This design comes from an exercise in tuning for small area on the open sky130 flow, not from production work. Where RTL was checked, it was by simulation tests only, not by an equivalence proof against the original. Not every run is shown, and edits may drop behaviour that the tests do not exercise. Only the layout flow was run in runs 2, 5 and 6; the RTL was not checked for function there.

File: flow/config.mk
export PLATFORM = sky130hd
export DESIGN_NAME = cnn_top
export DESIGN_NICKNAME = cnn_top
export VERILOG_FILES = /design/flow/design.v
export SDC_FILE = /design/flow/constraint.sdc
export NUM_CORES = 4
export LEC_CHECK = 0
export ABC_AREA = 1
export CAP_MARGIN = 40
export CORE_MARGIN = 2
export CORE_UTILIZATION = 30
export PLACE_DENSITY = 0.5
export SLEW_MARGIN = 40
File: flow/constraint.sdc
create_clock -name core_clock -period 20.0 [get_ports {clk}]
set_input_delay 4.0000 -clock core_clock [delete_from_list [all_inputs] [get_ports {clk}]]
set_output_delay 4.0000 -clock core_clock [all_outputs]
set_load 0.01 [all_outputs]
File: flow/design.v
module cnn_top (
    input clk,
    input rst_n,
    input mode_i,
    input mem_ram_dest_i,
    input [12:0] mem_ram_adr_i,
    input [4:0] mem_ram_adr_offset_i,
    input mem_ram_data_en_i,
    input [11:0] mem_ram_data_i,
    input ecg_ready_i,
    output ecg_predict_en_o,
    input signed [11:0] ecg_data_i,
    output [1:0] ecg_predict_label_o,
    output [23:0] ecg_predict_score_o
);
localparam NW = 48;      
localparam NB = 14;      
integer k, t, e;
reg [6:0] ph;
always @(posedge clk or negedge rst_n) begin
    if (!rst_n)
        ph <= 7'd0;
    else
        ph <= (ph == NW-1) ? 7'd0 : ph + 7'd1;
end
wire wr    = mode_i & mem_ram_data_en_i;
wire wr_w  = wr & mem_ram_dest_i;
wire wr_b  = wr & ~mem_ram_dest_i;
wire [7:0] tgt_raw = {1'b0, mem_ram_adr_i[6:0]} + 8'd47 - {1'b0, ph};
wire [6:0] tgt = (tgt_raw >= 8'd48) ? (tgt_raw - 8'd48) : tgt_raw[6:0];
wire in_ring = (mem_ram_adr_i[6:0] < 7'd48);
reg [4:0] tap_dec;
always @(*) begin
    for (t = 0; t < 5; t = t + 1)
        tap_dec[t] = (mem_ram_adr_offset_i == t);
end
reg [NW/2-1:0] pos_dec;
always @(*) begin
    for (k = 0; k < NW/2; k = k + 1)
        pos_dec[k] = wr_w & in_ring & (tgt == 2*k);
end
reg [NW*60-1:0] ring;
always @(posedge clk) begin
    for (k = 0; k < NW; k = k + 1)
        for (t = 0; t < 5; t = t + 1)
            if ((k % 2 == 0) && pos_dec[k/2] && tap_dec[t])
                ring[(k*5+t)*12 +: 12] <= mem_ram_data_i;
            else
                ring[(k*5+t)*12 +: 12] <= ring[(((k+1)%NW)*5+t)*12 +: 12];
end
wire [59:0] wword = ring[59:0];
reg [11:0] fcw [0:3];
always @(posedge clk) begin
    if (wr_w && mem_ram_adr_offset_i == 5'd4) begin
        if (mem_ram_adr_i[6:0] == 7'd60) fcw[0] <= mem_ram_data_i;
        if (mem_ram_adr_i[6:0] == 7'd61) fcw[1] <= mem_ram_data_i;
        if (mem_ram_adr_i[6:0] == 7'd63) fcw[2] <= mem_ram_data_i;
        if (mem_ram_adr_i[6:0] == 7'd64) fcw[3] <= mem_ram_data_i;
    end
end
reg [11:0] bmem [0:NB-1];
reg [11:0] bfc [0:1];
always @(posedge clk) begin
    for (k = 0; k < NB; k = k + 1)
        if (wr_b && (mem_ram_adr_i[4:0] == k))
            bmem[k] <= mem_ram_data_i;
    if (wr_b && (mem_ram_adr_i[4:0] == 5'd17))
        bfc[0] <= mem_ram_data_i;
    if (wr_b && (mem_ram_adr_i[4:0] == 5'd18))
        bfc[1] <= mem_ram_data_i;
end
reg [11:0] dt [0:15];       
reg [2:0]  dvc [0:3];       
reg [3:0]  dcnt;            
reg        dbusy;
reg [2:0]  des;             
reg [1:0]  dej;             
reg signed [20:0] dacc;
wire din_en = ecg_ready_i & ~mode_i;
wire [1:0] dline = (des == 3'd4) ? 2'd3 : des[1:0];
wire [11:0] dop_raw = dt[{dline, dej}];
wire        dop_vld = ({1'b0, dej} < dvc[dline]);
wire signed [11:0] dop = dop_vld ? dop_raw : 12'd0;
reg signed [8:0] dcoef;
always @(*) begin
    case ({des == 3'd4, dej})
        3'b000: dcoef = -9'sd33;
        3'b001: dcoef =  9'sd57;
        3'b010: dcoef =  9'sd214;
        3'b011: dcoef =  9'sd124;
        3'b100: dcoef = -9'sd124;
        3'b101: dcoef =  9'sd214;
        3'b110: dcoef = -9'sd57;
        default: dcoef = -9'sd33;
    endcase
end
wire signed [20:0] dprod = dop * dcoef;
wire signed [20:0] dsum  = ((dej == 2'd0) ? 21'sd0 : dacc) + dprod;
wire [11:0] dy = dsum[19:8] + dsum[7];
wire dlast = dbusy & (dej == 2'd3);
wire [3:0] dev;
assign dev[0] = din_en;
assign dev[1] = dlast & (des == 3'd0);
assign dev[2] = dlast & (des == 3'd1);
assign dev[3] = dlast & (des == 3'd2);
wire a_out_en = dlast & (des == 3'd3);
wire d_out_en = dlast & (des == 3'd4);
always @(posedge clk) begin
    for (k = 0; k < 4; k = k + 1)
        if (dev[k]) begin
            dt[4*k+3] <= dt[4*k+2];
            dt[4*k+2] <= dt[4*k+1];
            dt[4*k+1] <= dt[4*k+0];
            dt[4*k+0] <= (k == 0) ? ecg_data_i : dy;
        end
end
always @(posedge clk or negedge rst_n) begin
    if (!rst_n) begin
        for (k = 0; k < 4; k = k + 1)
            dvc[k] <= 3'd0;
        dcnt  <= 4'b0010;
        dbusy <= 1'b0;
        des   <= 3'd0;
        dej   <= 2'd0;
    end
    else begin
        for (k = 0; k < 4; k = k + 1)
            if (dev[k]) begin
                dcnt[k] <= ~dcnt[k];
                if (dvc[k] != 3'd4)
                    dvc[k] <= dvc[k] + 3'd1;
            end
        if (dbusy)
            dej <= dej + 2'd1;
        if (din_en & dcnt[0]) begin
            dbusy <= 1'b1;
            des   <= 3'd0;
            dej   <= 2'd0;
        end
        else if (dlast) begin
            if (des == 3'd3)
                des <= 3'd4;
            else if (des == 3'd4)
                dbusy <= 1'b0;
            else if (dcnt[des+1])
                des <= des + 3'd1;
            else
                dbusy <= 1'b0;
        end
    end
end
always @(posedge clk) begin
    if (dbusy)
        dacc <= dsum;
end
reg [11:0] f1 [0:9];        
reg [11:0] f2 [0:19];       
reg [11:0] f3 [0:19];
reg [11:0] f4 [0:19];
reg [11:0] f5 [0:3];        
reg [2:0] c1, c2, c3, c4;   
reg [1:0] c5;               
reg [1:0] pc1, pc2, pc3, pc4;
reg pend, run, fcrun, fc_out, u4b, pdone;
reg fpass;
wire start = (ph == NW-1) & (pend | d_out_en);
wire act2 = (pc1 == 2'd1);
wire act3 = act2 & (pc2 == 2'd1);
wire act4 = act3 & (pc3 == 2'd1);
wire act5 = act4 & (pc4 == 2'd1);
always @(posedge clk or negedge rst_n) begin
    if (!rst_n) begin
        pend <= 1'b0;
        run <= 1'b0;
        fcrun <= 1'b0;
        fc_out <= 1'b0;
        u4b <= 1'b0;
        pdone <= 1'b0;
        fpass <= 1'b1;
        pc1 <= 2'd2;
        pc2 <= 2'd2;
        pc3 <= 2'd2;
        pc4 <= 2'd2;
    end
    else begin
        pend <= (pend | d_out_en) & ~start;
        fc_out <= fcrun & (ph == 7'd3);
        u4b <= run & (ph == NW-1) & act4;
        pdone <= run & (ph == NW-1);
        if (ph == NW-1) begin
            run <= start;
            fcrun <= run & act5;
        end
        else if (ph == 7'd3)
            fcrun <= 1'b0;
        if (pdone)
            fpass <= 1'b0;
        if (pdone) begin
            pc1 <= (pc1 == 2'd2) ? 2'd0 : pc1 + 2'd1;
            if (act2) pc2 <= (pc2 == 2'd2) ? 2'd0 : pc2 + 2'd1;
            if (act3) pc3 <= (pc3 == 2'd2) ? 2'd0 : pc3 + 2'd1;
            if (act4) pc4 <= (pc4 == 2'd2) ? 2'd0 : pc4 + 2'd1;
        end
    end
end
wire l1 = (ph < 7'd8);
wire l2 = (ph >= 7'd8)  & (ph < 7'd24);
wire l3 = (ph >= 7'd24) & (ph < 7'd40);
wire first = fcrun ? ~ph[0] : l1 ? ~ph[0] : (ph[1:0] == 2'd0);
wire [3:0] bidx = l1 ? {2'd0, ph[2:1]} : (ph[5:2] + 4'd2);
wire [11:0] bias = fcrun ? bfc[ph[1]] : bmem[bidx];
reg [11:0] xl [0:4];
wire [11:0] fcx = ph[0] ? f5[3] : ((c5 == 2'd3) ? f5[2] : 12'd0);
always @(*) begin
    for (e = 0; e < 5; e = e + 1) begin
        if (fcrun)
            xl[e] = (e == 0) ? fcx : 12'd0;
        else if (l1)
            xl[e] = (e < c1) ? f1[5*ph[0]+e] : 12'd0;
        else if (l2)
            xl[e] = (e < c2) ? f2[5*ph[1:0]+e] : 12'd0;
        else if (l3)
            xl[e] = (e < c3) ? f3[5*ph[1:0]+e] : 12'd0;
        else
            xl[e] = (e < c4) ? f4[5*ph[1:0]+e] : 12'd0;
    end
end
wire [11:0] w4 = fcrun ? fcw[ph[1:0]] : wword[48 +: 12];
wire signed [11:0] mx0 = xl[0], mx1 = xl[1], mx2 = xl[2], mx3 = xl[3], mx4 = xl[4];
wire signed [11:0] mw4 = w4, mw3 = wword[36 +: 12], mw2 = wword[24 +: 12], mw1 = wword[12 +: 12], mw0 = wword[0 +: 12];
wire signed [25:0] msum = mx0 * mw4 + mx1 * mw3 + mx2 * mw2 + mx3 * mw1 + mx4 * mw0;
wire [11:0] my = msum[19:8] + msum[7];
reg signed [14:0] acc;
always @(posedge clk) begin
    if (run | fcrun)
        acc <= (fpass & (ph == 7'd0)) ? 15'd0 : (first ? {{3{bias[11]}}, bias} : acc) + {{3{my[11]}}, my};
end
wire [11:0] relu = acc[14] ? 12'd0 : (|acc[13:11]) ? 12'h7FF : {1'b0, acc[10:0]};
wire u1 = run & (ph >= 7'd2)  & (ph <= 7'd8)  & ~ph[0];                   
wire u2 = run & act2 & (ph >= 7'd12) & (ph <= 7'd24) & (ph[1:0] == 2'd0);  
wire u3 = run & act3 & (ph >= 7'd28) & (ph <= 7'd40) & (ph[1:0] == 2'd0);  
wire u4a = run & act4 & (ph == 7'd44);                                    
wire u4 = u4a | u4b;                                                       
wire u5 = fcrun & (ph == 7'd2);                                            
wire [1:0] uo = u1 ? (ph[2:1] - 2'd1) : u2 ? (ph[3:2] - 2'd3) : u3 ? (ph[3:2] - 2'd3) : {1'b0, u4b};
wire [1:0] upc = u1 ? pc1 : u2 ? pc2 : u3 ? pc3 : pc4;
wire ustart = (upc == 2'd2);
wire [11:0] ucur = u1 ? f2[5*uo] : u2 ? f3[5*uo] : u3 ? f4[5*uo] : (u4b ? f5[3] : f5[0]);
wire [11:0] umax = (ustart || relu > ucur) ? relu : ucur;
always @(posedge clk) begin
    for (k = 0; k < 4; k = k + 1) begin
        if (u1 && uo == k) begin
            if (ustart)
                for (e = 4; e > 0; e = e - 1)
                    f2[5*k+e] <= f2[5*k+e-1];
            f2[5*k] <= umax;
        end
        if (u2 && uo == k) begin
            if (ustart)
                for (e = 4; e > 0; e = e - 1)
                    f3[5*k+e] <= f3[5*k+e-1];
            f3[5*k] <= umax;
        end
        if (u3 && uo == k) begin
            if (ustart)
                for (e = 4; e > 0; e = e - 1)
                    f4[5*k+e] <= f4[5*k+e-1];
            f4[5*k] <= umax;
        end
    end
    if (u4a) begin
        if (ustart) begin
            f5[2] <= f5[1];
            f5[1] <= f5[0];
        end
        f5[0] <= umax;
    end
    if (u4b)
        f5[3] <= umax;
    if (a_out_en) begin
        for (e = 4; e > 0; e = e - 1)
            f1[e] <= f1[e-1];
        f1[0] <= dy;
    end
    if (d_out_en) begin
        for (e = 4; e > 0; e = e - 1)
            f1[5+e] <= f1[5+e-1];
        f1[5] <= dy;
    end
end
always @(posedge clk or negedge rst_n) begin
    if (!rst_n) begin
        c1 <= 3'd0; c2 <= 3'd0; c3 <= 3'd0; c4 <= 3'd0; c5 <= 2'd0;
    end
    else begin
        if (d_out_en && c1 != 3'd5) c1 <= c1 + 3'd1;
        if (u1 && uo == 2'd0 && ustart && c2 != 3'd5) c2 <= c2 + 3'd1;
        if (u2 && uo == 2'd0 && ustart && c3 != 3'd5) c3 <= c3 + 3'd1;
        if (u3 && uo == 2'd0 && ustart && c4 != 3'd5) c4 <= c4 + 3'd1;
        if (u4a && ustart && c5 != 2'd3) c5 <= c5 + 2'd1;
    end
end
reg [11:0] pred0;
always @(posedge clk) begin
    if (u5)
        pred0 <= relu;
end
assign ecg_predict_en_o = fc_out;
assign ecg_predict_score_o = {relu, pred0};
assign ecg_predict_label_o[0] = (pred0 > relu);
assign ecg_predict_label_o[1] = (relu > pred0);
endmodule
File: flow/run.sh
#!/bin/bash
# synth_recipe.tcl (not shown) runs the flow's synth.tcl, then flattens the netlist and writes it again
# the make line also repeats each setting of config.mk as NAME=value (left out here)
make -C /OpenROAD-flow-scripts/flow DESIGN_CONFIG=/design/flow/config.mk WORK_HOME=/design/flow/orfs CLKGATE_MAP_FILE= SYNTH_SCRIPT=/design/flow/synth_recipe.tcl finish
run_1/met3.png
Bar = 200 um. Cells faint in the background.
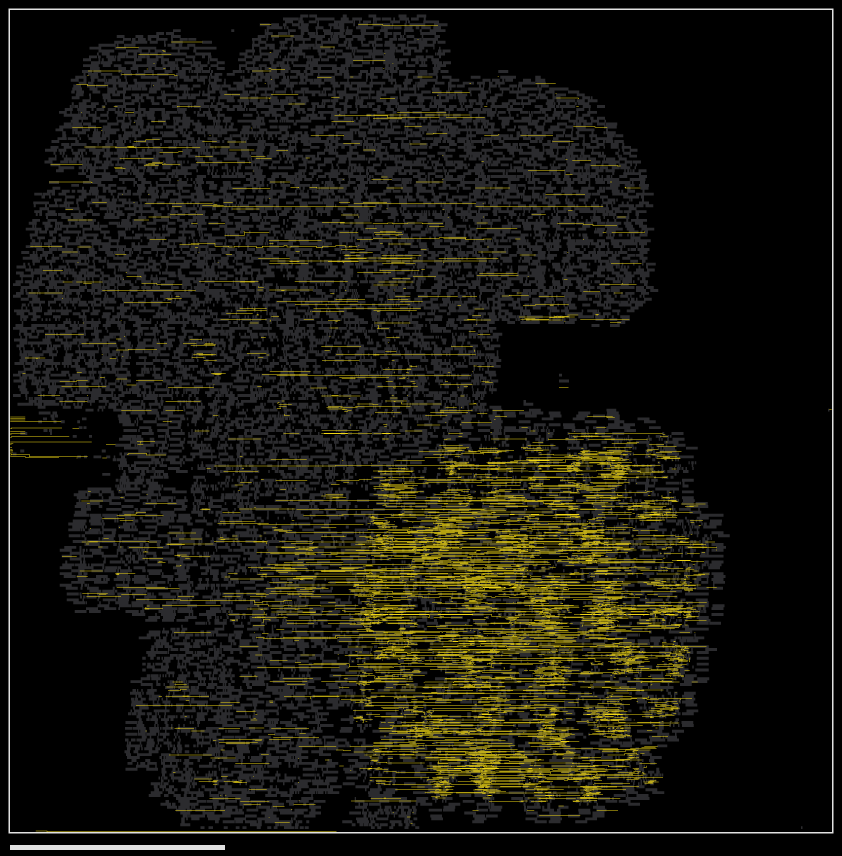
- main direction: horizontal
- nets with wire on the layer: 1,263
- share of all routed wire: 9.7%
WL final: 615 mm
M3 GR Usage: 5.19%
DR vias: 127,000

run_1/cts_layout.png
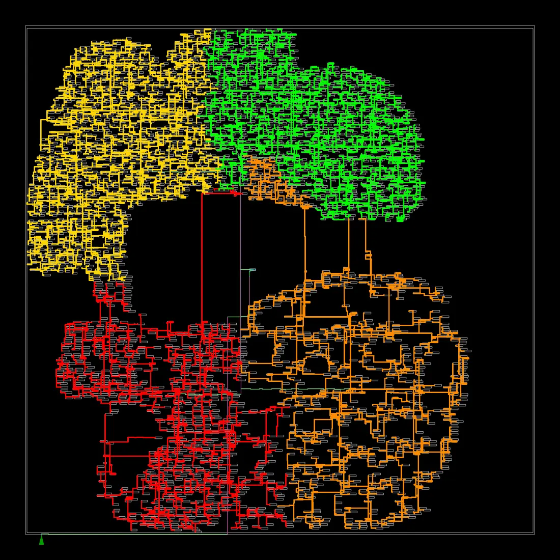
clock root buffer: clkbuf_16
Clock Sinks: 4,304
htree depth: 5
TritonCTS Buffers: 428
Seq cells: 4,304

==> impl_metrics.ini, run 1 <==
[status]
status = finished clean

[cells_and_area]
drive_gt1_share_pct = 7.66
fillers = 58400
nets = 18300
ff_latch_area_um2 = 100000
multiInputGateArea_um2 = 64500
syn_to_final_growth_pct = 14.2

[clocking]
cts_tree = done
ctsResizeCount = 0
cts_hold_buffers = 0
worstSkewPairLatency_ps = 1070
clk_pin_slew_ps = 60
ctsLongestPathBuffers = 4
post_cts_buffers = 0

[worst_setup_path]
start_kind = flip-flop
endpoint_kind = flip-flop
max_stage_delay_ps = 760
crit_top_cell = nand2_1
critPathRequiredTime_ps = 20760
slowest_stage = clkinv_1
cp_max_fo = 28
crit_family = adder cells
cp_num_buf_inv = 10
crit_arrival_ps = 17210
critPathKind = reg2reg

[logic_synthesis]
synth.avg_cell_area_um2 = 10.1
synthFlopType = dfxtp_1
ys_ff_latch = 4304
synth_compound_area_share_pct = 11.5
synth-warning-count = 12
synth_xor_area_share_pct = 0.678
synthAdderAreaFrac_pct = 11.4
synth_top_family_by_area = simple AND/OR/NAND/NOR gates
synth_async_sr_flop_share_pct = 1.35
syn_inst = 17200
yosysSeqAreaShare_pct = 57.5
syn_area_um2 = 174000
synth_simple_gate_area_share_pct = 12.9
synth.area.mux_share_pct = 0.0410
synth_edf_count = 1366
synth_cell_type_count = 87

[global_routing]
grt-ovfl-total = 0
antenna_found_initial = 46
grt_pass1_wl_mm = 890
grtUsageTotal_pct = 20.5
grt_pass1_vias = 125000
grt_max_degree = 82

[drt]
wl_per_cell_um = 24.4
ant_nets = 0
drtIter0Drc = 14400
drc = 0
via_per_inst = 5.05
drt-pass1-iter-count = 12

[timing]
period_share_pct = 82.3
max_freq_ghz = 0.0608
tns_ps = 0
finalSetupViolations = 0
rsz0062_at_grt = no
finalHoldViolCount = 0
skew_ps = 111
setup_slack_ps = 3550
worst-slew-pin-transition_ps = 990
final-max-slew-violation-count = 0
maxSlewHeadroom_pct = 33.3
post-route-min-period_ps = 16450

[floorplan]
start_util_pct = 30.1
ios = 75
dieWidth_um = 766
fp.dieH_um = 766
die-area_um2 = 587000

[placed_design]
place_ws_ps = 3990
place_hpwl_mm = 410
place_congestion = 0.972
numPortBuffers = 66

[run]
cap_violations = 0

[min_path]
min_path_type = reg2reg
run_1/met4.png
Supply wires on this layer in grey. Cells faint in the background.
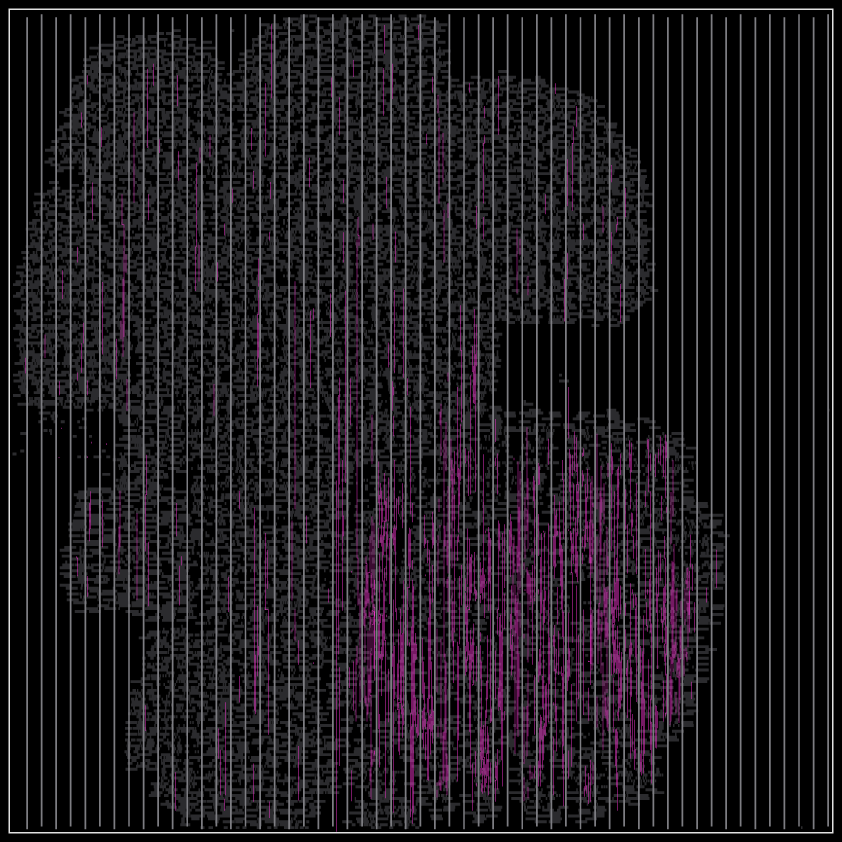
- longest straight run: 327 um
- share of all routed wire: 5.0%

run_1/cell_classes.png
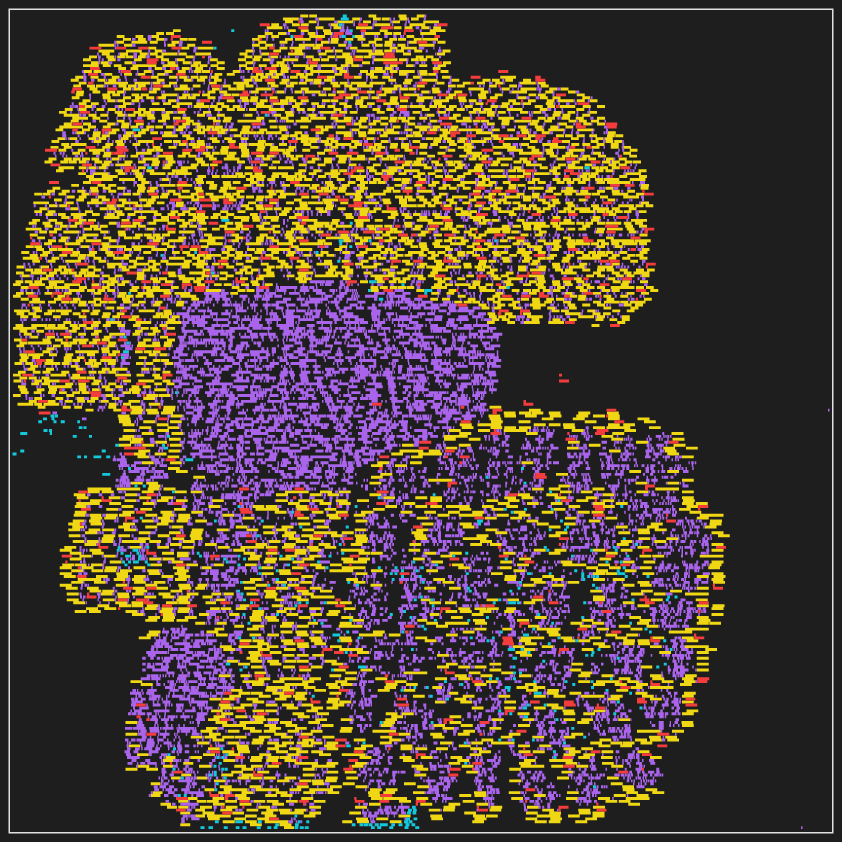
- yellow: flops (cells 4,304; share of their area 53%)
- cyan: other buffers and delay cells (cells 393; share of their area 1.7%)
- red: clock drivers and dummy loads (cells 790; share of their area 7.6%)
- purple: all other logic (cells 11,984; share of their area 38%)
final core occ: 34.4%
Final Cell Area: 199,000 um2
Core ar.: 578,000 um2
row count: 279
Seq/total area: 50.4%

==> run 1: Yosys cell counts (all sizes together), types with 93 or more instances <==
| cell | count | share of area [%] |
|---|---|---|
| edfxtp | 1366 | 24 |
| a221oi | 177 | 0.89 |
| nand4 | 163 | 0.59 |
| fa | 787 | 9.0 |
| o22ai | 281 | 1.0 |
| buf | 264 | 0.80 |
| clkbuf | 632 | 1.4 |
| nand2 | 3850 | 8.3 |
| o211ai | 93 | 0.41 |
| ha | 323 | 2.3 |
| nor2 | 899 | 2.0 |
| a21oi | 441 | 1.3 |
| dfxtp | 2880 | 33 |
| nand3 | 465 | 1.4 |
| o21ai | 1936 | 5.6 |
| inv | 1751 | 3.8 |
==> run 1: stage by stage <==
step | utilization [%] | hold slack [ps] | area, um2 | std cells
6_report | 34.4 | 275 | 199000 | 25200
5_1_grt | 34.4 | 275 | 199000 | 25200
4_1_cts | 34.3 | 265 | 198000 | 25200
3_5_place_dp | 31.8 | 312 | 184000 | 24400
3_3_place_gp | 31.8 | 309 | 184000 | 24400
2_1_floorplan | - | 310 | 174000 | 17200
==> run 1: logic make-up after synthesis <==
group / count (synthesis)
other: 1
adders and majority gates: 1110
DFF: 4304
buffers and inverters: 2665
and+or+nand+nor: 5551
muxes: 7
xor gates and xnor gates: 133
AOI/OAI and AO/OA: 3412
==> run 1: final timing paths <==
path | end | slack (ps) | start | cells after the start
hold / removal | ring[1532] | 270 | ring[1592] | 0
min in group asynchronous | dcnt[0] | 3040 | rst_n | 1
setup / recovery | acc[14] | 3550 | ph[0] | 57
hold reg to reg | ring[1532] | 270 | ring[1592] | 0
max in group asynchronous | fcrun | 16330 | rst_n | 1
setup reg to reg | acc[14] | 3550 | ph[0] | 57
==> run 1: layer usage <==
metal	GRT usage (%)	share of wire, %
met5	0	0.069
met1	27.4	42
met4	8.77	5.0
met3	5.19	9.7
met2	31.5	43
==> run 1: cell type report <==
type / count / area share (%)
antenna: 14 / 0.0176
clock buffer: 578 / 6.08
clock inverter: 212 / 1.17
inverter: 1769 / 3.39
multi-input combinational: 10200 / 32.5
sequential: 4304 / 50.4
tap: 7727 / 4.86
timing repair buffer: 393 / 1.66
==> run 1: placed cells by master (no fill, tap or decap), drive strengths merged, types with 26 or more instances in the layout <==
cell type / count
buf: 328
nand2: 3850
o21ai: 1936
nand4: 163
clkbuf: 579
xor2: 83
a211oi: 61
ha: 323
nand3: 465
dfrtp: 52
fa: 787
a221oi: 177
nor2: 899
dfxtp: 2880
a21oi: 441
nor4: 38
inv: 1770
clkinv: 166
xnor2: 50
or2: 33
bufinv: 28
o211ai: 93
a31oi: 26
o22ai: 281
edfxtp: 1366
clkdlybuf4s50: 64
nor3: 74
o2111ai: 82
a2111oi: 71
o221ai: 82
==> run 1: sequential cells by signal (all words and copies together), names as in the netlist, 12 cells and up <==
signal / cells
acc: 15
bfc: 24
bmem: 168
dacc: 20
dt: 192
dvc: 12
f1: 120
f2: 240
f3: 240
f4: 240
f5: 48
fcw: 48
ring: 2880
==> run 2: a larger rewrite; changed files in full <==
==> flow/design.v <==
module add #( 
    parameter BIT_WIDTH = 12,
    parameter BIAS_WIDTH = 12,
    parameter ACC_WIDTH = 17  
)(
    input clk,
    input rst_n,
    input in_enable,
    input new_bias,
    input signed [BIT_WIDTH-1:0] x_in,
    input signed [BIAS_WIDTH-1:0] bias_in,
    output signed [BIT_WIDTH-1:0] y_out_relu
);
reg signed [ACC_WIDTH-1:0] acc;
wire signed [BIT_WIDTH-1:0] y_out;
always @(posedge clk or negedge rst_n) begin
    if (!rst_n) begin
        acc <= 'b0;
    end
    else if (in_enable == 1'b1) begin
        if (new_bias == 1) begin
            acc <= x_in + bias_in;
        end
        else begin
            acc <= x_in + acc;
        end
    end
end
assign y_out = (|acc[ACC_WIDTH-1:BIT_WIDTH-1] == 1) ? 12'h7FF : acc[BIT_WIDTH-1:0];
assign y_out_relu = (acc[ACC_WIDTH-1]==0)? y_out : 0 ;  
endmodule
module conv #( 
    parameter IN_WIDTH = 12,
    parameter WEIGHT_WIDTH = 12,
    parameter MAC_WIDTH = 26,  
    parameter OUT_WIDTH = 12,
    parameter FRA_WIDTH = 8,  
    parameter N = 5  
)(
    input clk,
    input rst_n,
    input [N*IN_WIDTH-1:0] x_in,
    input [N*WEIGHT_WIDTH-1:0] h_in,
    output signed [OUT_WIDTH-1:0] y_out
);
wire signed [IN_WIDTH-1:0] x_w [0:N-1];
wire signed [WEIGHT_WIDTH-1:0] h_w [0:N-1];
wire signed [(IN_WIDTH + WEIGHT_WIDTH)-1:0] mul_line [0:N-1];
wire signed [MAC_WIDTH-1:0] sum_line [0:N-1];
genvar l;
generate
    for (l = 0; l < N; l = l + 1) begin : mul
        assign x_w[l] = x_in[l*IN_WIDTH+:IN_WIDTH];
        assign h_w[l] = h_in[(N-l-1)*WEIGHT_WIDTH+:WEIGHT_WIDTH];
        assign mul_line[l] = x_w[l] * h_w[l];
    end
endgenerate
assign sum_line[0] = mul_line[0];
genvar k;
generate
    for (k = 1; k < N; k = k + 1) begin : sum
        assign sum_line[k] = sum_line[k-1] + mul_line[k];
    end
endgenerate
assign y_out = sum_line[N-1][FRA_WIDTH+:OUT_WIDTH] + sum_line[N-1][FRA_WIDTH-1];  
endmodule
module cnn_fifo #( 
    parameter IN_WIDTH = 12,
    parameter N = 5  
)(
    input clk,
    input rst_n,
    input [IN_WIDTH-1:0] x_in,
    input  in_enable,
    output [IN_WIDTH*N-1:0] x_out
);
reg [IN_WIDTH-1:0] fifo_cell [0:N-1];
genvar i;
generate 
    for (i = 1; i < N; i = i + 1) begin : fifo
        always @(posedge clk or negedge rst_n) begin
            if (!rst_n) begin
                fifo_cell[i] <= 'b0;
            end
            else if (in_enable == 1) begin
                fifo_cell[i] <= fifo_cell[i-1];
            end
        end
    end
endgenerate
always @(posedge clk or negedge rst_n) begin
    if (!rst_n) begin
        fifo_cell[0] <= 'b0;
    end
    else if (in_enable == 1) begin
        fifo_cell[0] <= x_in;
    end
end
genvar j;
generate 
    for (j=0; j<N; j=j+1) begin : output_assign
        assign x_out[j*IN_WIDTH +: IN_WIDTH] = fifo_cell[j];
    end
endgenerate
endmodule
module maxpool #(     
    parameter BIT_WIDTH = 12,
    parameter N = 3,  
    parameter POOL_INIT = 0  
)(
    input clk,
    input rst_n,
    input in_enable,
    output out_enable,
    input [BIT_WIDTH-1:0] data_in,
    output [BIT_WIDTH-1:0] data_out
);
localparam RESET_VAL = {(BIT_WIDTH){1'b0}};
reg [1:0] pool_cyc_cnt;
wire pool_last_cyc;
wire [BIT_WIDTH-1:0] current_max;
reg [BIT_WIDTH-1:0] current_max_reg;
wire [BIT_WIDTH-1:0] next_max;
reg in_enable_reg;
always @(posedge clk or negedge rst_n) begin
    if (!rst_n) begin
        pool_cyc_cnt <= POOL_INIT;
    end
    else if(in_enable == 1) begin
        if (pool_last_cyc) begin
            pool_cyc_cnt <= 'b0;
        end
        else begin
            pool_cyc_cnt <= pool_cyc_cnt + 1'b1;
        end
    end
end
always @(posedge clk or negedge rst_n) begin
    if (!rst_n) begin
        current_max_reg <= 'b0;
    end
    else if(in_enable == 1) begin
        current_max_reg <= next_max;
    end
end
always @(posedge clk or negedge rst_n) begin
    if (!rst_n) begin
        in_enable_reg <= 1'b0;
    end
    else begin
        if(in_enable == 1) begin
            in_enable_reg <= 1'b1;
        end
        else begin
            in_enable_reg <= 1'b0;
        end
    end
end
assign current_max = pool_last_cyc ? RESET_VAL : current_max_reg ;
assign next_max = (data_in > current_max) ? data_in : current_max;
assign pool_last_cyc = ((pool_cyc_cnt + 1'b1) >= N);
assign out_enable = pool_last_cyc;  
assign data_out = current_max_reg;
endmodule
module dwt_cell #( 
    parameter IN_WIDTH = 12,
    parameter COEFF_WIDTH = 12,
    parameter MAC_WIDTH = 26,     
    parameter OUT_WIDTH = 12,
    parameter FRA_WIDTH = 8,   
    parameter N = 4,   
    parameter [COEFF_WIDTH*N -1 :0] H_IN = {12'h7C,12'hD6,12'h39,12'hFDF},
    parameter DWT_INIT = 1'b0   
)(
    input clk,
    input rst_n,
    input in_enable,
    output out_enable,
    input signed [IN_WIDTH-1:0] x_in,
    output signed [OUT_WIDTH-1:0] y_out
);
reg dwt_cyc_cnt;
reg dwt_cyc_cnt_dly1;
wire out_enable_w;
wire signed [COEFF_WIDTH-1:0] h_wire [0:N-1];
reg signed [OUT_WIDTH-1:0] y_out_reg;
reg  signed [IN_WIDTH-1:0] tap_line [0:N-1];
wire signed [(IN_WIDTH + COEFF_WIDTH)-1:0] mul_line [0:N-1];
wire signed [MAC_WIDTH-1:0] sum_line [0:N-1];
always @(posedge clk or negedge rst_n) begin
    if (!rst_n) begin
        dwt_cyc_cnt <= DWT_INIT;
    end
    else if(in_enable == 1) begin
        dwt_cyc_cnt <= dwt_cyc_cnt + 1'b1;
    end
end
always @(posedge clk or negedge rst_n) begin
    if (!rst_n) begin
        dwt_cyc_cnt_dly1 <= 1'b0;
    end
    else begin
        dwt_cyc_cnt_dly1 <= dwt_cyc_cnt;
    end
end
always @(*) begin
    tap_line[0] <= x_in;
end
genvar j;
generate
    for (j = 1; j < N; j = j + 1) begin : tap
        always @(posedge clk or negedge rst_n) begin
            if (!rst_n) begin
                tap_line[j] <= 'b0;
            end
            else if (in_enable == 1) begin
                tap_line[j] <= tap_line[j-1];
            end
        end
    end
endgenerate
always @(posedge clk or negedge rst_n) begin
    if (!rst_n) begin
        y_out_reg <= 'b0;
    end
    else if (dwt_cyc_cnt == 1 && in_enable == 1) begin
        y_out_reg <= sum_line[N-1][FRA_WIDTH+:OUT_WIDTH] + sum_line[N-1][FRA_WIDTH -1];
    end
end
genvar i;
generate
    for (i = 0; i < N; i = i + 1) begin : assign_h
        assign h_wire[i] = H_IN[i*COEFF_WIDTH +: COEFF_WIDTH];
    end
endgenerate
genvar l;
generate
    for (l = 0; l < N; l = l + 1) begin : mul
        assign mul_line[l] = tap_line[l] * h_wire[N-l-1];
    end
endgenerate
assign sum_line[0] = mul_line[0];
genvar k;
generate
    for (k = 1; k < N; k = k + 1) begin : sum
        assign sum_line[k] = sum_line[k-1] + mul_line[k];
    end
endgenerate
assign out_enable_w = (dwt_cyc_cnt_dly1 == 1 & dwt_cyc_cnt == 0) ? 1'b1 : 1'b0;
assign out_enable = out_enable_w;
assign y_out = y_out_reg;
endmodule
module dwt_nstage #( 
    parameter IN_WIDTH = 12,
    parameter OUT_WIDTH = 12,
    parameter COEFF_WIDTH = 12,
    parameter FRA_WIDTH = 8,  
    parameter MAC_WIDTH = 26,  
    parameter DEPTH = 4,
    parameter [DEPTH-1:0] DWT_INIT = {1'b0,1'b1,1'b0,1'b0}
)(
    input clk,
    input rst_n,
    input in_enable,
    output out_enable,
    input signed [IN_WIDTH-1:0] x_in,
    output [OUT_WIDTH-1:0] dwt_a_out,
    output [OUT_WIDTH-1:0] dwt_d_out
);
localparam N_DWT = 4;
parameter [COEFF_WIDTH*N_DWT -1 :0] H_IN_LP  = {12'hfdf, 12'h039, 12'h0d6, 12'h07c};
parameter [COEFF_WIDTH*N_DWT -1 :0] H_IN_HP  = {12'hf84, 12'h0d6, 12'hfc7, 12'hfdf};
wire cell_enable [0:DEPTH];
wire signed [OUT_WIDTH-1:0] cell_out [0:DEPTH];
wire signed [OUT_WIDTH-1:0] cell_hp_out; 
genvar i;
generate
    for (i=0;i<DEPTH;i=i+1) begin : LP_cells
        dwt_cell #(
            .IN_WIDTH(IN_WIDTH), 
            .COEFF_WIDTH(COEFF_WIDTH), 
            .MAC_WIDTH(MAC_WIDTH), 
            .OUT_WIDTH(OUT_WIDTH), 
            .FRA_WIDTH(FRA_WIDTH), 
            .H_IN(H_IN_LP),
            .N(N_DWT),
            .DWT_INIT(DWT_INIT[i])
        ) dwt_cell_inst (
            .clk(clk),
            .rst_n(rst_n),
            .in_enable(cell_enable[i]),
            .out_enable(cell_enable[i+1]),
            .x_in(cell_out[i]), 
            .y_out(cell_out[i+1])
        ); 
    end
endgenerate
dwt_cell #(
    .IN_WIDTH(IN_WIDTH), 
    .COEFF_WIDTH(COEFF_WIDTH), 
    .MAC_WIDTH(MAC_WIDTH), 
    .OUT_WIDTH(OUT_WIDTH), 
    .FRA_WIDTH(FRA_WIDTH), 
    .H_IN(H_IN_HP),
    .N(N_DWT),
    .DWT_INIT(DWT_INIT[DEPTH-1])
) dwt_cell_hp_inst (
    .clk(clk), 
    .rst_n(rst_n),
    .in_enable(cell_enable[DEPTH-1]),
    .out_enable(),
    .x_in(cell_out[DEPTH-1]),
    .y_out(cell_hp_out)
); 
assign cell_enable[0] = in_enable;
assign cell_out[0] = x_in;
assign out_enable = cell_enable[DEPTH];
assign dwt_a_out = cell_out[DEPTH];
assign dwt_d_out = cell_hp_out;
endmodule
module param_mem #(
    parameter WIDTH = 60,
    parameter DEPTH = 66,
    parameter ADR_WIDTH = 13
)(
    input clk,
    input cen,
    input rdwen,
    input [ADR_WIDTH-1:0] a,
    input [WIDTH-1:0] d,
    input [WIDTH-1:0] bw,
    output reg [WIDTH-1:0] q
);
reg [WIDTH-1:0] mem [0:DEPTH-1];
always @(posedge clk) begin
    if (!cen) begin
        if (!rdwen) begin
            if (a < DEPTH)
                mem[a] <= (mem[a] & ~bw) | (d & bw);
        end
        else begin
            if (a < DEPTH)
                q <= mem[a];
            else
                q <= {WIDTH{1'b0}};
        end
    end
end
endmodule
module nn_param_ram #(
    parameter WIDTH = 12,
    parameter MEM_ADR_MAX_WIDTH = 13,
    parameter N = 5  
)(
    input clk,
    input rst_n,
    input [2:0] main_fsm_state,
    input mem_ram_dest_i,
    input [MEM_ADR_MAX_WIDTH-1:0] mem_ram_adr_i,
    input [5-1:0] mem_ram_adr_offset_i,
    input [WIDTH-1:0] mem_ram_data_i,
    input [9:0] ch_in_i,
    input [9:0] ch_out_i,
    output [N*WIDTH-1:0] weight_o,
    output [WIDTH-1:0] bias_o
);
localparam MAIN_FSM_STA_IDLE = 3'b000;
localparam MAIN_FSM_STA_CONV1 = 3'b001;
localparam MAIN_FSM_STA_CONV2 = 3'b010;
localparam MAIN_FSM_STA_CONV3 = 3'b011;
localparam MAIN_FSM_STA_CONV4 = 3'b100;
localparam MAIN_FSM_STA_FC = 3'b101;
localparam MAIN_FSM_STA_MEMWR = 3'b110;
localparam MAIN_FSM_STA_CL = 3'b111;
localparam FSM_STATE_WIDTH = 6;
localparam integer BLOCK_CHN_0 = 2;   
localparam integer BLOCK_CHN_1 = 4;   
localparam integer BLOCK_CHN_2 = 4;   
localparam integer BLOCK_CHN_3 = 4;   
localparam integer BLOCK_CHN_4 = 5;   
localparam integer BLOCK_CHN_5 = 2;   
localparam CONV_K = 5;
localparam FC_K = 3;
localparam COEFF_FRA_WIDTH = 8;
localparam integer WEIGHT_OFFSET_0 = 0;
localparam integer WEIGHT_OFFSET_1 = 8;
localparam integer WEIGHT_OFFSET_2 = 24;
localparam integer WEIGHT_OFFSET_3 = 40;
localparam integer WEIGHT_OFFSET_4 = 60;
localparam integer WEIGHT_OFFSET_5 = 66;
localparam integer BIAS_OFFSET_0 = 0;
localparam integer BIAS_OFFSET_1 = 4;
localparam integer BIAS_OFFSET_2 = 8;
localparam integer BIAS_OFFSET_3 = 12;
localparam integer BIAS_OFFSET_4 = 17;
localparam integer BIAS_OFFSET_5 = 19;
localparam integer N_WEIGHTS = WEIGHT_OFFSET_5;
localparam integer N_BIAS = BIAS_OFFSET_5;
wire mem_cen_b;
wire [13-1:0] weight_ram_inst_a;
wire [60-1:0] weight_ram_inst_q;
wire [8-1:0] bias_ram_inst_a;
wire [16-1:0] bias_ram_inst_q;
reg [13-1:0] weight_a_offset;
reg [13-1:0] weight_a_chout_mul;
reg [8-1:0] bias_a_offset;
wire weight_ram_inst_wren;
wire bias_ram_inst_wren;
wire [60-1:0] ram_inst_bw;
wire [60-1:0] ram_inst_d;
wire ram_inst_deepsleep;
wire ram_inst_powergate;
wire mem_wr;
param_mem #(
    .WIDTH(60),
    .DEPTH(N_WEIGHTS),
    .ADR_WIDTH(13)
) weight_ram_inst (
    .clk(clk),
    .cen(mem_cen_b),
    .rdwen(weight_ram_inst_wren),
    .a(weight_ram_inst_a),
    .d(ram_inst_d),
    .bw(ram_inst_bw),
    .q(weight_ram_inst_q)
);
param_mem #(
    .WIDTH(16),
    .DEPTH(N_BIAS),
    .ADR_WIDTH(8)
) bias_ram_inst (
    .clk(clk),
    .cen(mem_cen_b),
    .rdwen(bias_ram_inst_wren),
    .a(bias_ram_inst_a),
    .d(ram_inst_d[16-1:0]),
    .bw(ram_inst_bw[16-1:0]),
    .q(bias_ram_inst_q)
);
always @(*) begin
    case(main_fsm_state)
        MAIN_FSM_STA_CONV1 : begin
            weight_a_offset <= WEIGHT_OFFSET_0;
            bias_a_offset <= BIAS_OFFSET_0;
            weight_a_chout_mul <= BLOCK_CHN_0;
        end
        MAIN_FSM_STA_CONV2 : begin
            weight_a_offset <= WEIGHT_OFFSET_1;
            bias_a_offset <= BIAS_OFFSET_1;
            weight_a_chout_mul <= BLOCK_CHN_1;
        end
        MAIN_FSM_STA_CONV3 : begin
            weight_a_offset <= WEIGHT_OFFSET_2;
            bias_a_offset <= BIAS_OFFSET_2;
            weight_a_chout_mul <= BLOCK_CHN_2;
        end
        MAIN_FSM_STA_CONV4 : begin
            weight_a_offset <= WEIGHT_OFFSET_3;
            bias_a_offset <= BIAS_OFFSET_3;
            weight_a_chout_mul <= BLOCK_CHN_3;
        end
        MAIN_FSM_STA_FC : begin
            weight_a_offset <= WEIGHT_OFFSET_4;
            bias_a_offset <= BIAS_OFFSET_4;
            weight_a_chout_mul <= FC_K*BLOCK_CHN_4/N;
        end
        default begin
            weight_a_offset <= 12'd0;
            bias_a_offset <= 7'd0;
            weight_a_chout_mul <= 12'd0;
        end
    endcase
end
assign ram_inst_bw = {{(60-WIDTH){1'b0}},{(WIDTH){1'b1}}} << WIDTH*mem_ram_adr_offset_i;
assign ram_inst_d = {{(60-WIDTH){1'b0}},{mem_ram_data_i}} << WIDTH*mem_ram_adr_offset_i;
assign ram_inst_deepsleep = 1'b0;
assign ram_inst_powergate = 1'b0;
assign mem_wr = (main_fsm_state != MAIN_FSM_STA_MEMWR);  
assign mem_cen_b = (main_fsm_state == MAIN_FSM_STA_IDLE) & mem_wr;
assign weight_ram_inst_wren = mem_ram_dest_i ? mem_wr : 1'b1;
assign bias_ram_inst_wren = (~mem_ram_dest_i) ? mem_wr : 1'b1;
assign weight_ram_inst_a = (mem_wr == 0) ? mem_ram_adr_i : (ch_out_i*weight_a_chout_mul + ch_in_i + weight_a_offset);
assign bias_ram_inst_a = (mem_wr == 0) ? mem_ram_adr_i : (ch_out_i + bias_a_offset);
assign weight_o = (!mem_cen_b) ? weight_ram_inst_q : {(N*WIDTH){1'b0}};
assign bias_o = (!mem_cen_b) ? bias_ram_inst_q[12-1:0] : {(WIDTH){1'b0}};
endmodule
module cnn_top #(
    parameter IN_WIDTH = 12,
    parameter OUT_WIDTH = 12,
    parameter COEFF_WIDTH = 12,
    parameter FRA_WIDTH = 8,  
    parameter N = 5,  
    parameter MAC_WIDTH = 26,  
    parameter MAC_WIDTH_FC = 23,
    parameter ACC_WIDTH = 20,  
    parameter MEM_ADR_MAX_WIDTH = 13,
    parameter Nb_MAC = 1  
)(
    input clk,
    input rst_n,
    input mode_i,  
    input mem_ram_dest_i,  
    input [MEM_ADR_MAX_WIDTH-1:0] mem_ram_adr_i,
    input [5-1:0] mem_ram_adr_offset_i,
    input mem_ram_data_en_i,
    input [IN_WIDTH-1:0] mem_ram_data_i,
    input ecg_ready_i,
    output ecg_predict_en_o,
    input signed [IN_WIDTH-1:0] ecg_data_i,
    output [1:0] ecg_predict_label_o,
    output [2*OUT_WIDTH-1:0] ecg_predict_score_o
);
localparam MAIN_FSM_STA_IDLE = 3'b000;
localparam MAIN_FSM_STA_CONV1 = 3'b001;
localparam MAIN_FSM_STA_CONV2 = 3'b010;
localparam MAIN_FSM_STA_CONV3 = 3'b011;
localparam MAIN_FSM_STA_CONV4 = 3'b100;
localparam MAIN_FSM_STA_FC = 3'b101;
localparam MAIN_FSM_STA_MEMWR = 3'b110;
localparam MAIN_FSM_STA_CL = 3'b111;
localparam FSM_STATE_WIDTH = 6;
localparam integer BLOCK_CHN_0 = 2;   
localparam integer BLOCK_CHN_1 = 4;   
localparam integer BLOCK_CHN_2 = 4;   
localparam integer BLOCK_CHN_3 = 4;   
localparam integer BLOCK_CHN_4 = 5;   
localparam integer BLOCK_CHN_5 = 2;   
localparam CONV_K = 5;
localparam FC_K = 3;
localparam COEFF_FRA_WIDTH = 8;
localparam integer WEIGHT_OFFSET_0 = 0;
localparam integer WEIGHT_OFFSET_1 = 8;
localparam integer WEIGHT_OFFSET_2 = 24;
localparam integer WEIGHT_OFFSET_3 = 40;
localparam integer WEIGHT_OFFSET_4 = 60;
localparam integer WEIGHT_OFFSET_5 = 66;
localparam integer BIAS_OFFSET_0 = 0;
localparam integer BIAS_OFFSET_1 = 4;
localparam integer BIAS_OFFSET_2 = 8;
localparam integer BIAS_OFFSET_3 = 12;
localparam integer BIAS_OFFSET_4 = 17;
localparam integer BIAS_OFFSET_5 = 19;
localparam integer N_WEIGHTS = WEIGHT_OFFSET_5;
localparam integer N_BIAS = BIAS_OFFSET_5;
localparam CYC_FC = 14; 
localparam CYC_CL = 5; 
reg [2:0] main_fsm_state;
reg [2:0] main_fsm_next_state;
wire conv_state;
wire fc_state;
wire active_state;
wire conv_next_state;
wire fc_next_state;
wire active_next_state;
wire conv_ch_in_cnt_en;
reg [9:0] conv_ch_in_cnt;
reg [9:0] conv_ch_in_cnt_dly1;
reg [10:0] conv_ch_in_cnt_max;
wire conv_ch_out_cnt_en;
reg [9:0] conv_ch_out_cnt;
reg [10:0] conv_ch_out_cnt_max;
wire conv_start;
wire conv_ch_in_first_cyc;
wire conv_ch_in_last_cyc;
reg conv_ch_in_last_cyc_dly1, conv_ch_in_last_cyc_dly2;
wire conv_ch_out_last_cyc;
wire conv_cnt_done;
wire conv_fc_done;
wire add_en_w;
reg add_en;
wire add_new_bias;
reg [9:0] pool_in_cnt;
reg pool_en;
wire pool_done;
reg pool_done_reg;
wire pool_last_cyc;
wire pool_cnt_en;
reg pool_cnt_valid;
wire [4:1] next_conv_en;
wire next_fc_en;
wire dwt_nstage_inst_in_enable;
wire signed [OUT_WIDTH-1:0] dwt_nstage_inst_a_out;
wire signed [OUT_WIDTH-1:0] dwt_nstage_inst_d_out;
wire [N*IN_WIDTH-1:0] conv1_in [0:BLOCK_CHN_0-1];
wire [N*IN_WIDTH-1:0] conv2_in [0:BLOCK_CHN_1-1];
wire [N*IN_WIDTH-1:0] conv3_in [0:BLOCK_CHN_2-1];
wire [N*IN_WIDTH-1:0] conv4_in [0:BLOCK_CHN_3-1];
wire [FC_K*IN_WIDTH-1:0] fc_in [0:BLOCK_CHN_4-1];
wire [IN_WIDTH-1:0] fc_in_vec [0:FC_K*BLOCK_CHN_4-1];
wire [N*IN_WIDTH-1:0] fc_data_sel_in [0:CYC_FC-1];
wire pred_en [0:BLOCK_CHN_5-1];
reg [OUT_WIDTH-1:0] pred [0:BLOCK_CHN_5-1];
reg [0:BLOCK_CHN_5-1] out_en_reg;
wire [N*IN_WIDTH-1:0] nn_param_mem_inst_weight_data;
wire [IN_WIDTH-1:0] nn_param_mem_inst_bias_data;
wire [OUT_WIDTH-1:0] conv_inst_result_out [0:Nb_MAC-1];
reg [N*IN_WIDTH-1:0] pe_array_conv_data_in [0:Nb_MAC-1];
wire [N*COEFF_WIDTH-1:0] pe_array_conv_weight_in [0:Nb_MAC-1];
wire [COEFF_WIDTH-1:0] pe_array_conv_bias_in [0:Nb_MAC-1];
wire [OUT_WIDTH-1:0] pe_array_accum_out [0:Nb_MAC-1];
reg [N*IN_WIDTH-1:0] conv1_to_pe [0:Nb_MAC-1];
reg [N*IN_WIDTH-1:0] conv2_to_pe [0:Nb_MAC-1];
reg [N*IN_WIDTH-1:0] conv3_to_pe [0:Nb_MAC-1];
reg [N*IN_WIDTH-1:0] conv4_to_pe [0:Nb_MAC-1];
reg [N*IN_WIDTH-1:0] fc_to_pe [0:Nb_MAC-1];
wire [BLOCK_CHN_1-1:0] pool1_en;
wire [BLOCK_CHN_2-1:0] pool2_en;
wire [BLOCK_CHN_3-1:0] pool3_en;
wire [BLOCK_CHN_4-1:0] pool4_en;
wire [BLOCK_CHN_1-1:0] pool1_out_en;
wire [BLOCK_CHN_2-1:0] pool2_out_en;
wire [BLOCK_CHN_3-1:0] pool3_out_en;
wire [BLOCK_CHN_4-1:0] pool4_out_en;
reg [OUT_WIDTH-1:0] pe_to_pool1 [0:BLOCK_CHN_1-1];
reg [OUT_WIDTH-1:0] pe_to_pool2 [0:BLOCK_CHN_2-1];
reg [OUT_WIDTH-1:0] pe_to_pool3 [0:BLOCK_CHN_3-1];
reg [OUT_WIDTH-1:0] pe_to_pool4 [0:BLOCK_CHN_4-1];
reg [OUT_WIDTH-1:0] pe_to_pred [0:BLOCK_CHN_5-1];
wire [OUT_WIDTH-1:0] pool1_to_conv2_fifo [0:BLOCK_CHN_1-1];
wire [OUT_WIDTH-1:0] pool2_to_conv3_fifo [0:BLOCK_CHN_2-1];
wire [OUT_WIDTH-1:0] pool3_to_conv4_fifo [0:BLOCK_CHN_3-1];
wire [OUT_WIDTH-1:0] pool4_to_fc_fifo [0:BLOCK_CHN_4-1];
dwt_nstage #(
    .IN_WIDTH(IN_WIDTH),
    .COEFF_WIDTH(COEFF_WIDTH),
    .OUT_WIDTH(OUT_WIDTH),
    .FRA_WIDTH(FRA_WIDTH),
    .MAC_WIDTH(MAC_WIDTH),
    .DEPTH(4),
    .DWT_INIT({1'b0,1'b0,1'b1,1'b0})
) dwt_nstage_inst (
    .clk(clk),
    .rst_n(rst_n),
    .in_enable(dwt_nstage_inst_in_enable),
    .out_enable(next_conv_en[1]),
    .x_in(ecg_data_i),
    .dwt_a_out(dwt_nstage_inst_a_out),
    .dwt_d_out(dwt_nstage_inst_d_out)
);
cnn_fifo #(
    .IN_WIDTH(IN_WIDTH),
    .N(N)
) CONV1_fifo_A (
    .clk(clk),
    .rst_n(rst_n),
    .x_in(dwt_nstage_inst_a_out),
    .in_enable(next_conv_en[1]),
    .x_out(conv1_in[0])
);
cnn_fifo #(
    .IN_WIDTH(IN_WIDTH),
    .N(N)
) CONV1_fifo_D (
    .clk(clk),
    .rst_n(rst_n),
    .x_in(dwt_nstage_inst_d_out),
    .in_enable(next_conv_en[1]),
    .x_out(conv1_in[1])
);
genvar i,j;
generate
    for (i=0; i<BLOCK_CHN_1; i = i+1) begin : P1_FIFO
        maxpool #(
            .BIT_WIDTH(IN_WIDTH),
            .N(3),
            .POOL_INIT(2)
        ) pool_inst (
            .clk(clk),
            .rst_n(rst_n),
            .in_enable(pool1_en[i]),
            .out_enable(pool1_out_en[i]),
            .data_in(pe_to_pool1[i]),
            .data_out(pool1_to_conv2_fifo[i])
        );
    end
endgenerate
generate
    for (i=0; i<BLOCK_CHN_1; i = i+1) begin : CONV2_input_fifo
        cnn_fifo #(
            .IN_WIDTH(IN_WIDTH),
            .N(N)
        ) fifo_inst (
            .clk(clk),
            .rst_n(rst_n),
            .x_in(pool1_to_conv2_fifo[i]),
            .in_enable(next_conv_en[2]),
            .x_out(conv2_in[i])
        );
    end
endgenerate
generate
    for (i=0; i<BLOCK_CHN_2; i = i+1) begin : P2_FIFO
        maxpool #(
            .BIT_WIDTH(IN_WIDTH),
            .N(3),
            .POOL_INIT(2)
        ) pool_inst (
            .clk(clk),
            .rst_n(rst_n),
            .in_enable(pool2_en[i]),
            .out_enable(pool2_out_en[i]),
            .data_in(pe_to_pool2[i]),
            .data_out(pool2_to_conv3_fifo[i])
        );
    end
endgenerate
generate
    for (i=0; i<BLOCK_CHN_2; i = i+1) begin : CONV3_input_fifo
        cnn_fifo #(
            .IN_WIDTH(IN_WIDTH),
            .N(N)
        ) fifo_inst (
            .clk(clk),
            .rst_n(rst_n),
            .x_in(pool2_to_conv3_fifo[i]),
            .in_enable(next_conv_en[3]),
            .x_out(conv3_in[i])
        );
    end
endgenerate
generate
    for (i=0; i<BLOCK_CHN_3; i = i+1) begin : P3_FIFO
        maxpool #(
            .BIT_WIDTH(IN_WIDTH),
            .N(3),
            .POOL_INIT(2)
        ) pool_inst (
            .clk(clk),
            .rst_n(rst_n),
            .in_enable(pool3_en[i]),
            .out_enable(pool3_out_en[i]),
            .data_in(pe_to_pool3[i]),
            .data_out(pool3_to_conv4_fifo[i])
        );
    end
endgenerate
generate
    for (i=0; i<BLOCK_CHN_3; i = i+1) begin : CONV4_input_fifo
        cnn_fifo #(
            .IN_WIDTH(IN_WIDTH),
            .N(N)
        ) fifo_inst (
            .clk(clk),
            .rst_n(rst_n),
            .x_in(pool3_to_conv4_fifo[i]),
            .in_enable(next_conv_en[4]),
            .x_out(conv4_in[i])
        );
    end
endgenerate
generate
    for (i=0; i<BLOCK_CHN_4; i = i+1) begin : P4_FIFO
        maxpool #(
            .BIT_WIDTH(IN_WIDTH),
            .N(3),
            .POOL_INIT(2)
        ) pool_inst (
            .clk(clk),
            .rst_n(rst_n),
            .in_enable(pool4_en[i]),
            .out_enable(pool4_out_en[i]),
            .data_in(pe_to_pool4[i]),
            .data_out(pool4_to_fc_fifo[i])
        );
    end
endgenerate
generate
    for (i=0; i<BLOCK_CHN_4; i = i+1) begin : FC_input_fifo
        cnn_fifo #(
            .IN_WIDTH(IN_WIDTH),
            .N(FC_K)
        ) fc_fifo (
            .clk(clk),
            .rst_n(rst_n),
            .x_in(pool4_to_fc_fifo[i]),
            .in_enable(next_fc_en),
            .x_out(fc_in[i])
        );
    end
endgenerate
nn_param_ram #(
    .WIDTH(12),
    .MEM_ADR_MAX_WIDTH(13),
    .N(5)  
) nn_param_ram_inst (
    .clk(clk),
    .rst_n(rst_n),
    .main_fsm_state(main_fsm_state),
    .mem_ram_dest_i(mem_ram_dest_i),
    .mem_ram_adr_i(mem_ram_adr_i),
    .mem_ram_adr_offset_i(mem_ram_adr_offset_i),
    .mem_ram_data_i(mem_ram_data_i),
    .ch_in_i(conv_ch_in_cnt),
    .ch_out_i(conv_ch_out_cnt),
    .weight_o(nn_param_mem_inst_weight_data),
    .bias_o(nn_param_mem_inst_bias_data)
);
generate
    for (i=0; i<Nb_MAC; i=i+1) begin : PE_ARRAY
        conv #(
            .IN_WIDTH(IN_WIDTH),
            .WEIGHT_WIDTH(COEFF_WIDTH),
            .MAC_WIDTH(MAC_WIDTH),
            .OUT_WIDTH(OUT_WIDTH),
            .FRA_WIDTH(FRA_WIDTH),
            .N(N)
        ) conv_inst (
            .clk(clk),
            .rst_n(rst_n),
            .x_in(pe_array_conv_data_in[i]),
            .h_in(pe_array_conv_weight_in[i]),
            .y_out(conv_inst_result_out[i])
        );
        add #(
            .BIT_WIDTH(IN_WIDTH),
            .BIAS_WIDTH(IN_WIDTH),
            .ACC_WIDTH(ACC_WIDTH)
        ) add_inst (
            .clk(clk),
            .rst_n(rst_n),
            .in_enable(add_en),
            .new_bias(add_new_bias),
            .x_in(conv_inst_result_out[i]),
            .bias_in(pe_array_conv_bias_in[i]),
            .y_out_relu(pe_array_accum_out[i])
        );
    end
endgenerate
always @(posedge clk or negedge rst_n) begin
    if (!rst_n)
        main_fsm_state <= MAIN_FSM_STA_IDLE;
    else
        main_fsm_state <= main_fsm_next_state;
end
always @(*) begin
    case(main_fsm_state)
        MAIN_FSM_STA_IDLE : begin
            if ((mem_ram_data_en_i & mode_i) == 1)
                main_fsm_next_state = MAIN_FSM_STA_MEMWR;
            else if (next_conv_en[1] == 1)
                main_fsm_next_state = MAIN_FSM_STA_CONV1;
            else
                main_fsm_next_state = main_fsm_state;
        end
        MAIN_FSM_STA_CONV1 : begin
            if (pool_done_reg == 1)
                if (next_conv_en[2] == 1)
                    main_fsm_next_state = MAIN_FSM_STA_CONV2;
                else
                    main_fsm_next_state = MAIN_FSM_STA_IDLE;
            else
                main_fsm_next_state = main_fsm_state;
        end
        MAIN_FSM_STA_CONV2 : begin
            if (pool_done_reg == 1)
                if (next_conv_en[3] == 1)
                    main_fsm_next_state = MAIN_FSM_STA_CONV3;
                else
                    main_fsm_next_state = MAIN_FSM_STA_IDLE;
            else
                main_fsm_next_state = main_fsm_state;
        end
        MAIN_FSM_STA_CONV3 : begin
            if (pool_done_reg == 1)
                if (next_conv_en[4] == 1)
                    main_fsm_next_state = MAIN_FSM_STA_CONV4;
                else
                    main_fsm_next_state = MAIN_FSM_STA_IDLE;
            else
                main_fsm_next_state = main_fsm_state;
        end
        MAIN_FSM_STA_CONV4 : begin
            if (pool_done_reg == 1)
                if (next_fc_en == 1)
                    main_fsm_next_state = MAIN_FSM_STA_FC;
                else
                    main_fsm_next_state = MAIN_FSM_STA_IDLE;
            else
                main_fsm_next_state = main_fsm_state;
        end
        MAIN_FSM_STA_FC : begin
            if (conv_fc_done == 1)
                main_fsm_next_state = MAIN_FSM_STA_IDLE;
            else
                main_fsm_next_state = main_fsm_state;
        end
        MAIN_FSM_STA_MEMWR : begin
            main_fsm_next_state = MAIN_FSM_STA_IDLE;
        end
        default begin
            main_fsm_next_state = MAIN_FSM_STA_IDLE;
        end
    endcase
end
always @(posedge clk or negedge rst_n) begin
    if (!rst_n) begin
        conv_ch_in_cnt <= 10'd0;
    end
    else if (conv_ch_in_cnt_en == 1) begin
        if (conv_ch_in_last_cyc) begin
            conv_ch_in_cnt <= 10'd0;
        end
        else begin
            conv_ch_in_cnt <= conv_ch_in_cnt + 10'd1;
        end
    end
end
always @(posedge clk or negedge rst_n) begin
    if (!rst_n) begin
        conv_ch_out_cnt <= 10'd0;
    end
    else if (conv_ch_out_cnt_en == 1) begin
        if (conv_ch_out_last_cyc) begin
            conv_ch_out_cnt <= 10'd0;
        end
        else begin
            conv_ch_out_cnt <= conv_ch_out_cnt + Nb_MAC;
        end
    end
end
always @(posedge clk or negedge rst_n) begin
    if (!rst_n) begin
        conv_ch_in_cnt_dly1 <= 10'd0;
    end
    else begin
        if (conv_start & conv_cnt_done) begin
            conv_ch_in_cnt_dly1 <= 10'd0;
        end
        else begin
            conv_ch_in_cnt_dly1 <= conv_ch_in_cnt;
        end
    end
end
always @(posedge clk or negedge rst_n) begin
    if (!rst_n) begin
        conv_ch_in_last_cyc_dly1 <= 1'b0;
    end
    else begin
        conv_ch_in_last_cyc_dly1 <= conv_ch_in_last_cyc;
    end
end
always @(posedge clk or negedge rst_n) begin
    if (!rst_n) begin
        conv_ch_in_last_cyc_dly2 <= 1'b0;
    end
    else begin
        conv_ch_in_last_cyc_dly2 <= conv_ch_in_last_cyc_dly1;
    end
end
always @(posedge clk or negedge rst_n) begin
    if (!rst_n) begin
        pool_cnt_valid <= 1'b0;
    end
    else begin
        if ((conv_ch_in_last_cyc_dly1 == 0) & (conv_ch_in_last_cyc_dly2 == 1)) begin
            pool_cnt_valid <= 1'b1;
        end
        else if (pool_last_cyc) begin
            pool_cnt_valid <= 1'b0;
        end
        else begin
            pool_cnt_valid <= pool_cnt_valid;
        end
    end
end
always @(posedge clk or negedge rst_n) begin
    if (!rst_n) begin
        pool_en <= 1'b0;
    end
    else begin
        pool_en <= (conv_ch_in_last_cyc_dly1 == 1) & (conv_ch_in_last_cyc_dly2 == 0);
    end
end
always @(posedge clk or negedge rst_n) begin
    if (!rst_n) begin
        conv_ch_in_cnt_max <= 11'd0;
        conv_ch_out_cnt_max <= 11'd0;
    end
    else begin
        case(main_fsm_next_state)
            MAIN_FSM_STA_CONV1 : begin
                conv_ch_in_cnt_max <= BLOCK_CHN_0-1;
                conv_ch_out_cnt_max <= BLOCK_CHN_1-1;
            end
            MAIN_FSM_STA_CONV2 : begin
                conv_ch_in_cnt_max <= BLOCK_CHN_1-1;
                conv_ch_out_cnt_max <= BLOCK_CHN_2-1;
            end
            MAIN_FSM_STA_CONV3 : begin
                conv_ch_in_cnt_max <= BLOCK_CHN_2-1;
                conv_ch_out_cnt_max <= BLOCK_CHN_3-1;
            end
            MAIN_FSM_STA_CONV4 : begin
                conv_ch_in_cnt_max <= BLOCK_CHN_3-1;
                conv_ch_out_cnt_max <= BLOCK_CHN_4-1;
            end
            MAIN_FSM_STA_FC : begin
                conv_ch_in_cnt_max <= 14; 
                conv_ch_out_cnt_max <= BLOCK_CHN_5-1;
            end
            default begin
                conv_ch_in_cnt_max <= 11'd0;
                conv_ch_out_cnt_max <= 11'd0;
            end
        endcase
    end
end
always @(posedge clk or negedge rst_n) begin
    if (!rst_n) begin
        add_en <= 1'b0;
    end
    else begin
        add_en <= add_en_w;
    end
end
always @(posedge clk or negedge rst_n) begin
    if (!rst_n) begin
        pool_in_cnt <= 10'd0;
    end
    else if (pool_cnt_en == 1) begin
        if (pool_last_cyc | conv_start) begin
            pool_in_cnt <= 10'd0;
        end
        else begin
            pool_in_cnt <= pool_in_cnt + Nb_MAC;
        end
    end
end
always @(posedge clk or negedge rst_n) begin
    if (!rst_n) begin
        pool_done_reg <= 1'b0;
    end
    else begin
        pool_done_reg <= pool_done;
    end
end
generate
    for (i=0; i<BLOCK_CHN_5; i = i+1) begin : pred_data_reg
        always @(posedge clk or negedge rst_n) begin
            if (!rst_n) begin
                pred[i] <= {(OUT_WIDTH){1'b0}};
            end
            else if (pred_en[i]) begin
                pred[i] <= pe_to_pred[i];
            end
        end
    end
endgenerate
generate
    for (i=0; i<BLOCK_CHN_5; i = i+1) begin : out_enable_reg
        always @(posedge clk or negedge rst_n) begin
            if (!rst_n) begin
                out_en_reg[i] <= 1'b0;
            end
            else begin
                if (active_state) begin
                    if (pred_en[i]) begin
                        out_en_reg[i] <= 1'b1;
                    end
                    else begin
                        out_en_reg[i] <= out_en_reg[i];
                    end
                end
                else begin
                    out_en_reg[i] <= 1'b0;
                end
            end
        end
    end
endgenerate
generate
    for (i=0; i<Nb_MAC; i = i+1) begin : conv_data_in_mux
        always @(*) begin
            case(main_fsm_state)
                MAIN_FSM_STA_CONV1 : begin
                    if (i >= BLOCK_CHN_1) begin
                        pe_array_conv_data_in[i] = {(N*IN_WIDTH){1'b0}};
                    end
                    else begin
                        pe_array_conv_data_in[i] = conv1_to_pe[i];
                    end
                end
                MAIN_FSM_STA_CONV2 : begin
                    if (i >= BLOCK_CHN_2) begin
                        pe_array_conv_data_in[i] = {(N*IN_WIDTH){1'b0}};
                    end
                    else begin
                        pe_array_conv_data_in[i] = conv2_to_pe[i];
                    end
                end
                MAIN_FSM_STA_CONV3 : begin
                    if (i >= BLOCK_CHN_3) begin
                        pe_array_conv_data_in[i] = {(N*IN_WIDTH){1'b0}};
                    end
                    else begin
                        pe_array_conv_data_in[i] = conv3_to_pe[i];
                    end
                end
                MAIN_FSM_STA_CONV4 : begin
                    if (i >= BLOCK_CHN_4) begin
                        pe_array_conv_data_in[i] = {(N*IN_WIDTH){1'b0}};
                    end
                    else begin
                        pe_array_conv_data_in[i] = conv4_to_pe[i];
                    end
                end
                MAIN_FSM_STA_FC : begin
                    pe_array_conv_data_in[i] = fc_to_pe[i];
                end
                default begin
                    pe_array_conv_data_in[i] = {(N*IN_WIDTH){1'b0}};
                end
            endcase
        end
    end
endgenerate
generate
    for (i=0; i<Nb_MAC; i = i+1) begin : fifo_data_out_mux
        always @(*) begin
            conv1_to_pe[i] = conv1_in[conv_ch_in_cnt_dly1];
            conv2_to_pe[i] = conv2_in[conv_ch_in_cnt_dly1];
            conv3_to_pe[i] = conv3_in[conv_ch_in_cnt_dly1];
            conv4_to_pe[i] = conv4_in[conv_ch_in_cnt_dly1];
            fc_to_pe[i] = {fc_data_sel_in[4],fc_data_sel_in[3],fc_data_sel_in[2],fc_data_sel_in[1],fc_data_sel_in[0]};  
        end
    end
endgenerate
generate
    for (i=0; i<BLOCK_CHN_1; i = i+1) begin : pool1_data_in_mux
        always @(*) begin
            if (i >= pool_in_cnt && i < pool_in_cnt+Nb_MAC) begin
                pe_to_pool1[i] = pe_array_accum_out[i-pool_in_cnt];
            end
            else begin
                pe_to_pool1[i] = {(IN_WIDTH){1'b0}};
            end
        end
    end
endgenerate
generate
    for (i=0; i<BLOCK_CHN_2; i = i+1) begin : pool2_data_in_mux
        always @(*) begin
            if (i >= pool_in_cnt && i < pool_in_cnt+Nb_MAC) begin
                pe_to_pool2[i] = pe_array_accum_out[i-pool_in_cnt];
            end
            else begin
                pe_to_pool2[i] = {(IN_WIDTH){1'b0}};
            end
        end
    end
endgenerate
generate
    for (i=0; i<BLOCK_CHN_3; i = i+1) begin : pool3_data_in_mux
        always @(*) begin
            if (i >= pool_in_cnt && i < pool_in_cnt+Nb_MAC) begin
                pe_to_pool3[i] = pe_array_accum_out[i-pool_in_cnt];
            end
            else begin
                pe_to_pool3[i] = {(IN_WIDTH){1'b0}};
            end
        end
    end
endgenerate
generate
    for (i=0; i<BLOCK_CHN_4; i = i+1) begin : pool4_data_in_mux
        always @(*) begin
            if (i >= pool_in_cnt && i < pool_in_cnt+Nb_MAC) begin
                pe_to_pool4[i] = pe_array_accum_out[i-pool_in_cnt];
            end
            else begin
                pe_to_pool4[i] = {(IN_WIDTH){1'b0}};
            end
        end
    end
endgenerate
generate
    for (i=0; i<BLOCK_CHN_5; i = i+1) begin : pred_data_in_mux
        always @(*) begin
            if (i >= pool_in_cnt && i < pool_in_cnt+Nb_MAC) begin
                pe_to_pred[i] = pe_array_accum_out[i-pool_in_cnt];
            end
            else begin
                pe_to_pred[i] = {(IN_WIDTH){1'b0}};
            end
        end
    end
endgenerate
assign dwt_nstage_inst_in_enable = ecg_ready_i & ~mode_i;
assign pe_array_conv_weight_in[0] = nn_param_mem_inst_weight_data;
assign pe_array_conv_bias_in[0] = nn_param_mem_inst_bias_data;
generate
    for (i=0; i<BLOCK_CHN_1; i = i+1) begin : pool1_en_mux
        assign pool1_en[i] = (i >= pool_in_cnt && i < pool_in_cnt+Nb_MAC) ? pool_en & (main_fsm_state == MAIN_FSM_STA_CONV1) : 1'b0;
    end
endgenerate
generate
    for (i=0; i<BLOCK_CHN_2; i = i+1) begin : pool2_en_mux
        assign pool2_en[i] = (i >= pool_in_cnt && i < pool_in_cnt+Nb_MAC) ? pool_en & (main_fsm_state == MAIN_FSM_STA_CONV2) : 1'b0;
    end
endgenerate
generate
    for (i=0; i<BLOCK_CHN_3; i = i+1) begin : pool3_en_mux
        assign pool3_en[i] = (i >= pool_in_cnt && i < pool_in_cnt+Nb_MAC) ? pool_en & (main_fsm_state == MAIN_FSM_STA_CONV3) : 1'b0;
    end
endgenerate
generate
    for (i=0; i<BLOCK_CHN_4; i = i+1) begin : pool4_en_mux
        assign pool4_en[i] = (i >= pool_in_cnt && i < pool_in_cnt+Nb_MAC) ? pool_en & (main_fsm_state == MAIN_FSM_STA_CONV4) : 1'b0;
    end
endgenerate
generate
    for (i=0; i<BLOCK_CHN_4; i = i+1) begin : fc_in_vectorized
        for (j=0; j<FC_K; j = j+1) begin : fc_in_vectorized
            assign fc_in_vec[i*FC_K+(FC_K-1-j)] = fc_in[i][j*(IN_WIDTH)+:IN_WIDTH];
        end
    end
endgenerate
generate
    for (i=0; i<N; i = i+1) begin : fc_data_vec_sel_in
        assign fc_data_sel_in[i] = (conv_ch_in_cnt_dly1*N+i > conv_ch_in_cnt_max) ? {(IN_WIDTH){1'b0}} : fc_in_vec[conv_ch_in_cnt_dly1*N+i];
    end
endgenerate
assign conv_state = (main_fsm_state == MAIN_FSM_STA_CONV1) | (main_fsm_state == MAIN_FSM_STA_CONV2) | (main_fsm_state == MAIN_FSM_STA_CONV3) | (main_fsm_state == MAIN_FSM_STA_CONV4);
assign fc_state = (main_fsm_state == MAIN_FSM_STA_FC);
assign active_state = conv_state | fc_state;
assign conv_next_state = (main_fsm_next_state == MAIN_FSM_STA_CONV1) | (main_fsm_next_state == MAIN_FSM_STA_CONV2) | (main_fsm_next_state == MAIN_FSM_STA_CONV3) | (main_fsm_next_state == MAIN_FSM_STA_CONV4);
assign fc_next_state = (main_fsm_next_state == MAIN_FSM_STA_FC);
assign active_next_state = conv_next_state | fc_next_state;
assign conv_start = (main_fsm_state != main_fsm_next_state) & active_next_state;
assign conv_ch_in_cnt_en = conv_start | (active_state & ~conv_cnt_done);  
assign conv_ch_out_cnt_en = conv_start | (active_state & conv_ch_in_last_cyc & ~conv_ch_out_last_cyc);  
assign conv_ch_in_first_cyc = (conv_ch_in_cnt == 0);
assign conv_ch_in_last_cyc = (conv_state) ? (conv_ch_in_cnt >= conv_ch_in_cnt_max) : ((conv_ch_in_cnt * N) > conv_ch_in_cnt_max);  
assign conv_ch_out_last_cyc = ((conv_ch_out_cnt + Nb_MAC) > conv_ch_out_cnt_max);
assign conv_cnt_done = conv_ch_in_last_cyc & conv_ch_out_last_cyc;
assign pool_last_cyc = ((pool_in_cnt + Nb_MAC) > conv_ch_out_cnt_max);
assign pool_cnt_en = (pool_en & ~pool_last_cyc) | conv_start;
assign pool_done = conv_ch_in_last_cyc & pool_last_cyc & pool_en;
assign add_en_w = (active_state & ((~(conv_ch_in_last_cyc_dly1 & conv_ch_out_last_cyc)) | pool_cnt_valid ));  
assign add_new_bias = ((conv_ch_in_cnt_dly1 == 0) & active_state);  
generate
    for (i=0; i<BLOCK_CHN_5; i = i+1) begin : pred_en_ctrl
        assign pred_en[i] = (fc_state & conv_ch_in_last_cyc & (conv_ch_out_cnt == i));  
    end
endgenerate
assign next_conv_en[2] = &pool1_out_en & pool_done_reg & (main_fsm_state == MAIN_FSM_STA_CONV1);
assign next_conv_en[3] = &pool2_out_en & pool_done_reg & (main_fsm_state == MAIN_FSM_STA_CONV2);
assign next_conv_en[4] = &pool3_out_en & pool_done_reg & (main_fsm_state == MAIN_FSM_STA_CONV3);
assign next_fc_en = &pool4_out_en & pool_done_reg & (main_fsm_state == MAIN_FSM_STA_CONV4);
assign conv_fc_done = &out_en_reg & (main_fsm_state == MAIN_FSM_STA_FC);
assign ecg_predict_en_o = conv_fc_done;
assign ecg_predict_label_o[0] = (pred[0] > pred[1]) ; 
assign ecg_predict_label_o[1] = (pred[1] > pred[0]) ; 
assign ecg_predict_score_o = {pred[1], pred[0]};
endmodule
==> flow/config.mk <==
export PLATFORM = sky130hd
export DESIGN_NAME = cnn_top
export DESIGN_NICKNAME = cnn_top
export VERILOG_FILES = /design/flow/design.v
export SDC_FILE = /design/flow/constraint.sdc
export NUM_CORES = 4
export LEC_CHECK = 0
export CAP_MARGIN = 40
export CORE_MARGIN = 2
export CORE_UTILIZATION = 30
export PLACE_DENSITY = 0.5
export SLEW_MARGIN = 40
run_2/cts_layout.png
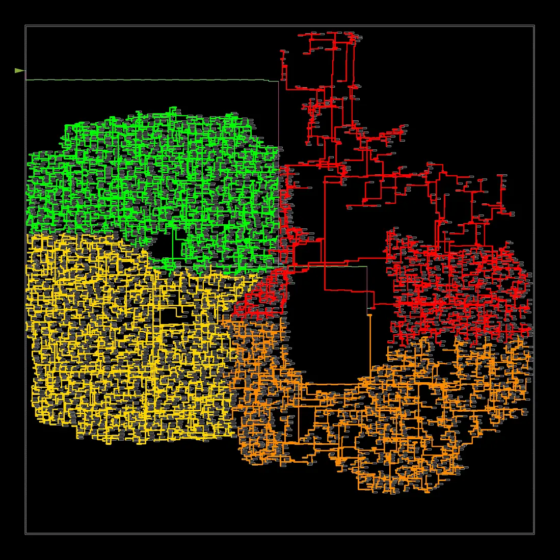
Clock Sinks: 5,832
TritonCTS Buffers: 663

run_2/cell_classes.png
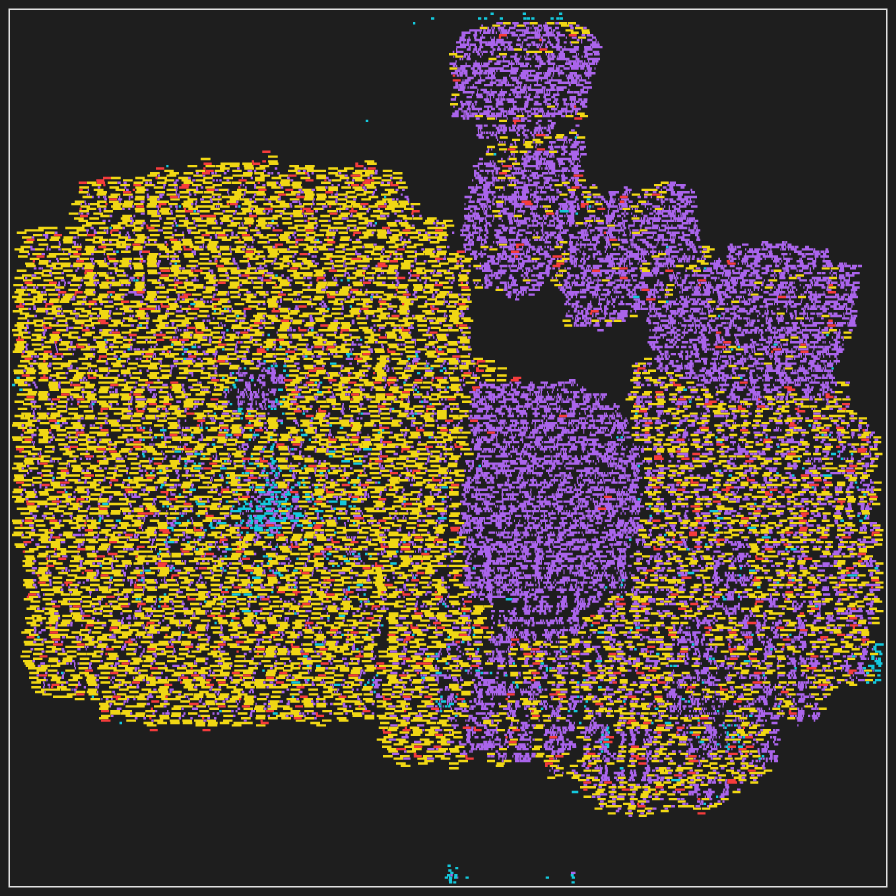
- red: clock drivers and dummy loads (cells 1,131; share of their area 6.3%)
- yellow: flops (cells 5,832; share of their area 52%)
- purple: all other logic (cells 15,353; share of their area 40%)
- cyan: other buffers and delay cells (cells 724; share of their area 2.3%)
final core occ: 34.3%
row count: 366

run_2/met3.png
Bar = 200 um. Cells faint in the background.
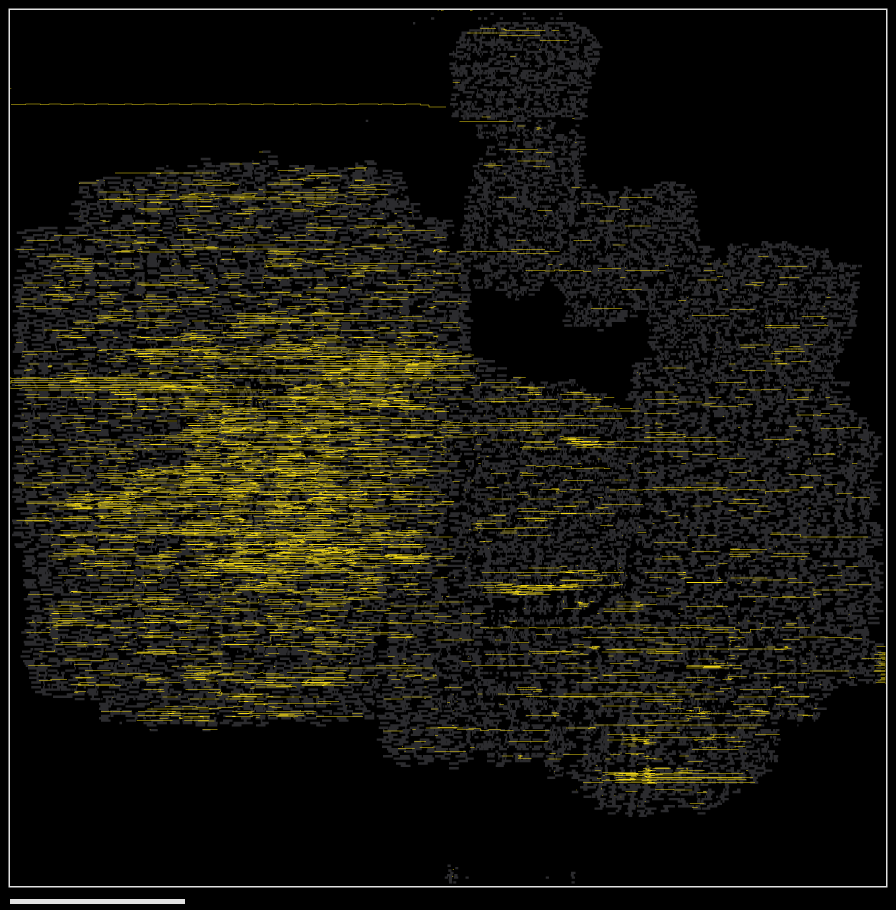
- share of all routed wire: 8.1%
- wire length on this layer: 84.3 mm
- nets with wire on the layer: 1,513
- longest straight run: 322 um
- main direction: horizontal
M3 GR Usage: 3.98%
WL final: 1050 mm
DR vias: 192,000

==> run 2 against run 1 <==
Against the previous run:
- clock-buffer cell count grew 300
- register-to-register slack improved by 680 ps
- via count grew 50%
- sequential cell count grew 1528
- sequential share of layout area decreased by 1.3 points
- clock skew up 53 ps
- still clean
- largest cell class unchanged
==> impl_metrics.ini, run 2 <==
[timing]
skew_ps = 163
final-max-slew-violation-count = 0
tns_ps = 0
hold_ws_ps = 378
finalSetupViolations = 0
period_share_pct = 78.9
max_freq_ghz = 0.0634
maxSlewHeadroom_pct = 30.4
rsz0062_at_grt = no
finalHoldViolCount = 0
worst-slew-pin-transition_ps = 1040
post-route-min-period_ps = 15770

[worst_setup_path]
crit_top_cell = ha_1
endpoint_kind = flip-flop
critPathRequiredTime_ps = 20980
r2r_start = conv_ch_in_cnt_dly1[1]
crit_start = conv_ch_in_cnt_dly1[1]
max_stage_delay_ps = 840
cp_num_buf_inv = 5
slowest_stage = dfrtp_4
critPathKind = reg2reg
crit_family = adder cells
start_kind = flip-flop
cp_max_fo = 44
crit_arrival_ps = 16750

[run]
cap_violations = 0

[logic_synthesis]
yosys.cell_count.top_type = edfxtp_1
synth_area_leaders = edfxtp_1 (43%), dfrtp_1 (13%), fa_1 (11%)
ys_ff_latch = 5832
yosysSeqAreaShare_pct = 56.1
synth_async_sr_flop_share_pct = 27.0
syn_inst = 22200
synth.area.mux_share_pct = 6.45
synth.avg_cell_area_um2 = 13.4
synth_top_family_by_area = adder cells
synth_xor_area_share_pct = 1.50
synth_edf_count = 4260
yosys.area.top_type_share_pct = 42.9
synth_compound_area_share_pct = 9.14
synth-warning-count = 42
synthFlopType = edfxtp_1
syn_area_um2 = 298000
synth_top_area_cell = edfxtp_1
synth_cell_type_count = 91
synthAdderAreaFrac_pct = 16.2
yosys-top-cells-count = edfxtp_1 (4,260), inv_1 (2,372), nand2_1 (1,781)
synth_simple_gate_area_share_pct = 6.30

[cells_and_area]
top_register = nn_param_ram_inst.weight_ram_inst.mem
largest_register_ffs = 3960
final_area_um2 = 341000
finalNonFillerCells = 36400
nets = 25500
mostFrequentLayoutCells = edfxtp_1 (4,260), inv_1 (2,371), nand2_1 (1,763)
syn_to_final_growth_pct = 14.2
drive_gt1_share_pct = 14.1
layout_commonest_cell = edfxtp_1

[clocking]
cts_hold_buffers = 0
ctsResizeCount = 0
ctsLongestPathBuffers = 5
htreeDepth = 6
worstSkewPairLatency_ps = 1160
cts_tree = done
post_cts_buffers = 0
clk_pin_slew_ps = 70
cts_root_buffer = clkbuf_16

[floorplan]
fp.dieH_mm = 1.00
core_um2 = 992000
ios = 75
die-area_um2 = 1000000
dieWidth_mm = 1.00
start_util_pct = 30.1

[min_path]
worstHoldStart = conv_ch_in_last_cyc_dly1
min_path_type = reg2reg

[drt]
drt-pass1-iter-count = 8
via_per_inst = 5.27
drc = 0
ant_nets = 0
drtIter0Drc = 20400
wl_per_cell_um = 28.8

[global_routing]
grt_pass1_vias = 192000
antenna_found_initial = 68
grtUsageTotal_pct = 20.4
grt_max_degree = 168
grt-ovfl-total = 0
grt_pass1_wl_mm = 1480

[placed_design]
numPortBuffers = 74
place_area_um2 = 320000
place_hpwl_mm = 670
place_congestion = 0.854
place_inst = 35100

[status]
status = finished clean
## run 2: changes by cell type after synthesis, sizes merged, moves of 621 or more
cell | previous run | this run
edfxtp | 1366 | 4260
dfxtp | 2880 | 0
nand2 | 3850 | 1781
dfrtp | 52 | 1554
o21ai | 1936 | 527
mux2 | 1 | 1134
a22oi | 18 | 1056
ha | 323 | 1303
fa | 787 | 1595
inv | 1751 | 2372
## run 2: logic make-up (layout without fill, tap and decap cells)
logic type,Yosys count,count (layout)
xor gates and xnor gates,507,507
and+or+nand+nor,4056,4056
buffers and inverters,3422,4227
muxes,1521,1521
other,1,90
AOI/OAI and AO/OA,3978,3978
adders and majority gates,2902,2902
DFF,5832,5832
## run 2: path summary, 6_finish.rpt
path	end	slack [ps]	cells after the start
setup reg to reg	PE_ARRAY[0].add_inst.acc[19]	4230	53
hold reg to reg	conv_ch_in_last_cyc_dly2	380	0
max in group asynchronous	async pin	13640	6
hold / removal	conv_ch_in_last_cyc_dly2	380	0
min in group asynchronous	pred[0][11]	2880	1
setup / recovery	PE_ARRAY[0].add_inst.acc[19]	4230	53
## run 2: worst reg2reg max path: cells and delay by family (launching register included)
kind / cells / cell delay [ps]
buffers and inverters: 5 / 400
adders and majority gates: 16 / 6810
and+or+nand+nor: 15 / 3560
muxes: 1 / 200
xor gates and xnor gates: 2 / 470
AOI/OAI and AO/OA: 14 / 3420
DFF: 1 / 840
## run 2: per-layer routing
metal	GRT usage (%)	part of all wire [%]	wire length, um	vias to the layer above
met3	3.98	8.1	84300	1824
met4	7.72	4.2	44000	34
met2	32.8	46	486000	8159
met5	0	0.023	237	-
met1	27.3	41	431000	101000
li1	-	-	-	80800
## run 2: layout make-up
| type | instances | area (um2) |
|---|---|---|
| clock buffer | 878 | 18100 |
| antenna | 73 | 183 |
| tap | 13200 | 16600 |
| sequential | 5832 | 167000 |
| multi-input combinational | 13000 | 120000 |
| clock inverter | 253 | 2250 |
| inverter | 2372 | 8900 |
| timing repair buffer | 724 | 7300 |
| fill | 96600 | 652000 |
## run 2: through the flow
stage / setup WS, ps / util [%]
6_report: 4230 / 34.3
2_1_floorplan: 6080 / -
4_1_cts: 4020 / 34.3
3_3_place_gp: 3620 / 32.1
3_5_place_dp: 4120 / 32.2
5_1_grt: 3160 / 34.3
--- run 3: outline of the changes from run 2 ---
flow/design.v: 1255 -> 1924 lines; modules unchanged: 0
  mac5: new, 1301 lines
  dmac: new, 273 lines
  cnn_top: edited, 769 -> 350 lines
  removed: add, conv, cnn_fifo, maxpool, dwt_cell, dwt_nstage, param_mem, nn_param_ram
--- a/flow/config.mk
+++ b/flow/config.mk
@@ -6,7 +6,10 @@
 export NUM_CORES = 4
 export LEC_CHECK = 0
+export ABC_AREA = 1
 export CAP_MARGIN = 40
 export CORE_MARGIN = 2
-export CORE_UTILIZATION = 30
-export PLACE_DENSITY = 0.5
+export CORE_UTILIZATION = 55
+export CTS_CLUSTER_DIAMETER = 100
+export CTS_CLUSTER_SIZE = 30
+export PLACE_DENSITY = 0.7
 export SLEW_MARGIN = 40
run_3/met4.png
Supply wires on this layer in grey. Cells faint in the background.
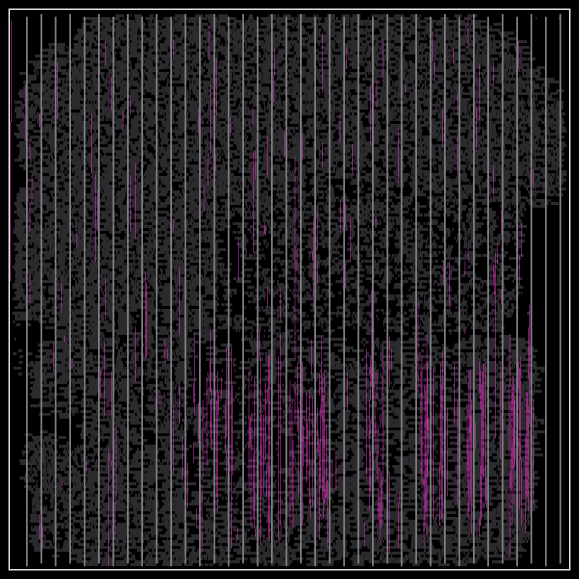
- nets with wire on the layer: 200
- longest straight run: 190 um
- wire length on this layer: 14,800 um
- main direction: vertical
DR vias: 94,200
WL final: 406 mm

run_3/cell_classes.png
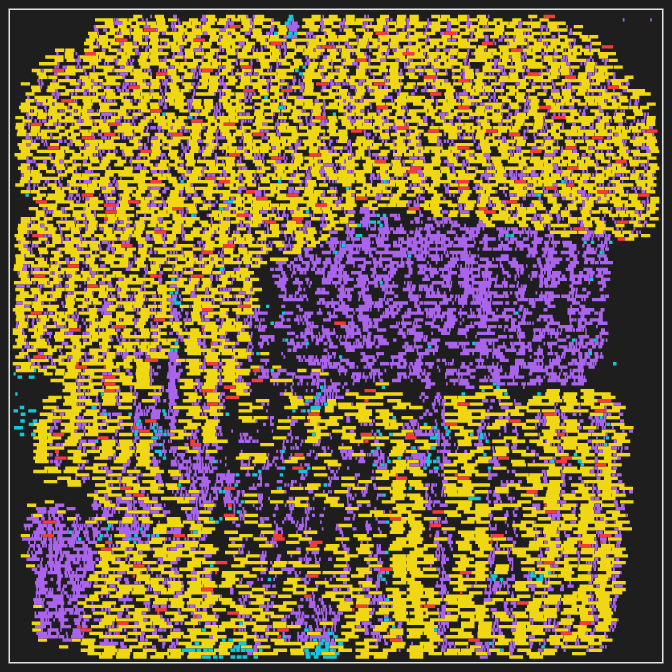
- purple: all other logic (cells 8,127; share of their area 31%)
- yellow: flops (cells 4,304; share of their area 64%)
- red: clock drivers and dummy loads (cells 235; share of their area 3.2%)
- cyan: other buffers and delay cells (cells 292; share of their area 1.5%)
Final Cell Area: 160,000 um2
final core occ: 58.9%
Core ar.: 271,000 um2
row count: 191

run_3/cts_layout.png
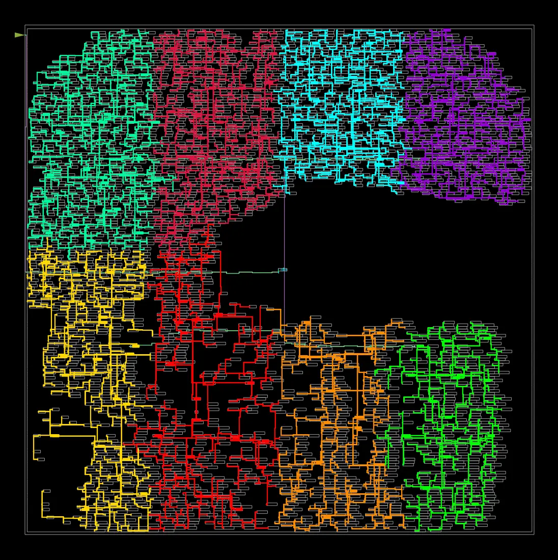
htree depth: 4
TritonCTS Buffers: 176
Clock Sinks: 4,304

==> run 3 against run 2 <==
Against the previous run:
- register-to-register slack got worse by 1400 ps
- routed wire length fell by 61%
- critical path depth rose by 3
- clock-buffer cell count fell by 670
- via count fell by 51%
- sequential share of layout area rose by 13 points
- die area fell by 72%
- core utilization rose by 25 points
- maximum frequency fell by 7.9%
- highest routed layer unchanged
==> impl_metrics.ini, run 3 <==
[logic_synthesis]
synth_cell_type_count = 73
yosysSeqAreaShare_pct = 66.5
syn_area_um2 = 150000
synth.avg_cell_area_um2 = 11.4
yosys-top-cells-count = dfxtp_1 (2,915), nand2_1 (2,461), o21ai_0 (1,701)
synth_edf_count = 1331
ys_ff_latch = 4304
synthFlopType = dfxtp_1
synth_area_leaders = dfxtp_1 (39%), edfxtp_1 (27%), nand2_1 (6.2%)
synth-warning-count = 12
yosys.area.top_type_share_pct = 38.9
synth_top_area_cell = dfxtp_1
yosys.cell_count.top_type = dfxtp_1
synth_async_sr_flop_share_pct = 1.35
syn_inst = 13100

[floorplan]
ios = 75
die-area_um2 = 277000
fp.dieH_um = 526
dieWidth_um = 526
start_util_pct = 55.3

[min_path]
min_path_type = reg2reg

[worst_setup_path]
crit_top_cell = fa_1
crit_arrival_ps = 17900
critPathRequiredTime_ps = 20770
slowest_stage = dfrtp_1
cp_max_fo = 21
start_kind = flip-flop
endpoint_kind = flip-flop
regToRegSetupSlack_ps = 2870
critPathKind = reg2reg
max_stage_delay_ps = 810

[timing]
max_freq_ghz = 0.0584
finalSetupViolations = 0
final-max-slew-violation-count = 0
tns_ps = 0
finalHoldViolCount = 0
rsz0062_at_grt = no
skew_ps = 83.4
period_share_pct = 85.7
worst-slew-pin-transition_ps = 941
maxSlewHeadroom_pct = 37.1
post-route-min-period_ps = 17130

[status]
status = finished clean

[placed_design]
numPortBuffers = 66
place_hpwl_mm = 278
place_congestion = 1.04

[cells_and_area]
syn_to_final_growth_pct = 6.46
mostFrequentLayoutCells = dfxtp_1 (2,914), nand2_1 (2,460), o21ai_0 (1,698)
top_register = ring
nets = 13500
layout_commonest_cell = dfxtp_1
fillers = 21900
multiInputGateArea_um2 = 44200
drive_gt1_share_pct = 5.09
ff_latch_area_um2 = 99800
largest_register_ffs = 2880

[drt]
drc = 0
drt-pass1-iter-count = 8
drtIter0Drc = 11900
ant_nets = 0
wl_per_cell_um = 24.6
via_per_inst = 5.70

[global_routing]
grt-busiest-layer = met1
grt_pass1_vias = 90600
grtUsageMet2_pct = 42.4
grt_use_met1_pct = 43.7
antenna_found_initial = 22
grt-ovfl-total = 0
grt_pass1_wl_mm = 598
use_met3_pct = 4.85
grt_max_degree = 82
grtUsageTotal_pct = 28.9

[clocking]
cts_root_buffer = clkbuf_16
cts_hold_buffers = 0
ctsResizeCount = 0
ctsLongestPathBuffers = 4
clk_pin_slew_ps = 110
worstSkewPairLatency_ps = 910
post_cts_buffers = 0
cts_tree = done

[run]
cap_violations = 0
## run 3: cell type report
class,count,area share [%]
Sequential cell,4304,62.5
Multi-Input combinational cell,7129,27.7
Clock buffer,208,2.85
Tap cell,3570,2.80
Inverter,998,2.39
Timing Repair Buffer,292,1.50
Clock inverter,27,0.262
Antenna cell,4,0.00627
## run 3: final timing paths
path / endpoint / startpoint / cells after the start
worst min register to register: ring[112] / ring[172] / 0
worst min-delay path: ring[112] / ring[172] / 0
worst max register to register: acc[14] / ph[1] / 56
worst max-delay path: acc[14] / ph[1] / 56
min in group asynchronous: c5[0] / rst_n / 2
max in group asynchronous: c3[2] / rst_n / 2
## run 3: per-layer routing
metal / vias up / part of all wire (%)
li1: 43200 / -
met1: 46300 / 45
met2: 4132 / 42
met3: 600 / 9.1
met4: 4 / 3.6
met5: - / 0.0066
## run 3: per-stage QoR
| stage | hold WS (ps) | area (um2) | cells | setup WS [ps] |
|---|---|---|---|---|
| floorplan | 310 | 150000 | 13100 | 5350 |
| finish | 292 | 160000 | 16500 | 2870 |
| CTS | 297 | 159000 | 16500 | 2850 |
| global placement | 310 | 154000 | 16300 | 2760 |
| detailed placement | 312 | 155000 | 16300 | 2820 |
| global route | 307 | 160000 | 16500 | 2340 |
## run 3: logic make-up after synthesis
logic type / count (synthesis) / share of synthesized area (%)
buffers and inverters: 1703 / 4.36
flip-flops: 4304 / 66.5
adder cells (fa/ha/maj): 537 / 6.55
other: 1 / 0.00250
AND/OR/NAND/NOR: 3576 / 9.88
XOR/XNOR: 462 / 2.70
AO/OA/AOI/OAI: 2538 / 9.87
multiplexers: 14 / 0.102
## run 3: critical path, delay by kind of cell (launching register included)
| family | cells | cell delay [ps] |
|---|---|---|
| flops | 1 | 810 |
| fa+ha+maj | 22 | 9520 |
| xor+xnor | 8 | 1520 |
| compound gates | 5 | 1580 |
| simple gates | 9 | 1420 |
| buf+inv | 12 | 2120 |
## Run 4: what changed since run 3
--- a/flow/config.mk
+++ b/flow/config.mk
@@ -8,8 +8,6 @@
 export ABC_AREA = 1
 export CAP_MARGIN = 40
 export CORE_MARGIN = 2
-export CORE_UTILIZATION = 55
-export CTS_CLUSTER_DIAMETER = 100
-export CTS_CLUSTER_SIZE = 30
-export PLACE_DENSITY = 0.7
+export CORE_UTILIZATION = 30
+export PLACE_DENSITY = 0.5
 export SLEW_MARGIN = 40
run_4/cell_classes.png
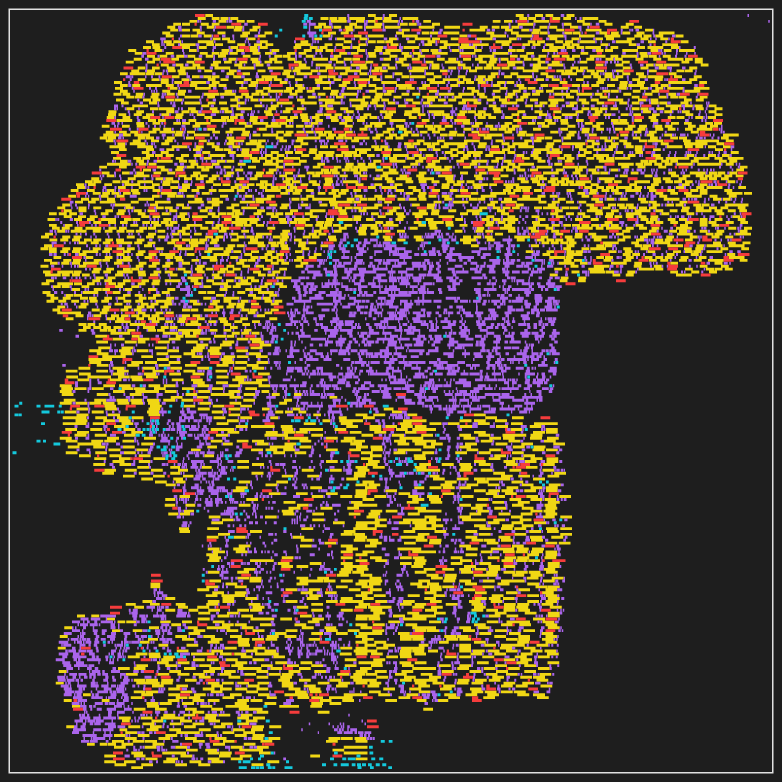
- yellow: flops (cells 4,304; share of their area 61%)
- purple: all other logic (cells 8,127; share of their area 29%)
- red: clock drivers and dummy loads (cells 778; share of their area 8.6%)
- cyan: other buffers and delay cells (cells 321; share of their area 1.6%)
Seq/total area: 57.7%
Core ar.: 498,000 um2

run_4/met3.png
Bar = 200 um. Cells faint in the background.
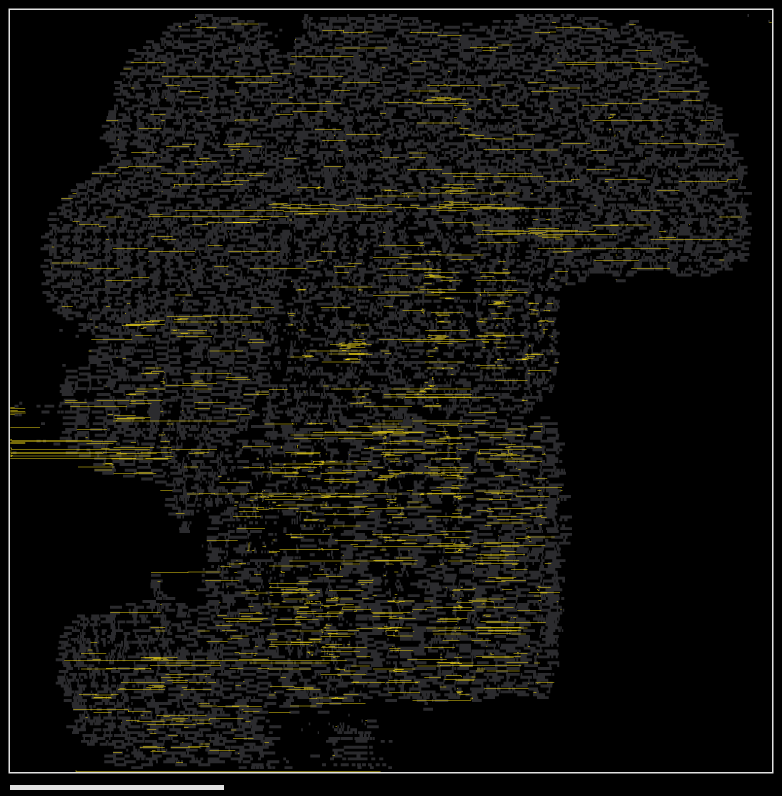
- share of all routed wire: 5.4%
- longest straight run: 283 um
WL final: 433 mm
M3 GR Usage: 2.29%
DR vias: 93,600

run_4/cts_layout.png
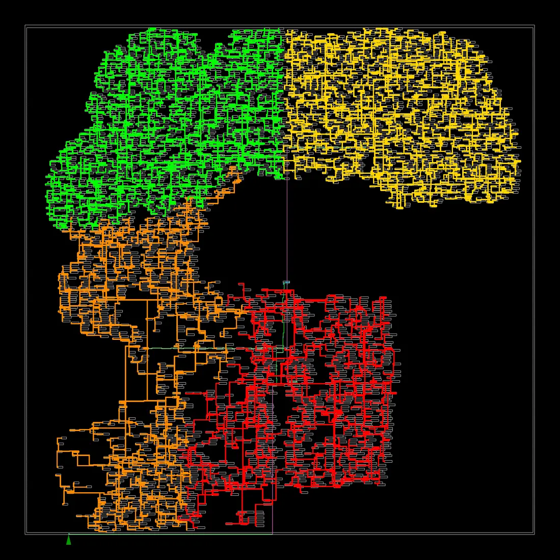
htree depth: 5
TritonCTS Buffers: 424

==> run 4 against run 3 <==
Against the previous run:
- core utilization is 24 points lower
- critical path depth stayed put
- cell count up 22%
- routed wire length rose by 6.4%
- final area grew 8.4%
- sequential cell count stayed put
- global-route usage is 12 points lower
- die area rose by 83%
- synthesized cell count is the same
==> impl_metrics.ini, run 4 <==
[logic_synthesis]
synth.avg_cell_area_um2 = 11.4
synth_async_sr_flop_share_pct = 1.35
syn_area_um2 = 150000
synth_edf_count = 1331
ys_ff_latch = 4304
yosys.area.top_type_share_pct = 38.9
yosys-top-cells-count = dfxtp_1 (2,915), nand2_1 (2,461), o21ai_0 (1,701)
syn_inst = 13100
synth-warning-count = 12
yosysSeqAreaShare_pct = 66.5
synth_top_area_cell = dfxtp_1
yosys.cell_count.top_type = dfxtp_1
synth_cell_type_count = 73

[timing]
post-route-min-period_ps = 16930
period_share_pct = 84.6
maxSlewHeadroom_pct = 39.0
rsz0062_at_grt = no
final-max-slew-violation-count = 0
finalSetupViolations = 0
tns_ps = 0
worst-slew-pin-transition_ps = 910
setup_slack_ps = 3070
skew_ps = 113
max_freq_ghz = 0.0591

[drt]
wl_per_cell_um = 21.4
drc = 0
ant_nets = 0
via_per_inst = 4.64

[cells_and_area]
drive_gt1_share_pct = 8.48
top_register = ring
syn_to_final_growth_pct = 15.4
fillers = 49600
mostFrequentLayoutCells = dfxtp_1 (2,915), nand2_1 (2,461), o21ai_0 (1,691)
nets = 13800

[global_routing]
antenna_found_initial = 32
grtUsageTotal_pct = 16.7
grt_pass1_vias = 89800
grt_max_degree = 70
grt-ovfl-total = 0
grt_pass1_wl_mm = 632

[floorplan]
start_util_pct = 30.1
die-area_um2 = 506000
fp.dieH_um = 711
dieWidth_um = 711
num_rows = 259

[clocking]
clk_pin_slew_ps = 60
ctsResizeCount = 0
cts_hold_buffers = 0
cts_root_buffer = clkbuf_16
worstSkewPairLatency_ps = 1050
post_cts_buffers = 0
cts_sinks = 4304
cts_tree = done
ctsLongestPathBuffers = 4

[worst_setup_path]
endpoint_kind = flip-flop
r2r_start = ph[1]
crit_arrival_ps = 17800
cp_max_fo = 19
crit_top_cell = fa_1
critPathRequiredTime_ps = 20880
crit_start = ph[1]
critPathKind = reg2reg

[placed_design]
place_congestion = 0.943
place_ws_ps = 2930
place_hpwl_mm = 295
numPortBuffers = 66

[min_path]
min_path_type = reg2reg

[status]
status = finished clean

[run]
cap_violations = 0
run 4: critical path: cells and delay by family, from the launching register on:
kind	cells	cell delay, ps
adder cells (fa/ha/maj)	22	9560
buffers and inverters	12	1870
AO/OA/AOI/OAI	5	1590
XOR/XNOR	8	1530
AND/OR/NAND/NOR	9	1410
flip-flops	1	870
run 4: cell families (layout without fill, tap and decap cells):
logic type,Yosys count,in the layout,share of synthesized area (%)
flops,4304,4304,66.5
simple gates,3576,3576,9.88
fa+ha+maj,537,537,6.55
xor+xnor,462,462,2.70
mux,14,14,0.102
buf+inv,1703,2097,4.36
compound gates,2538,2538,9.87
other cells,1,9,0.00250
run 4: per-stage QoR:
| step | hold WS [ps] | cells | util, % | cell area (um2) |
|---|---|---|---|---|
| 2_1_floorplan | 310 | 13100 | - | 150000 |
| 3_3_place_gp | 310 | 19400 | 31.8 | 158000 |
| 3_5_place_dp | 312 | 19400 | 31.9 | 159000 |
| 4_1_cts | 206 | 20200 | 34.7 | 173000 |
| 5_1_grt | 206 | 20200 | 34.8 | 173000 |
| 6_report | 217 | 20200 | 34.8 | 173000 |
run 4: metal layers:
| metal | track usage (%) | wire length, um | up-vias |
|---|---|---|---|
| met5 | 0 | 89 | - |
| met4 | 5.56 | 15200 | 14 |
| met3 | 2.29 | 23300 | 625 |
| met2 | 25.6 | 189000 | 2594 |
| met1 | 24.2 | 205000 | 46300 |
| li1 | - | - | 44000 |
run 4: area by class of cell:
class / instances / area [um2] / area share [%]
clock inverter: 192 / 2120 / 1.23
timing repair buffer: 321 / 2700 / 1.56
tap: 6655 / 8330 / 4.81
antenna: 7 / 17.5 / 0.0101
inverter: 998 / 3810 / 2.20
sequential: 4304 / 99800 / 57.7
clock buffer: 586 / 12000 / 6.92
multi-input combinational: 7129 / 44300 / 25.6
run 4: path summary, 6_finish.rpt:
path                       cells past startpoint          to  slack (ps)
min in group asynchronous                      1      fc_out        2950
max                                           56     acc[14]        3070
max reg2reg                                   56     acc[14]        3070
min                                            0  ring[2390]         220
min reg2reg                                    0  ring[2390]         220
max in group asynchronous                      2       fcrun       15980
## Run 5: large edit since run 4, in outline
flow/design.v: 1924 -> 1701 lines; modules unchanged: 1
  cnn_top: edited, 350 -> 400 lines
  removed: dmac
--- a/flow/config.mk
+++ b/flow/config.mk
@@ -9,5 +9,7 @@
 export CAP_MARGIN = 40
 export CORE_MARGIN = 2
-export CORE_UTILIZATION = 30
-export PLACE_DENSITY = 0.5
+export CORE_UTILIZATION = 60
+export CTS_CLUSTER_DIAMETER = 50
+export CTS_CLUSTER_SIZE = 30
+export PLACE_DENSITY = 0.75
 export SLEW_MARGIN = 40
run_5/cell_classes.png
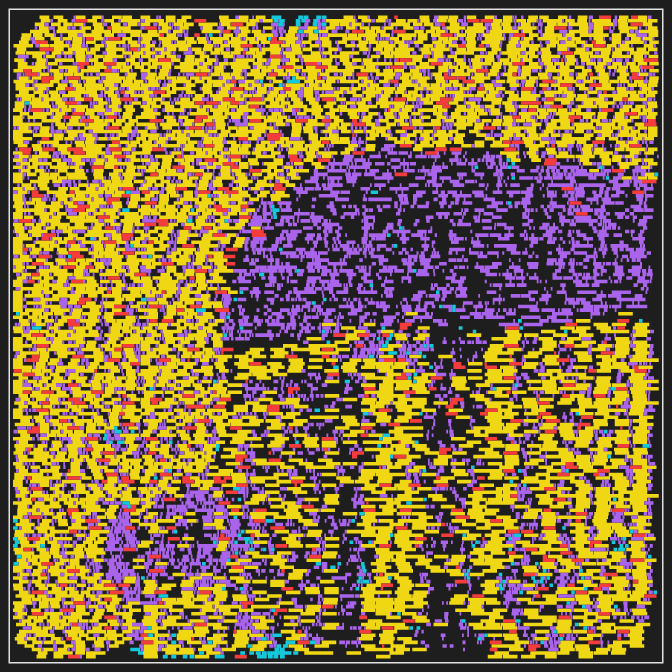
- red: clock drivers and dummy loads (cells 574; share of their area 7.3%)
- yellow: flops (cells 4,364; share of their area 63%)
- purple: all other logic (cells 7,715; share of their area 28%)
- cyan: other buffers and delay cells (cells 286; share of their area 1.6%)
Seq/total area: 61.2%
Core ar.: 241,000 um2
final core occ: 67.2%
Final Cell Area: 162,000 um2

run_5/met3.png
Bar = 100 um. Cells faint in the background.
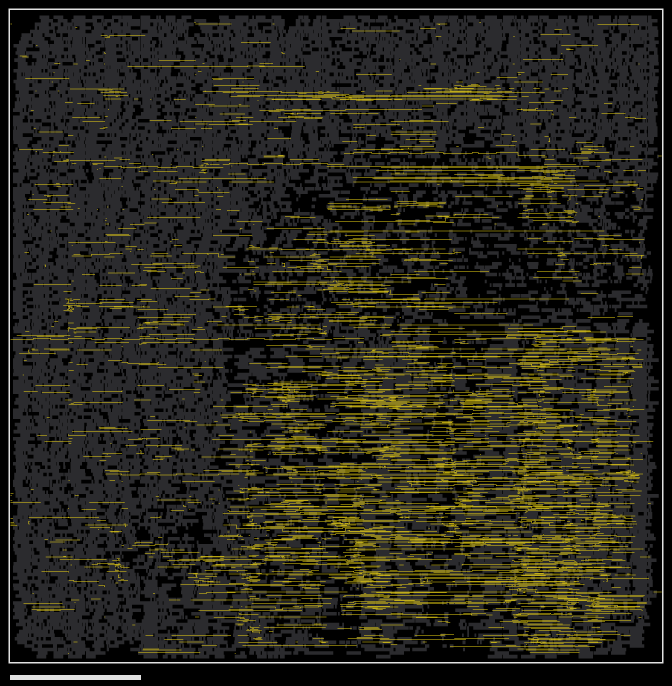
- wire length on this layer: 45.6 mm
- share of all routed wire: 11%
- nets with wire on the layer: 1,228
- main direction: horizontal
- longest straight run: 208 um
WL final: 428 mm
DR vias: 94,300
M3 GR Usage: 8.81%

run_5/cts_layout.png
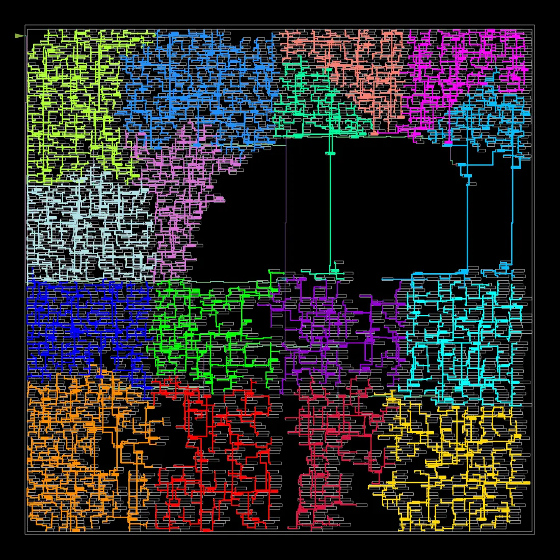
TritonCTS Buffers: 322
Seq cells: 4,364
Clock Sinks: 4,364

==> run 5 against run 4 <==
Against the previous run:
- clock skew is 22 ps higher
- maximum frequency is 2.3% lower
- first-iteration DRC count is 45% higher
- cell count is 20% lower
- clock-buffer cell count is 248 lower
- register-to-register slack worse by 410 ps
- critical endpoint unchanged
- largest cell class unchanged
- highest routed layer unchanged
==> impl_metrics.ini, run 5 <==
[floorplan]
die-area_um2 = 246000
num_rows = 180
start_util_pct = 60.4
fp.dieH_um = 496
dieWidth_um = 496
ios = 75

[timing]
maxSlewHeadroom_pct = 39.1
hold_ws_ps = 253
skew_ps = 136
finalHoldViolCount = 0
period_share_pct = 86.7
worst-slew-pin-transition_ps = 913
finalSetupViolations = 0
final-max-slew-violation-count = 0
tns_ps = 0
rsz0062_at_grt = no
max_freq_ghz = 0.0577
post-route-min-period_ps = 17330

[logic_synthesis]
synth.avg_cell_area_um2 = 11.4
synth-warning-count = 9
synth_top_area_cell = dfxtp_1
syn_area_um2 = 146000
synth_edf_count = 1139
yosysSeqAreaShare_pct = 68.1
synth_area_leaders = dfxtp_1 (43%), edfxtp_1 (24%), nand2_1 (6.7%)
yosys.cell_count.top_type = dfxtp_1
syn_inst = 12800
synthFlopType = dfxtp_1
synth_async_sr_flop_share_pct = 1.51
ys_ff_latch = 4364
yosys-top-cells-count = dfxtp_1 (3,159), nand2_1 (2,602), o21ai_0 (1,807)
synth_cell_type_count = 67
yosys.area.top_type_share_pct = 43.5

[worst_setup_path]
slowest_stage = a221o_1
crit_arrival_ps = 18270
crit_top_cell = fa_1
start_kind = flip-flop
critPathKind = reg2reg
max_stage_delay_ps = 710
critPathRequiredTime_ps = 20940
cp_max_fo = 19
endpoint_kind = flip-flop

[run]
cap_violations = 0

[drt]
drc = 0
via_per_inst = 5.84
wl_per_cell_um = 26.5
ant_nets = 0
drt-pass1-iter-count = 8
drtIter0Drc = 11700

[placed_design]
place_hpwl_mm = 290
place_area_um2 = 150000
numPortBuffers = 66
place_congestion = 0.999

[global_routing]
grt_pass1_wl_mm = 618
grtUsageTotal_pct = 34.4
grt_max_degree = 84
grt-ovfl-total = 0
antenna_found_initial = 16
grt_pass1_vias = 90300

[cells_and_area]
layout_commonest_cell = dfxtp_1
drive_gt1_share_pct = 7.83
syn_to_final_growth_pct = 11.2
fillers = 17200
nets = 13200
largest_register_ffs = 2880
top_register = ring
mostFrequentLayoutCells = dfxtp_1 (3,159), nand2_1 (2,601), o21ai_0 (1,804)

[clocking]
post_cts_buffers = 0
cts_root_buffer = clkbuf_16
ctsLongestPathBuffers = 4
cts_hold_buffers = 0
htreeDepth = 5
cts_tree = done
ctsResizeCount = 0
clk_pin_slew_ps = 90
worstSkewPairLatency_ps = 1000

[min_path]
min_path_type = reg2reg

[status]
status = finished clean
run 5: cell types whose count changed after synthesis, moves of 33 or more:
cell	change
nand3_1	-212
o22ai_1	+39
xor2_1	-80
o21ai_0	+106
nand2_1	+141
edfxtp_1	-192
a22o_1	-189
xnor2_1	+33
a22oi_1	+121
inv_1	-221
dfxtp_1	+244
fa_1	-48
a21oi_1	-51
run 5: metal layers:
layer  GRT usage, %  part of all wire, %
met1           51.1                   44
met2           50.0                   42
met3           8.81                   11
met4           10.3                  3.2
met5              0                0.020
run 5: through the flow:
step                utilization [%]  std cells  worst slack, ps
floorplan                         -      12800             2990
global placement               62.1      15500             2540
detailed placement             62.3      15500             2710
CTS                            67.1      16100             2750
global route                   67.2      16100             2140
finish                         67.2      16100             2670
run 5: final cells by class:
| type | count | area [um2] | share of cell area [%] |
|---|---|---|---|
| Timing Repair Buffer | 286 | 2500 | 1.54 |
| Multi-Input combinational cell | 6944 | 41700 | 25.8 |
| Clock buffer | 338 | 8220 | 5.08 |
| Clock inverter | 236 | 3320 | 2.05 |
| Inverter | 771 | 2960 | 1.83 |
| Antenna cell | 7 | 17.5 | 0.0108 |
| Sequential cell | 4364 | 99100 | 61.2 |
| Tap cell | 3185 | 3990 | 2.46 |
run 5: path summary, 6_finish.rpt:
kind / from / end / slack, ps / cells after the start
max in group asynchronous: rst_n / dvc[2][2] / 16010 / 2
setup / recovery: ph[0] / acc[14] / 2670 / 54
hold reg to reg: ring[2656] / ring[2596] / 250 / 0
min in group asynchronous: rst_n / c2[0] / 2890 / 1
setup reg to reg: ph[0] / acc[14] / 2670 / 54
hold / removal: ring[2656] / ring[2596] / 250 / 0
run 5: cell families after synthesis:
family,count (synthesis),synth area share [%]
and+or+nand+nor,3506,9.72
AOI/OAI and AO/OA,2536,9.87
DFF,4364,68.1
buffers and inverters,1446,3.77
other,1,0.00258
muxes,9,0.0662
adders and majority gates,476,5.98
xor gates and xnor gates,415,2.50
run 5: worst max-delay path, delay by kind of cell (launching register included):
family,cells,cell delay [ps]
xor+xnor,4,800
simple gates,6,1360
fa+ha+maj,24,10800
buf+inv,9,1830
compound gates,11,1790
flops,1,620
## Run 6: what changed since run 5
--- a/flow/config.mk
+++ b/flow/config.mk
@@ -9,7 +9,8 @@
 export CAP_MARGIN = 40
 export CORE_MARGIN = 2
 export CORE_UTILIZATION = 60
+export CTS_BUF_LIST = sky130_fd_sc_hd__clkbuf_8
 export CTS_CLUSTER_DIAMETER = 50
-export CTS_CLUSTER_SIZE = 30
+export CTS_CLUSTER_SIZE = 20
 export PLACE_DENSITY = 0.75
 export SLEW_MARGIN = 40
run_6/met4.png
Supply wires on this layer in grey. Cells faint in the background.
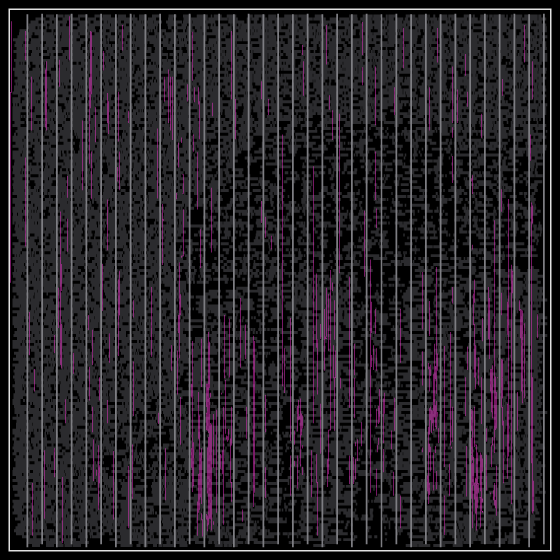
- longest straight run: 239 um
- wire length on this layer: 13,600 um
- main direction: vertical
DR vias: 93,500
WL final: 421 mm

run_6/cts_layout.png
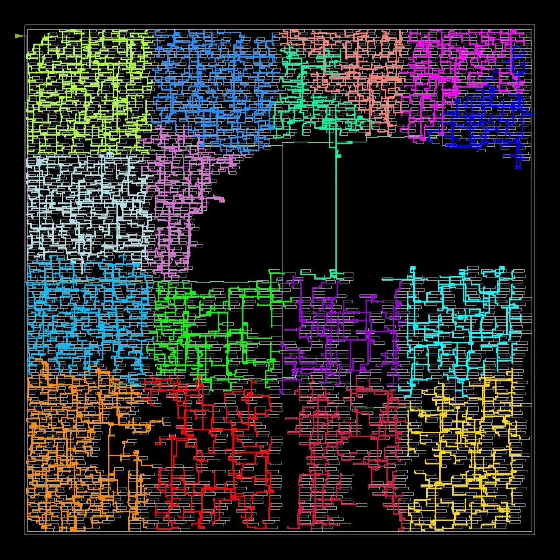
TritonCTS Buffers: 338
clock root buffer: clkbuf_8

run_6/cell_classes.png
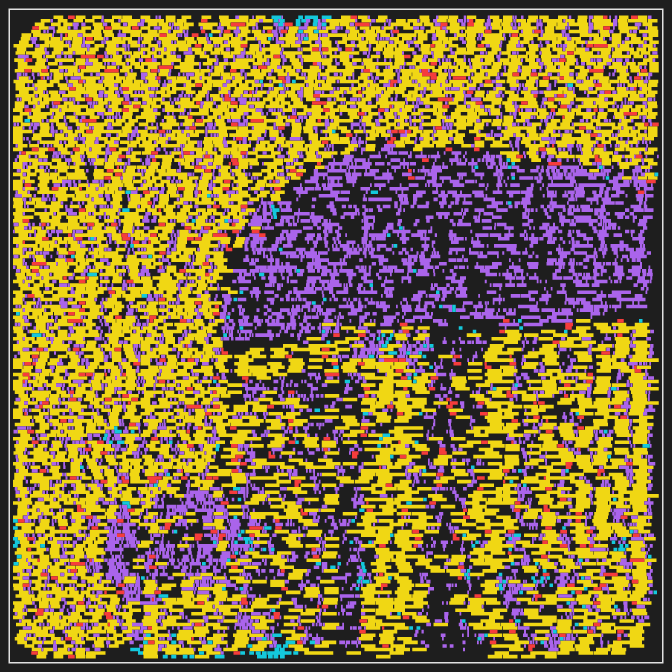
- yellow: flops (cells 4,364; share of their area 65%)
- red: clock drivers and dummy loads (cells 554; share of their area 4.6%)
- cyan: other buffers and delay cells (cells 287; share of their area 1.6%)
- purple: all other logic (cells 7,715; share of their area 29%)
Seq/total area: 63.0%
Final Cell Area: 157,000 um2

==> run 6 against run 5 <==
Against the previous run:
- maximum frequency is 0.13% higher
- non-clock buffer count is 1 higher
- synthesized cell count stayed put
- global-route usage is 0.57 points lower
- critical path type unchanged
- critical endpoint unchanged
- first-iteration DRC count is 4.6% lower
- final area is 2.8% lower
- still clean on timing, DRC and antenna
==> impl_metrics.ini, run 6 <==
[global_routing]
grt_pass1_vias = 88800
grt-ovfl-total = 0
grt_max_degree = 84
grtUsageTotal_pct = 33.9
grt_pass1_wl_mm = 607
antenna_found_initial = 19

[worst_setup_path]
slowest_stage = a221o_1
endpoint_kind = flip-flop
critPathKind = reg2reg
max_stage_delay_ps = 700
cp_max_fo = 19
crit_arrival_ps = 18370
critPathRequiredTime_ps = 21060
crit_top_cell = fa_1
start_kind = flip-flop

[drt]
drtIter0Drc = 11200
ant_nets = 0
drc = 0
via_per_inst = 5.80
wl_per_cell_um = 26.2
drt-pass1-iter-count = 6

[cells_and_area]
largest_register_ffs = 2880
layout_commonest_cell = dfxtp_1
top_register = ring
fillers = 17900
ff_latch_area_um2 = 99100
nets = 13200
finalNonFillerCells = 16100
mostFrequentLayoutCells = dfxtp_1 (3,159), nand2_1 (2,601), o21ai_0 (1,804)
multiInputGateArea_um2 = 41700
syn_to_final_growth_pct = 8.11
drive_gt1_share_pct = 7.55

[logic_synthesis]
syn_inst = 12800
syn_area_um2 = 146000
yosys-top-cells-count = dfxtp_1 (3,159), nand2_1 (2,602), o21ai_0 (1,807)
synth_area_leaders = dfxtp_1 (43%), edfxtp_1 (24%), nand2_1 (6.7%)
synth_edf_count = 1139
yosys.cell_count.top_type = dfxtp_1
yosysSeqAreaShare_pct = 68.1
synth-warning-count = 9
synth_async_sr_flop_share_pct = 1.51
synth_cell_type_count = 67
synth_top_area_cell = dfxtp_1
synthFlopType = dfxtp_1
yosys.area.top_type_share_pct = 43.5
synth.avg_cell_area_um2 = 11.4
ys_ff_latch = 4364

[floorplan]
num_rows = 180
die-area_um2 = 246000
core_um2 = 241000
dieWidth_um = 496
start_util_pct = 60.4
ios = 75
fp.dieH_um = 496

[timing]
setup_slack_ps = 2690
finalHoldViolCount = 0
max_freq_ghz = 0.0578
rsz0062_at_grt = no
tns_ps = 0
hold_ws_ps = 256
worst-slew-pin-transition_ps = 942
period_share_pct = 86.5
post-route-min-period_ps = 17310
maxSlewHeadroom_pct = 37.2
skew_ps = 137
finalSetupViolations = 0
final-max-slew-violation-count = 0

[clocking]
worstSkewPairLatency_ps = 1140
cts_tree = done
cts_hold_buffers = 0
cts_sinks = 4364
post_cts_buffers = 0
htreeDepth = 5
ctsLongestPathBuffers = 4
clk_pin_slew_ps = 110
ctsResizeCount = 0

[placed_design]
numPortBuffers = 66
place_hpwl_mm = 290
place_inst = 15500
place_congestion = 0.999
place_ws_ps = 2710

[status]
status = finished clean

[run]
cap_violations = 0

[min_path]
min_path_type = reg2reg
## run 6: metrics by stage
step | cell area (um2) | utilization [%]
after floorplan | 146000 | -
after global placement | 150000 | 62.1
after detailed placement | 150000 | 62.3
after CTS | 157000 | 65.2
after global routing | 157000 | 65.3
final | 157000 | 65.3
## run 6: layer usage
metal	global-route usage [%]	routed length [um]	up-vias
li1	-	-	42300
met1	51.0	187000	45800
met2	48.6	175000	4560
met3	8.48	44900	783
met4	9.81	13600	16
met5	0	99	-
## run 6: kinds of logic after synthesis
family	count (synthesis)	synth area share, %
DFF	4364	68.1
buffers and inverters	1446	3.77
muxes	9	0.0662
other	1	0.00258
adders and majority gates	476	5.98
xor gates and xnor gates	415	2.50
AOI/OAI and AO/OA	2536	9.87
and+or+nand+nor	3506	9.72
## run 6: cell type report
type	instances	share of cell area (%)
Multi-Input combinational cell	6944	26.5
Antenna cell	8	0.0127
Clock buffer	352	3.08
Inverter	771	1.88
Timing Repair Buffer	287	1.59
Sequential cell	4364	63.0
Clock inverter	202	1.40
Tap cell	3185	2.53
## run 6: final timing paths
kind	startpoint	end	slack [ps]	cells past startpoint
worst max-delay path	ph[0]	acc[14]	2690	54
worst min-delay path	ring[2059]	ring[1999]	260	0
worst max register to register	ph[0]	acc[14]	2690	54
worst min register to register	ring[2059]	ring[1999]	260	0
max in group asynchronous	rst_n	dcnt[2]	16210	2
min in group asynchronous	rst_n	c2[0]	2730	1
## run 6: worst max-delay path: cells and delay by family, from the launching register on
kind            cells  cell delay [ps]
flops               1              620
compound gates     11             1780
buf+inv             9             1700
xor+xnor            4              790
simple gates        6             1340
fa+ha+maj          24            10910
## Run 7: what changed since run 6
--- a/flow/design.v
+++ b/flow/design.v
@@ -1515,10 +1515,10 @@
     end
 end
 reg [11:0] f1 [0:9];        
-reg [11:0] f2 [0:19];       
-reg [11:0] f3 [0:19];
-reg [11:0] f4 [0:19];
-reg [11:0] f5 [0:3];        
+reg [10:0] f2 [0:19];       
+reg [10:0] f3 [0:19];
+reg [10:0] f4 [0:19];
+reg [10:0] f5 [0:3];        
 reg [2:0] c1, c2, c3, c4;   
 reg [1:0] c5;               
 reg [1:0] pc1, pc2, pc3, pc4;
@@ -1689,13 +1689,13 @@
         if (u4a && ustart && c5 != 2'd3) c5 <= c5 + 2'd1;
     end
 end
-reg [11:0] pred0;
+reg [10:0] pred0;
 always @(posedge clk) begin
     if (u5)
         pred0 <= relu;
 end
 assign ecg_predict_en_o = fc_out;
-assign ecg_predict_score_o = {relu, pred0};
+assign ecg_predict_score_o = {relu, 1'b0, pred0};
 assign ecg_predict_label_o[0] = gt12(pred0, relu);
 assign ecg_predict_label_o[1] = gt12(relu, pred0);
 endmodule
==> flow/config.mk (replaced) <==
export PLATFORM = sky130hd
export DESIGN_NAME = cnn_top
export DESIGN_NICKNAME = cnn_top
export VERILOG_FILES = /design/flow/design.v
export SDC_FILE = /design/flow/constraint.sdc
export NUM_CORES = 4
export LEC_CHECK = 0
export ABC_AREA = 1
export CAP_MARGIN = 5
export CORE_MARGIN = 2
export CORE_UTILIZATION = 55
export CTS_CLUSTER_DIAMETER = 100
export CTS_CLUSTER_SIZE = 25
export PLACE_DENSITY = 0.7
export SLEW_MARGIN = 5
run_7/cell_classes.png
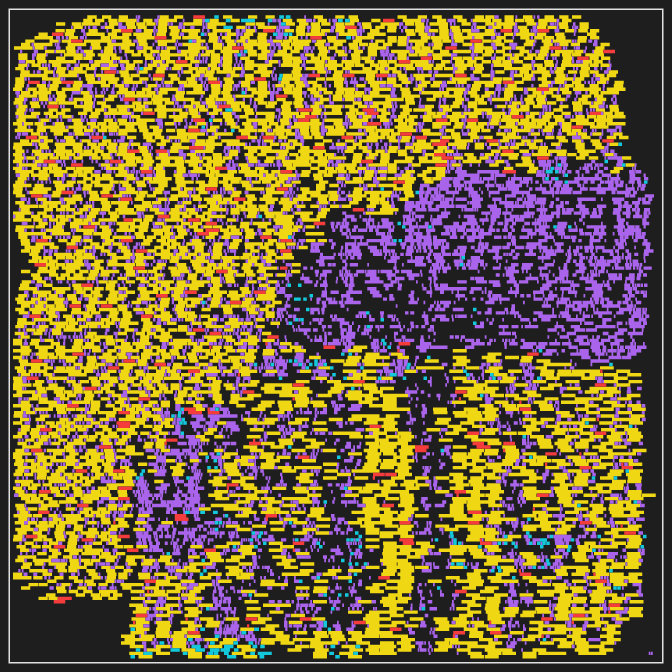
- cyan: other buffers and delay cells (cells 282; share of their area 1.5%)
- red: clock drivers and dummy loads (cells 246; share of their area 3.6%)
- yellow: flops (cells 4,300; share of their area 65%)
- purple: all other logic (cells 7,822; share of their area 30%)
Final Cell Area: 154,000 um2
Seq/total area: 63.2%
final core occ: 59.2%

run_7/met4.png
Supply wires on this layer in grey. Cells faint in the background.
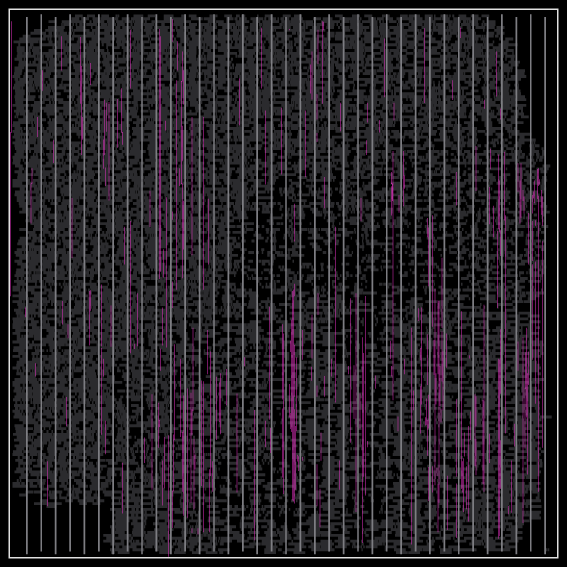
- nets with wire on the layer: 180
- share of all routed wire: 3.5%
- main direction: vertical
WL final: 423 mm
DR vias: 91,600

run_7/met3.png
Bar = 200 um. Cells faint in the background.
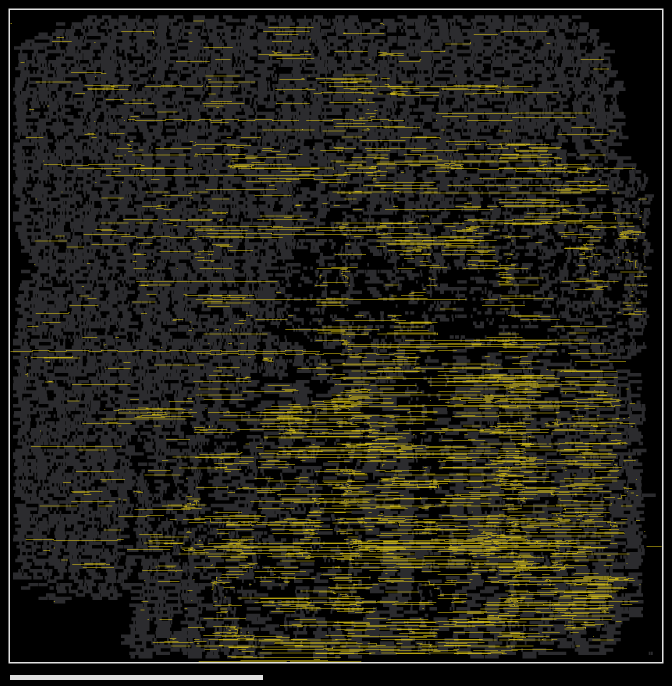
- nets with wire on the layer: 1,201
- share of all routed wire: 9.9%
- main direction: horizontal
M3 GR Usage: 6.73%

==> run 7 against run 6 <==
Against the previous run:
- maximum frequency grew 0.27%
- highest routed layer unchanged
- final area shrank 2.2%
- core utilization shrank 6.1 points
- via count shrank 2.0%
- largest cell class unchanged
- synthesized area shrank 1.1%
- sequential share of layout area grew 0.16 points
- global-route usage shrank 2.2 points
- register-to-register slack gained 50 ps
==> impl_metrics.ini, run 7 <==
[timing]
hold_ws_ps = 242
finalSetupViolations = 0
final-max-slew-violation-count = 0
rsz0062_at_grt = no
skew_ps = 94.6
post-route-min-period_ps = 17260
period_share_pct = 86.3

[cells_and_area]
syn_to_final_growth_pct = 6.91
drive_gt1_share_pct = 4.89
fillers = 21000
nets = 13100
multiInputGateArea_um2 = 41200
ff_latch_area_um2 = 97200
layout_commonest_cell = dfxtp_1

[worst_setup_path]
critPathRequiredTime_ps = 20770
start_kind = flip-flop
max_stage_delay_ps = 880
slowest_stage = xor2_2
endpoint_kind = flip-flop
crit_family = adder cells
crit_top_cell = fa_1

[clocking]
cts_hold_buffers = 0
cts_tree = done
cts_sinks = 4300
htreeDepth = 4

[logic_synthesis]
syn_inst = 12800
yosys.cell_count.top_type = dfxtp_1
synth-warning-count = 9
synth_top_area_cell = dfxtp_1
synthFlopType = dfxtp_1
synth_cell_type_count = 72
syn_area_um2 = 144000
synth_area_leaders = dfxtp_1 (44%), edfxtp_1 (22%), nand2_1 (6.7%)
yosys-top-cells-count = dfxtp_1 (3,159), nand2_1 (2,559), o21ai_0 (1,820)
synth_async_sr_flop_share_pct = 1.53
yosys.area.top_type_share_pct = 43.9

[drt]
via_per_inst = 5.67
drtIter0Drc = 11700
ant_nets = 0

[global_routing]
grt_pass1_wl_mm = 610
grt_max_degree = 85
antenna_found_initial = 15
grt-ovfl-total = 0

[floorplan]
core_um2 = 260000
die-area_um2 = 266000
ios = 75
num_rows = 187
fp.dieH_um = 516

[placed_design]
place_congestion = 1.04
place_inst = 15900
place_hpwl_mm = 297

[status]
status = finished clean

[min_path]
min_path_type = reg2reg
[run 7: per-stage QoR]
| step | area (um2) | setup slack, ps | util [%] |
|---|---|---|---|
| 6_report | 154000 | 2740 | 59.2 |
| 5_1_grt | 154000 | 2010 | 59.2 |
| 4_1_cts | 154000 | 3000 | 59.2 |
| 3_5_place_dp | 148000 | 3040 | 57.1 |
| 3_3_place_gp | 148000 | 3070 | 57.1 |
| 2_1_floorplan | 144000 | 4190 | - |
[run 7: path summary, 6_finish.rpt]
check                           from        end  slack (ps)  depth (start not counted)
max                            c2[0]    acc[14]        2740                         55
min                        ring[892]  ring[832]         240                          0
max reg2reg                    c2[0]    acc[14]        2740                         55
min reg2reg                ring[892]  ring[832]         240                          0
max in group asynchronous      rst_n     pc2[0]       15850                          2
min in group asynchronous      rst_n      c4[1]        2990                          1
[run 7: cell type report]
cell class	instances	share of cell area (%)
Clock inverter	21	0.338
Inverter	881	2.19
Sequential cell	4300	63.2
Clock buffer	225	3.19
Antenna cell	4	0.00650
Multi-Input combinational cell	6941	26.8
Tap cell	3496	2.84
Timing Repair Buffer	282	1.48
[run 7: cells by family (layout without fill, tap and decap cells)]
group	Yosys count	count (layout)	synth area share [%]
xor gates and xnor gates	415	415	2.53
DFF	4300	4300	67.5
muxes	5	5	0.0382
other	1	6	0.00261
buffers and inverters	1549	1409	4.13
AOI/OAI and AO/OA	2504	2504	9.76
and+or+nand+nor	3539	3539	9.98
adders and majority gates	476	476	6.04
[run 7: metal layers]
layer | vias up | GRT usage [%] | share of wire, %
li1 | 41600 | - | -
met1 | 45000 | 48.1 | 45
met2 | 4332 | 45.2 | 41
met3 | 604 | 6.73 | 9.9
met4 | 2 | 10.2 | 3.5
met5 | - | 0 | 0.0031

[re-timing with driven ports]
No port has a modelled driver above. Below, the same layouts with a new extraction and two added sets of constraints. Step 1: set_driving_cell puts a clkbuf_16 on clk and a buf_2 on each other input, an assumption about the parent block. Step 2 times the ports against the registers' clock, not the clock port: input delays grow and output delays shrink by t, the midpoint of the rising clock arrivals with the driver on. a / b / c = no drivers / after step 1 / after step 2; a / b = the first two.
run | shift t [ns] | slack for setup (ns) | worst hold slack (ns) | worst data-port slew with drivers (ns)
run 1 | 1.139 | 3.548 / 3.548 / 3.548 | 0.275 / 0.275 / 0.275 | 0.11
run 2 | 1.217 | 4.228 / 4.228 / 4.228 | 0.378 / 0.378 / 0.378 | 0.61
run 3 | 0.970 | 2.870 / 2.870 / 2.870 | 0.292 / 0.292 / 0.292 | 0.04
run 4 | 1.094 | 3.075 / 3.075 / 3.075 | 0.217 / 0.217 / 0.217 | 0.16
run 5 | 1.040 | 2.668 / 2.668 / 2.668 | 0.253 / 0.253 / 0.253 | 0.11
run 6 | 1.175 | 2.691 / 2.691 / 2.691 | 0.256 / 0.256 / 0.256 | 0.11
run 7 | 0.989 | 2.737 / 2.737 / 2.737 | 0.242 / 0.242 / 0.242 | 0.19
After both steps every run listed still meets setup and hold.
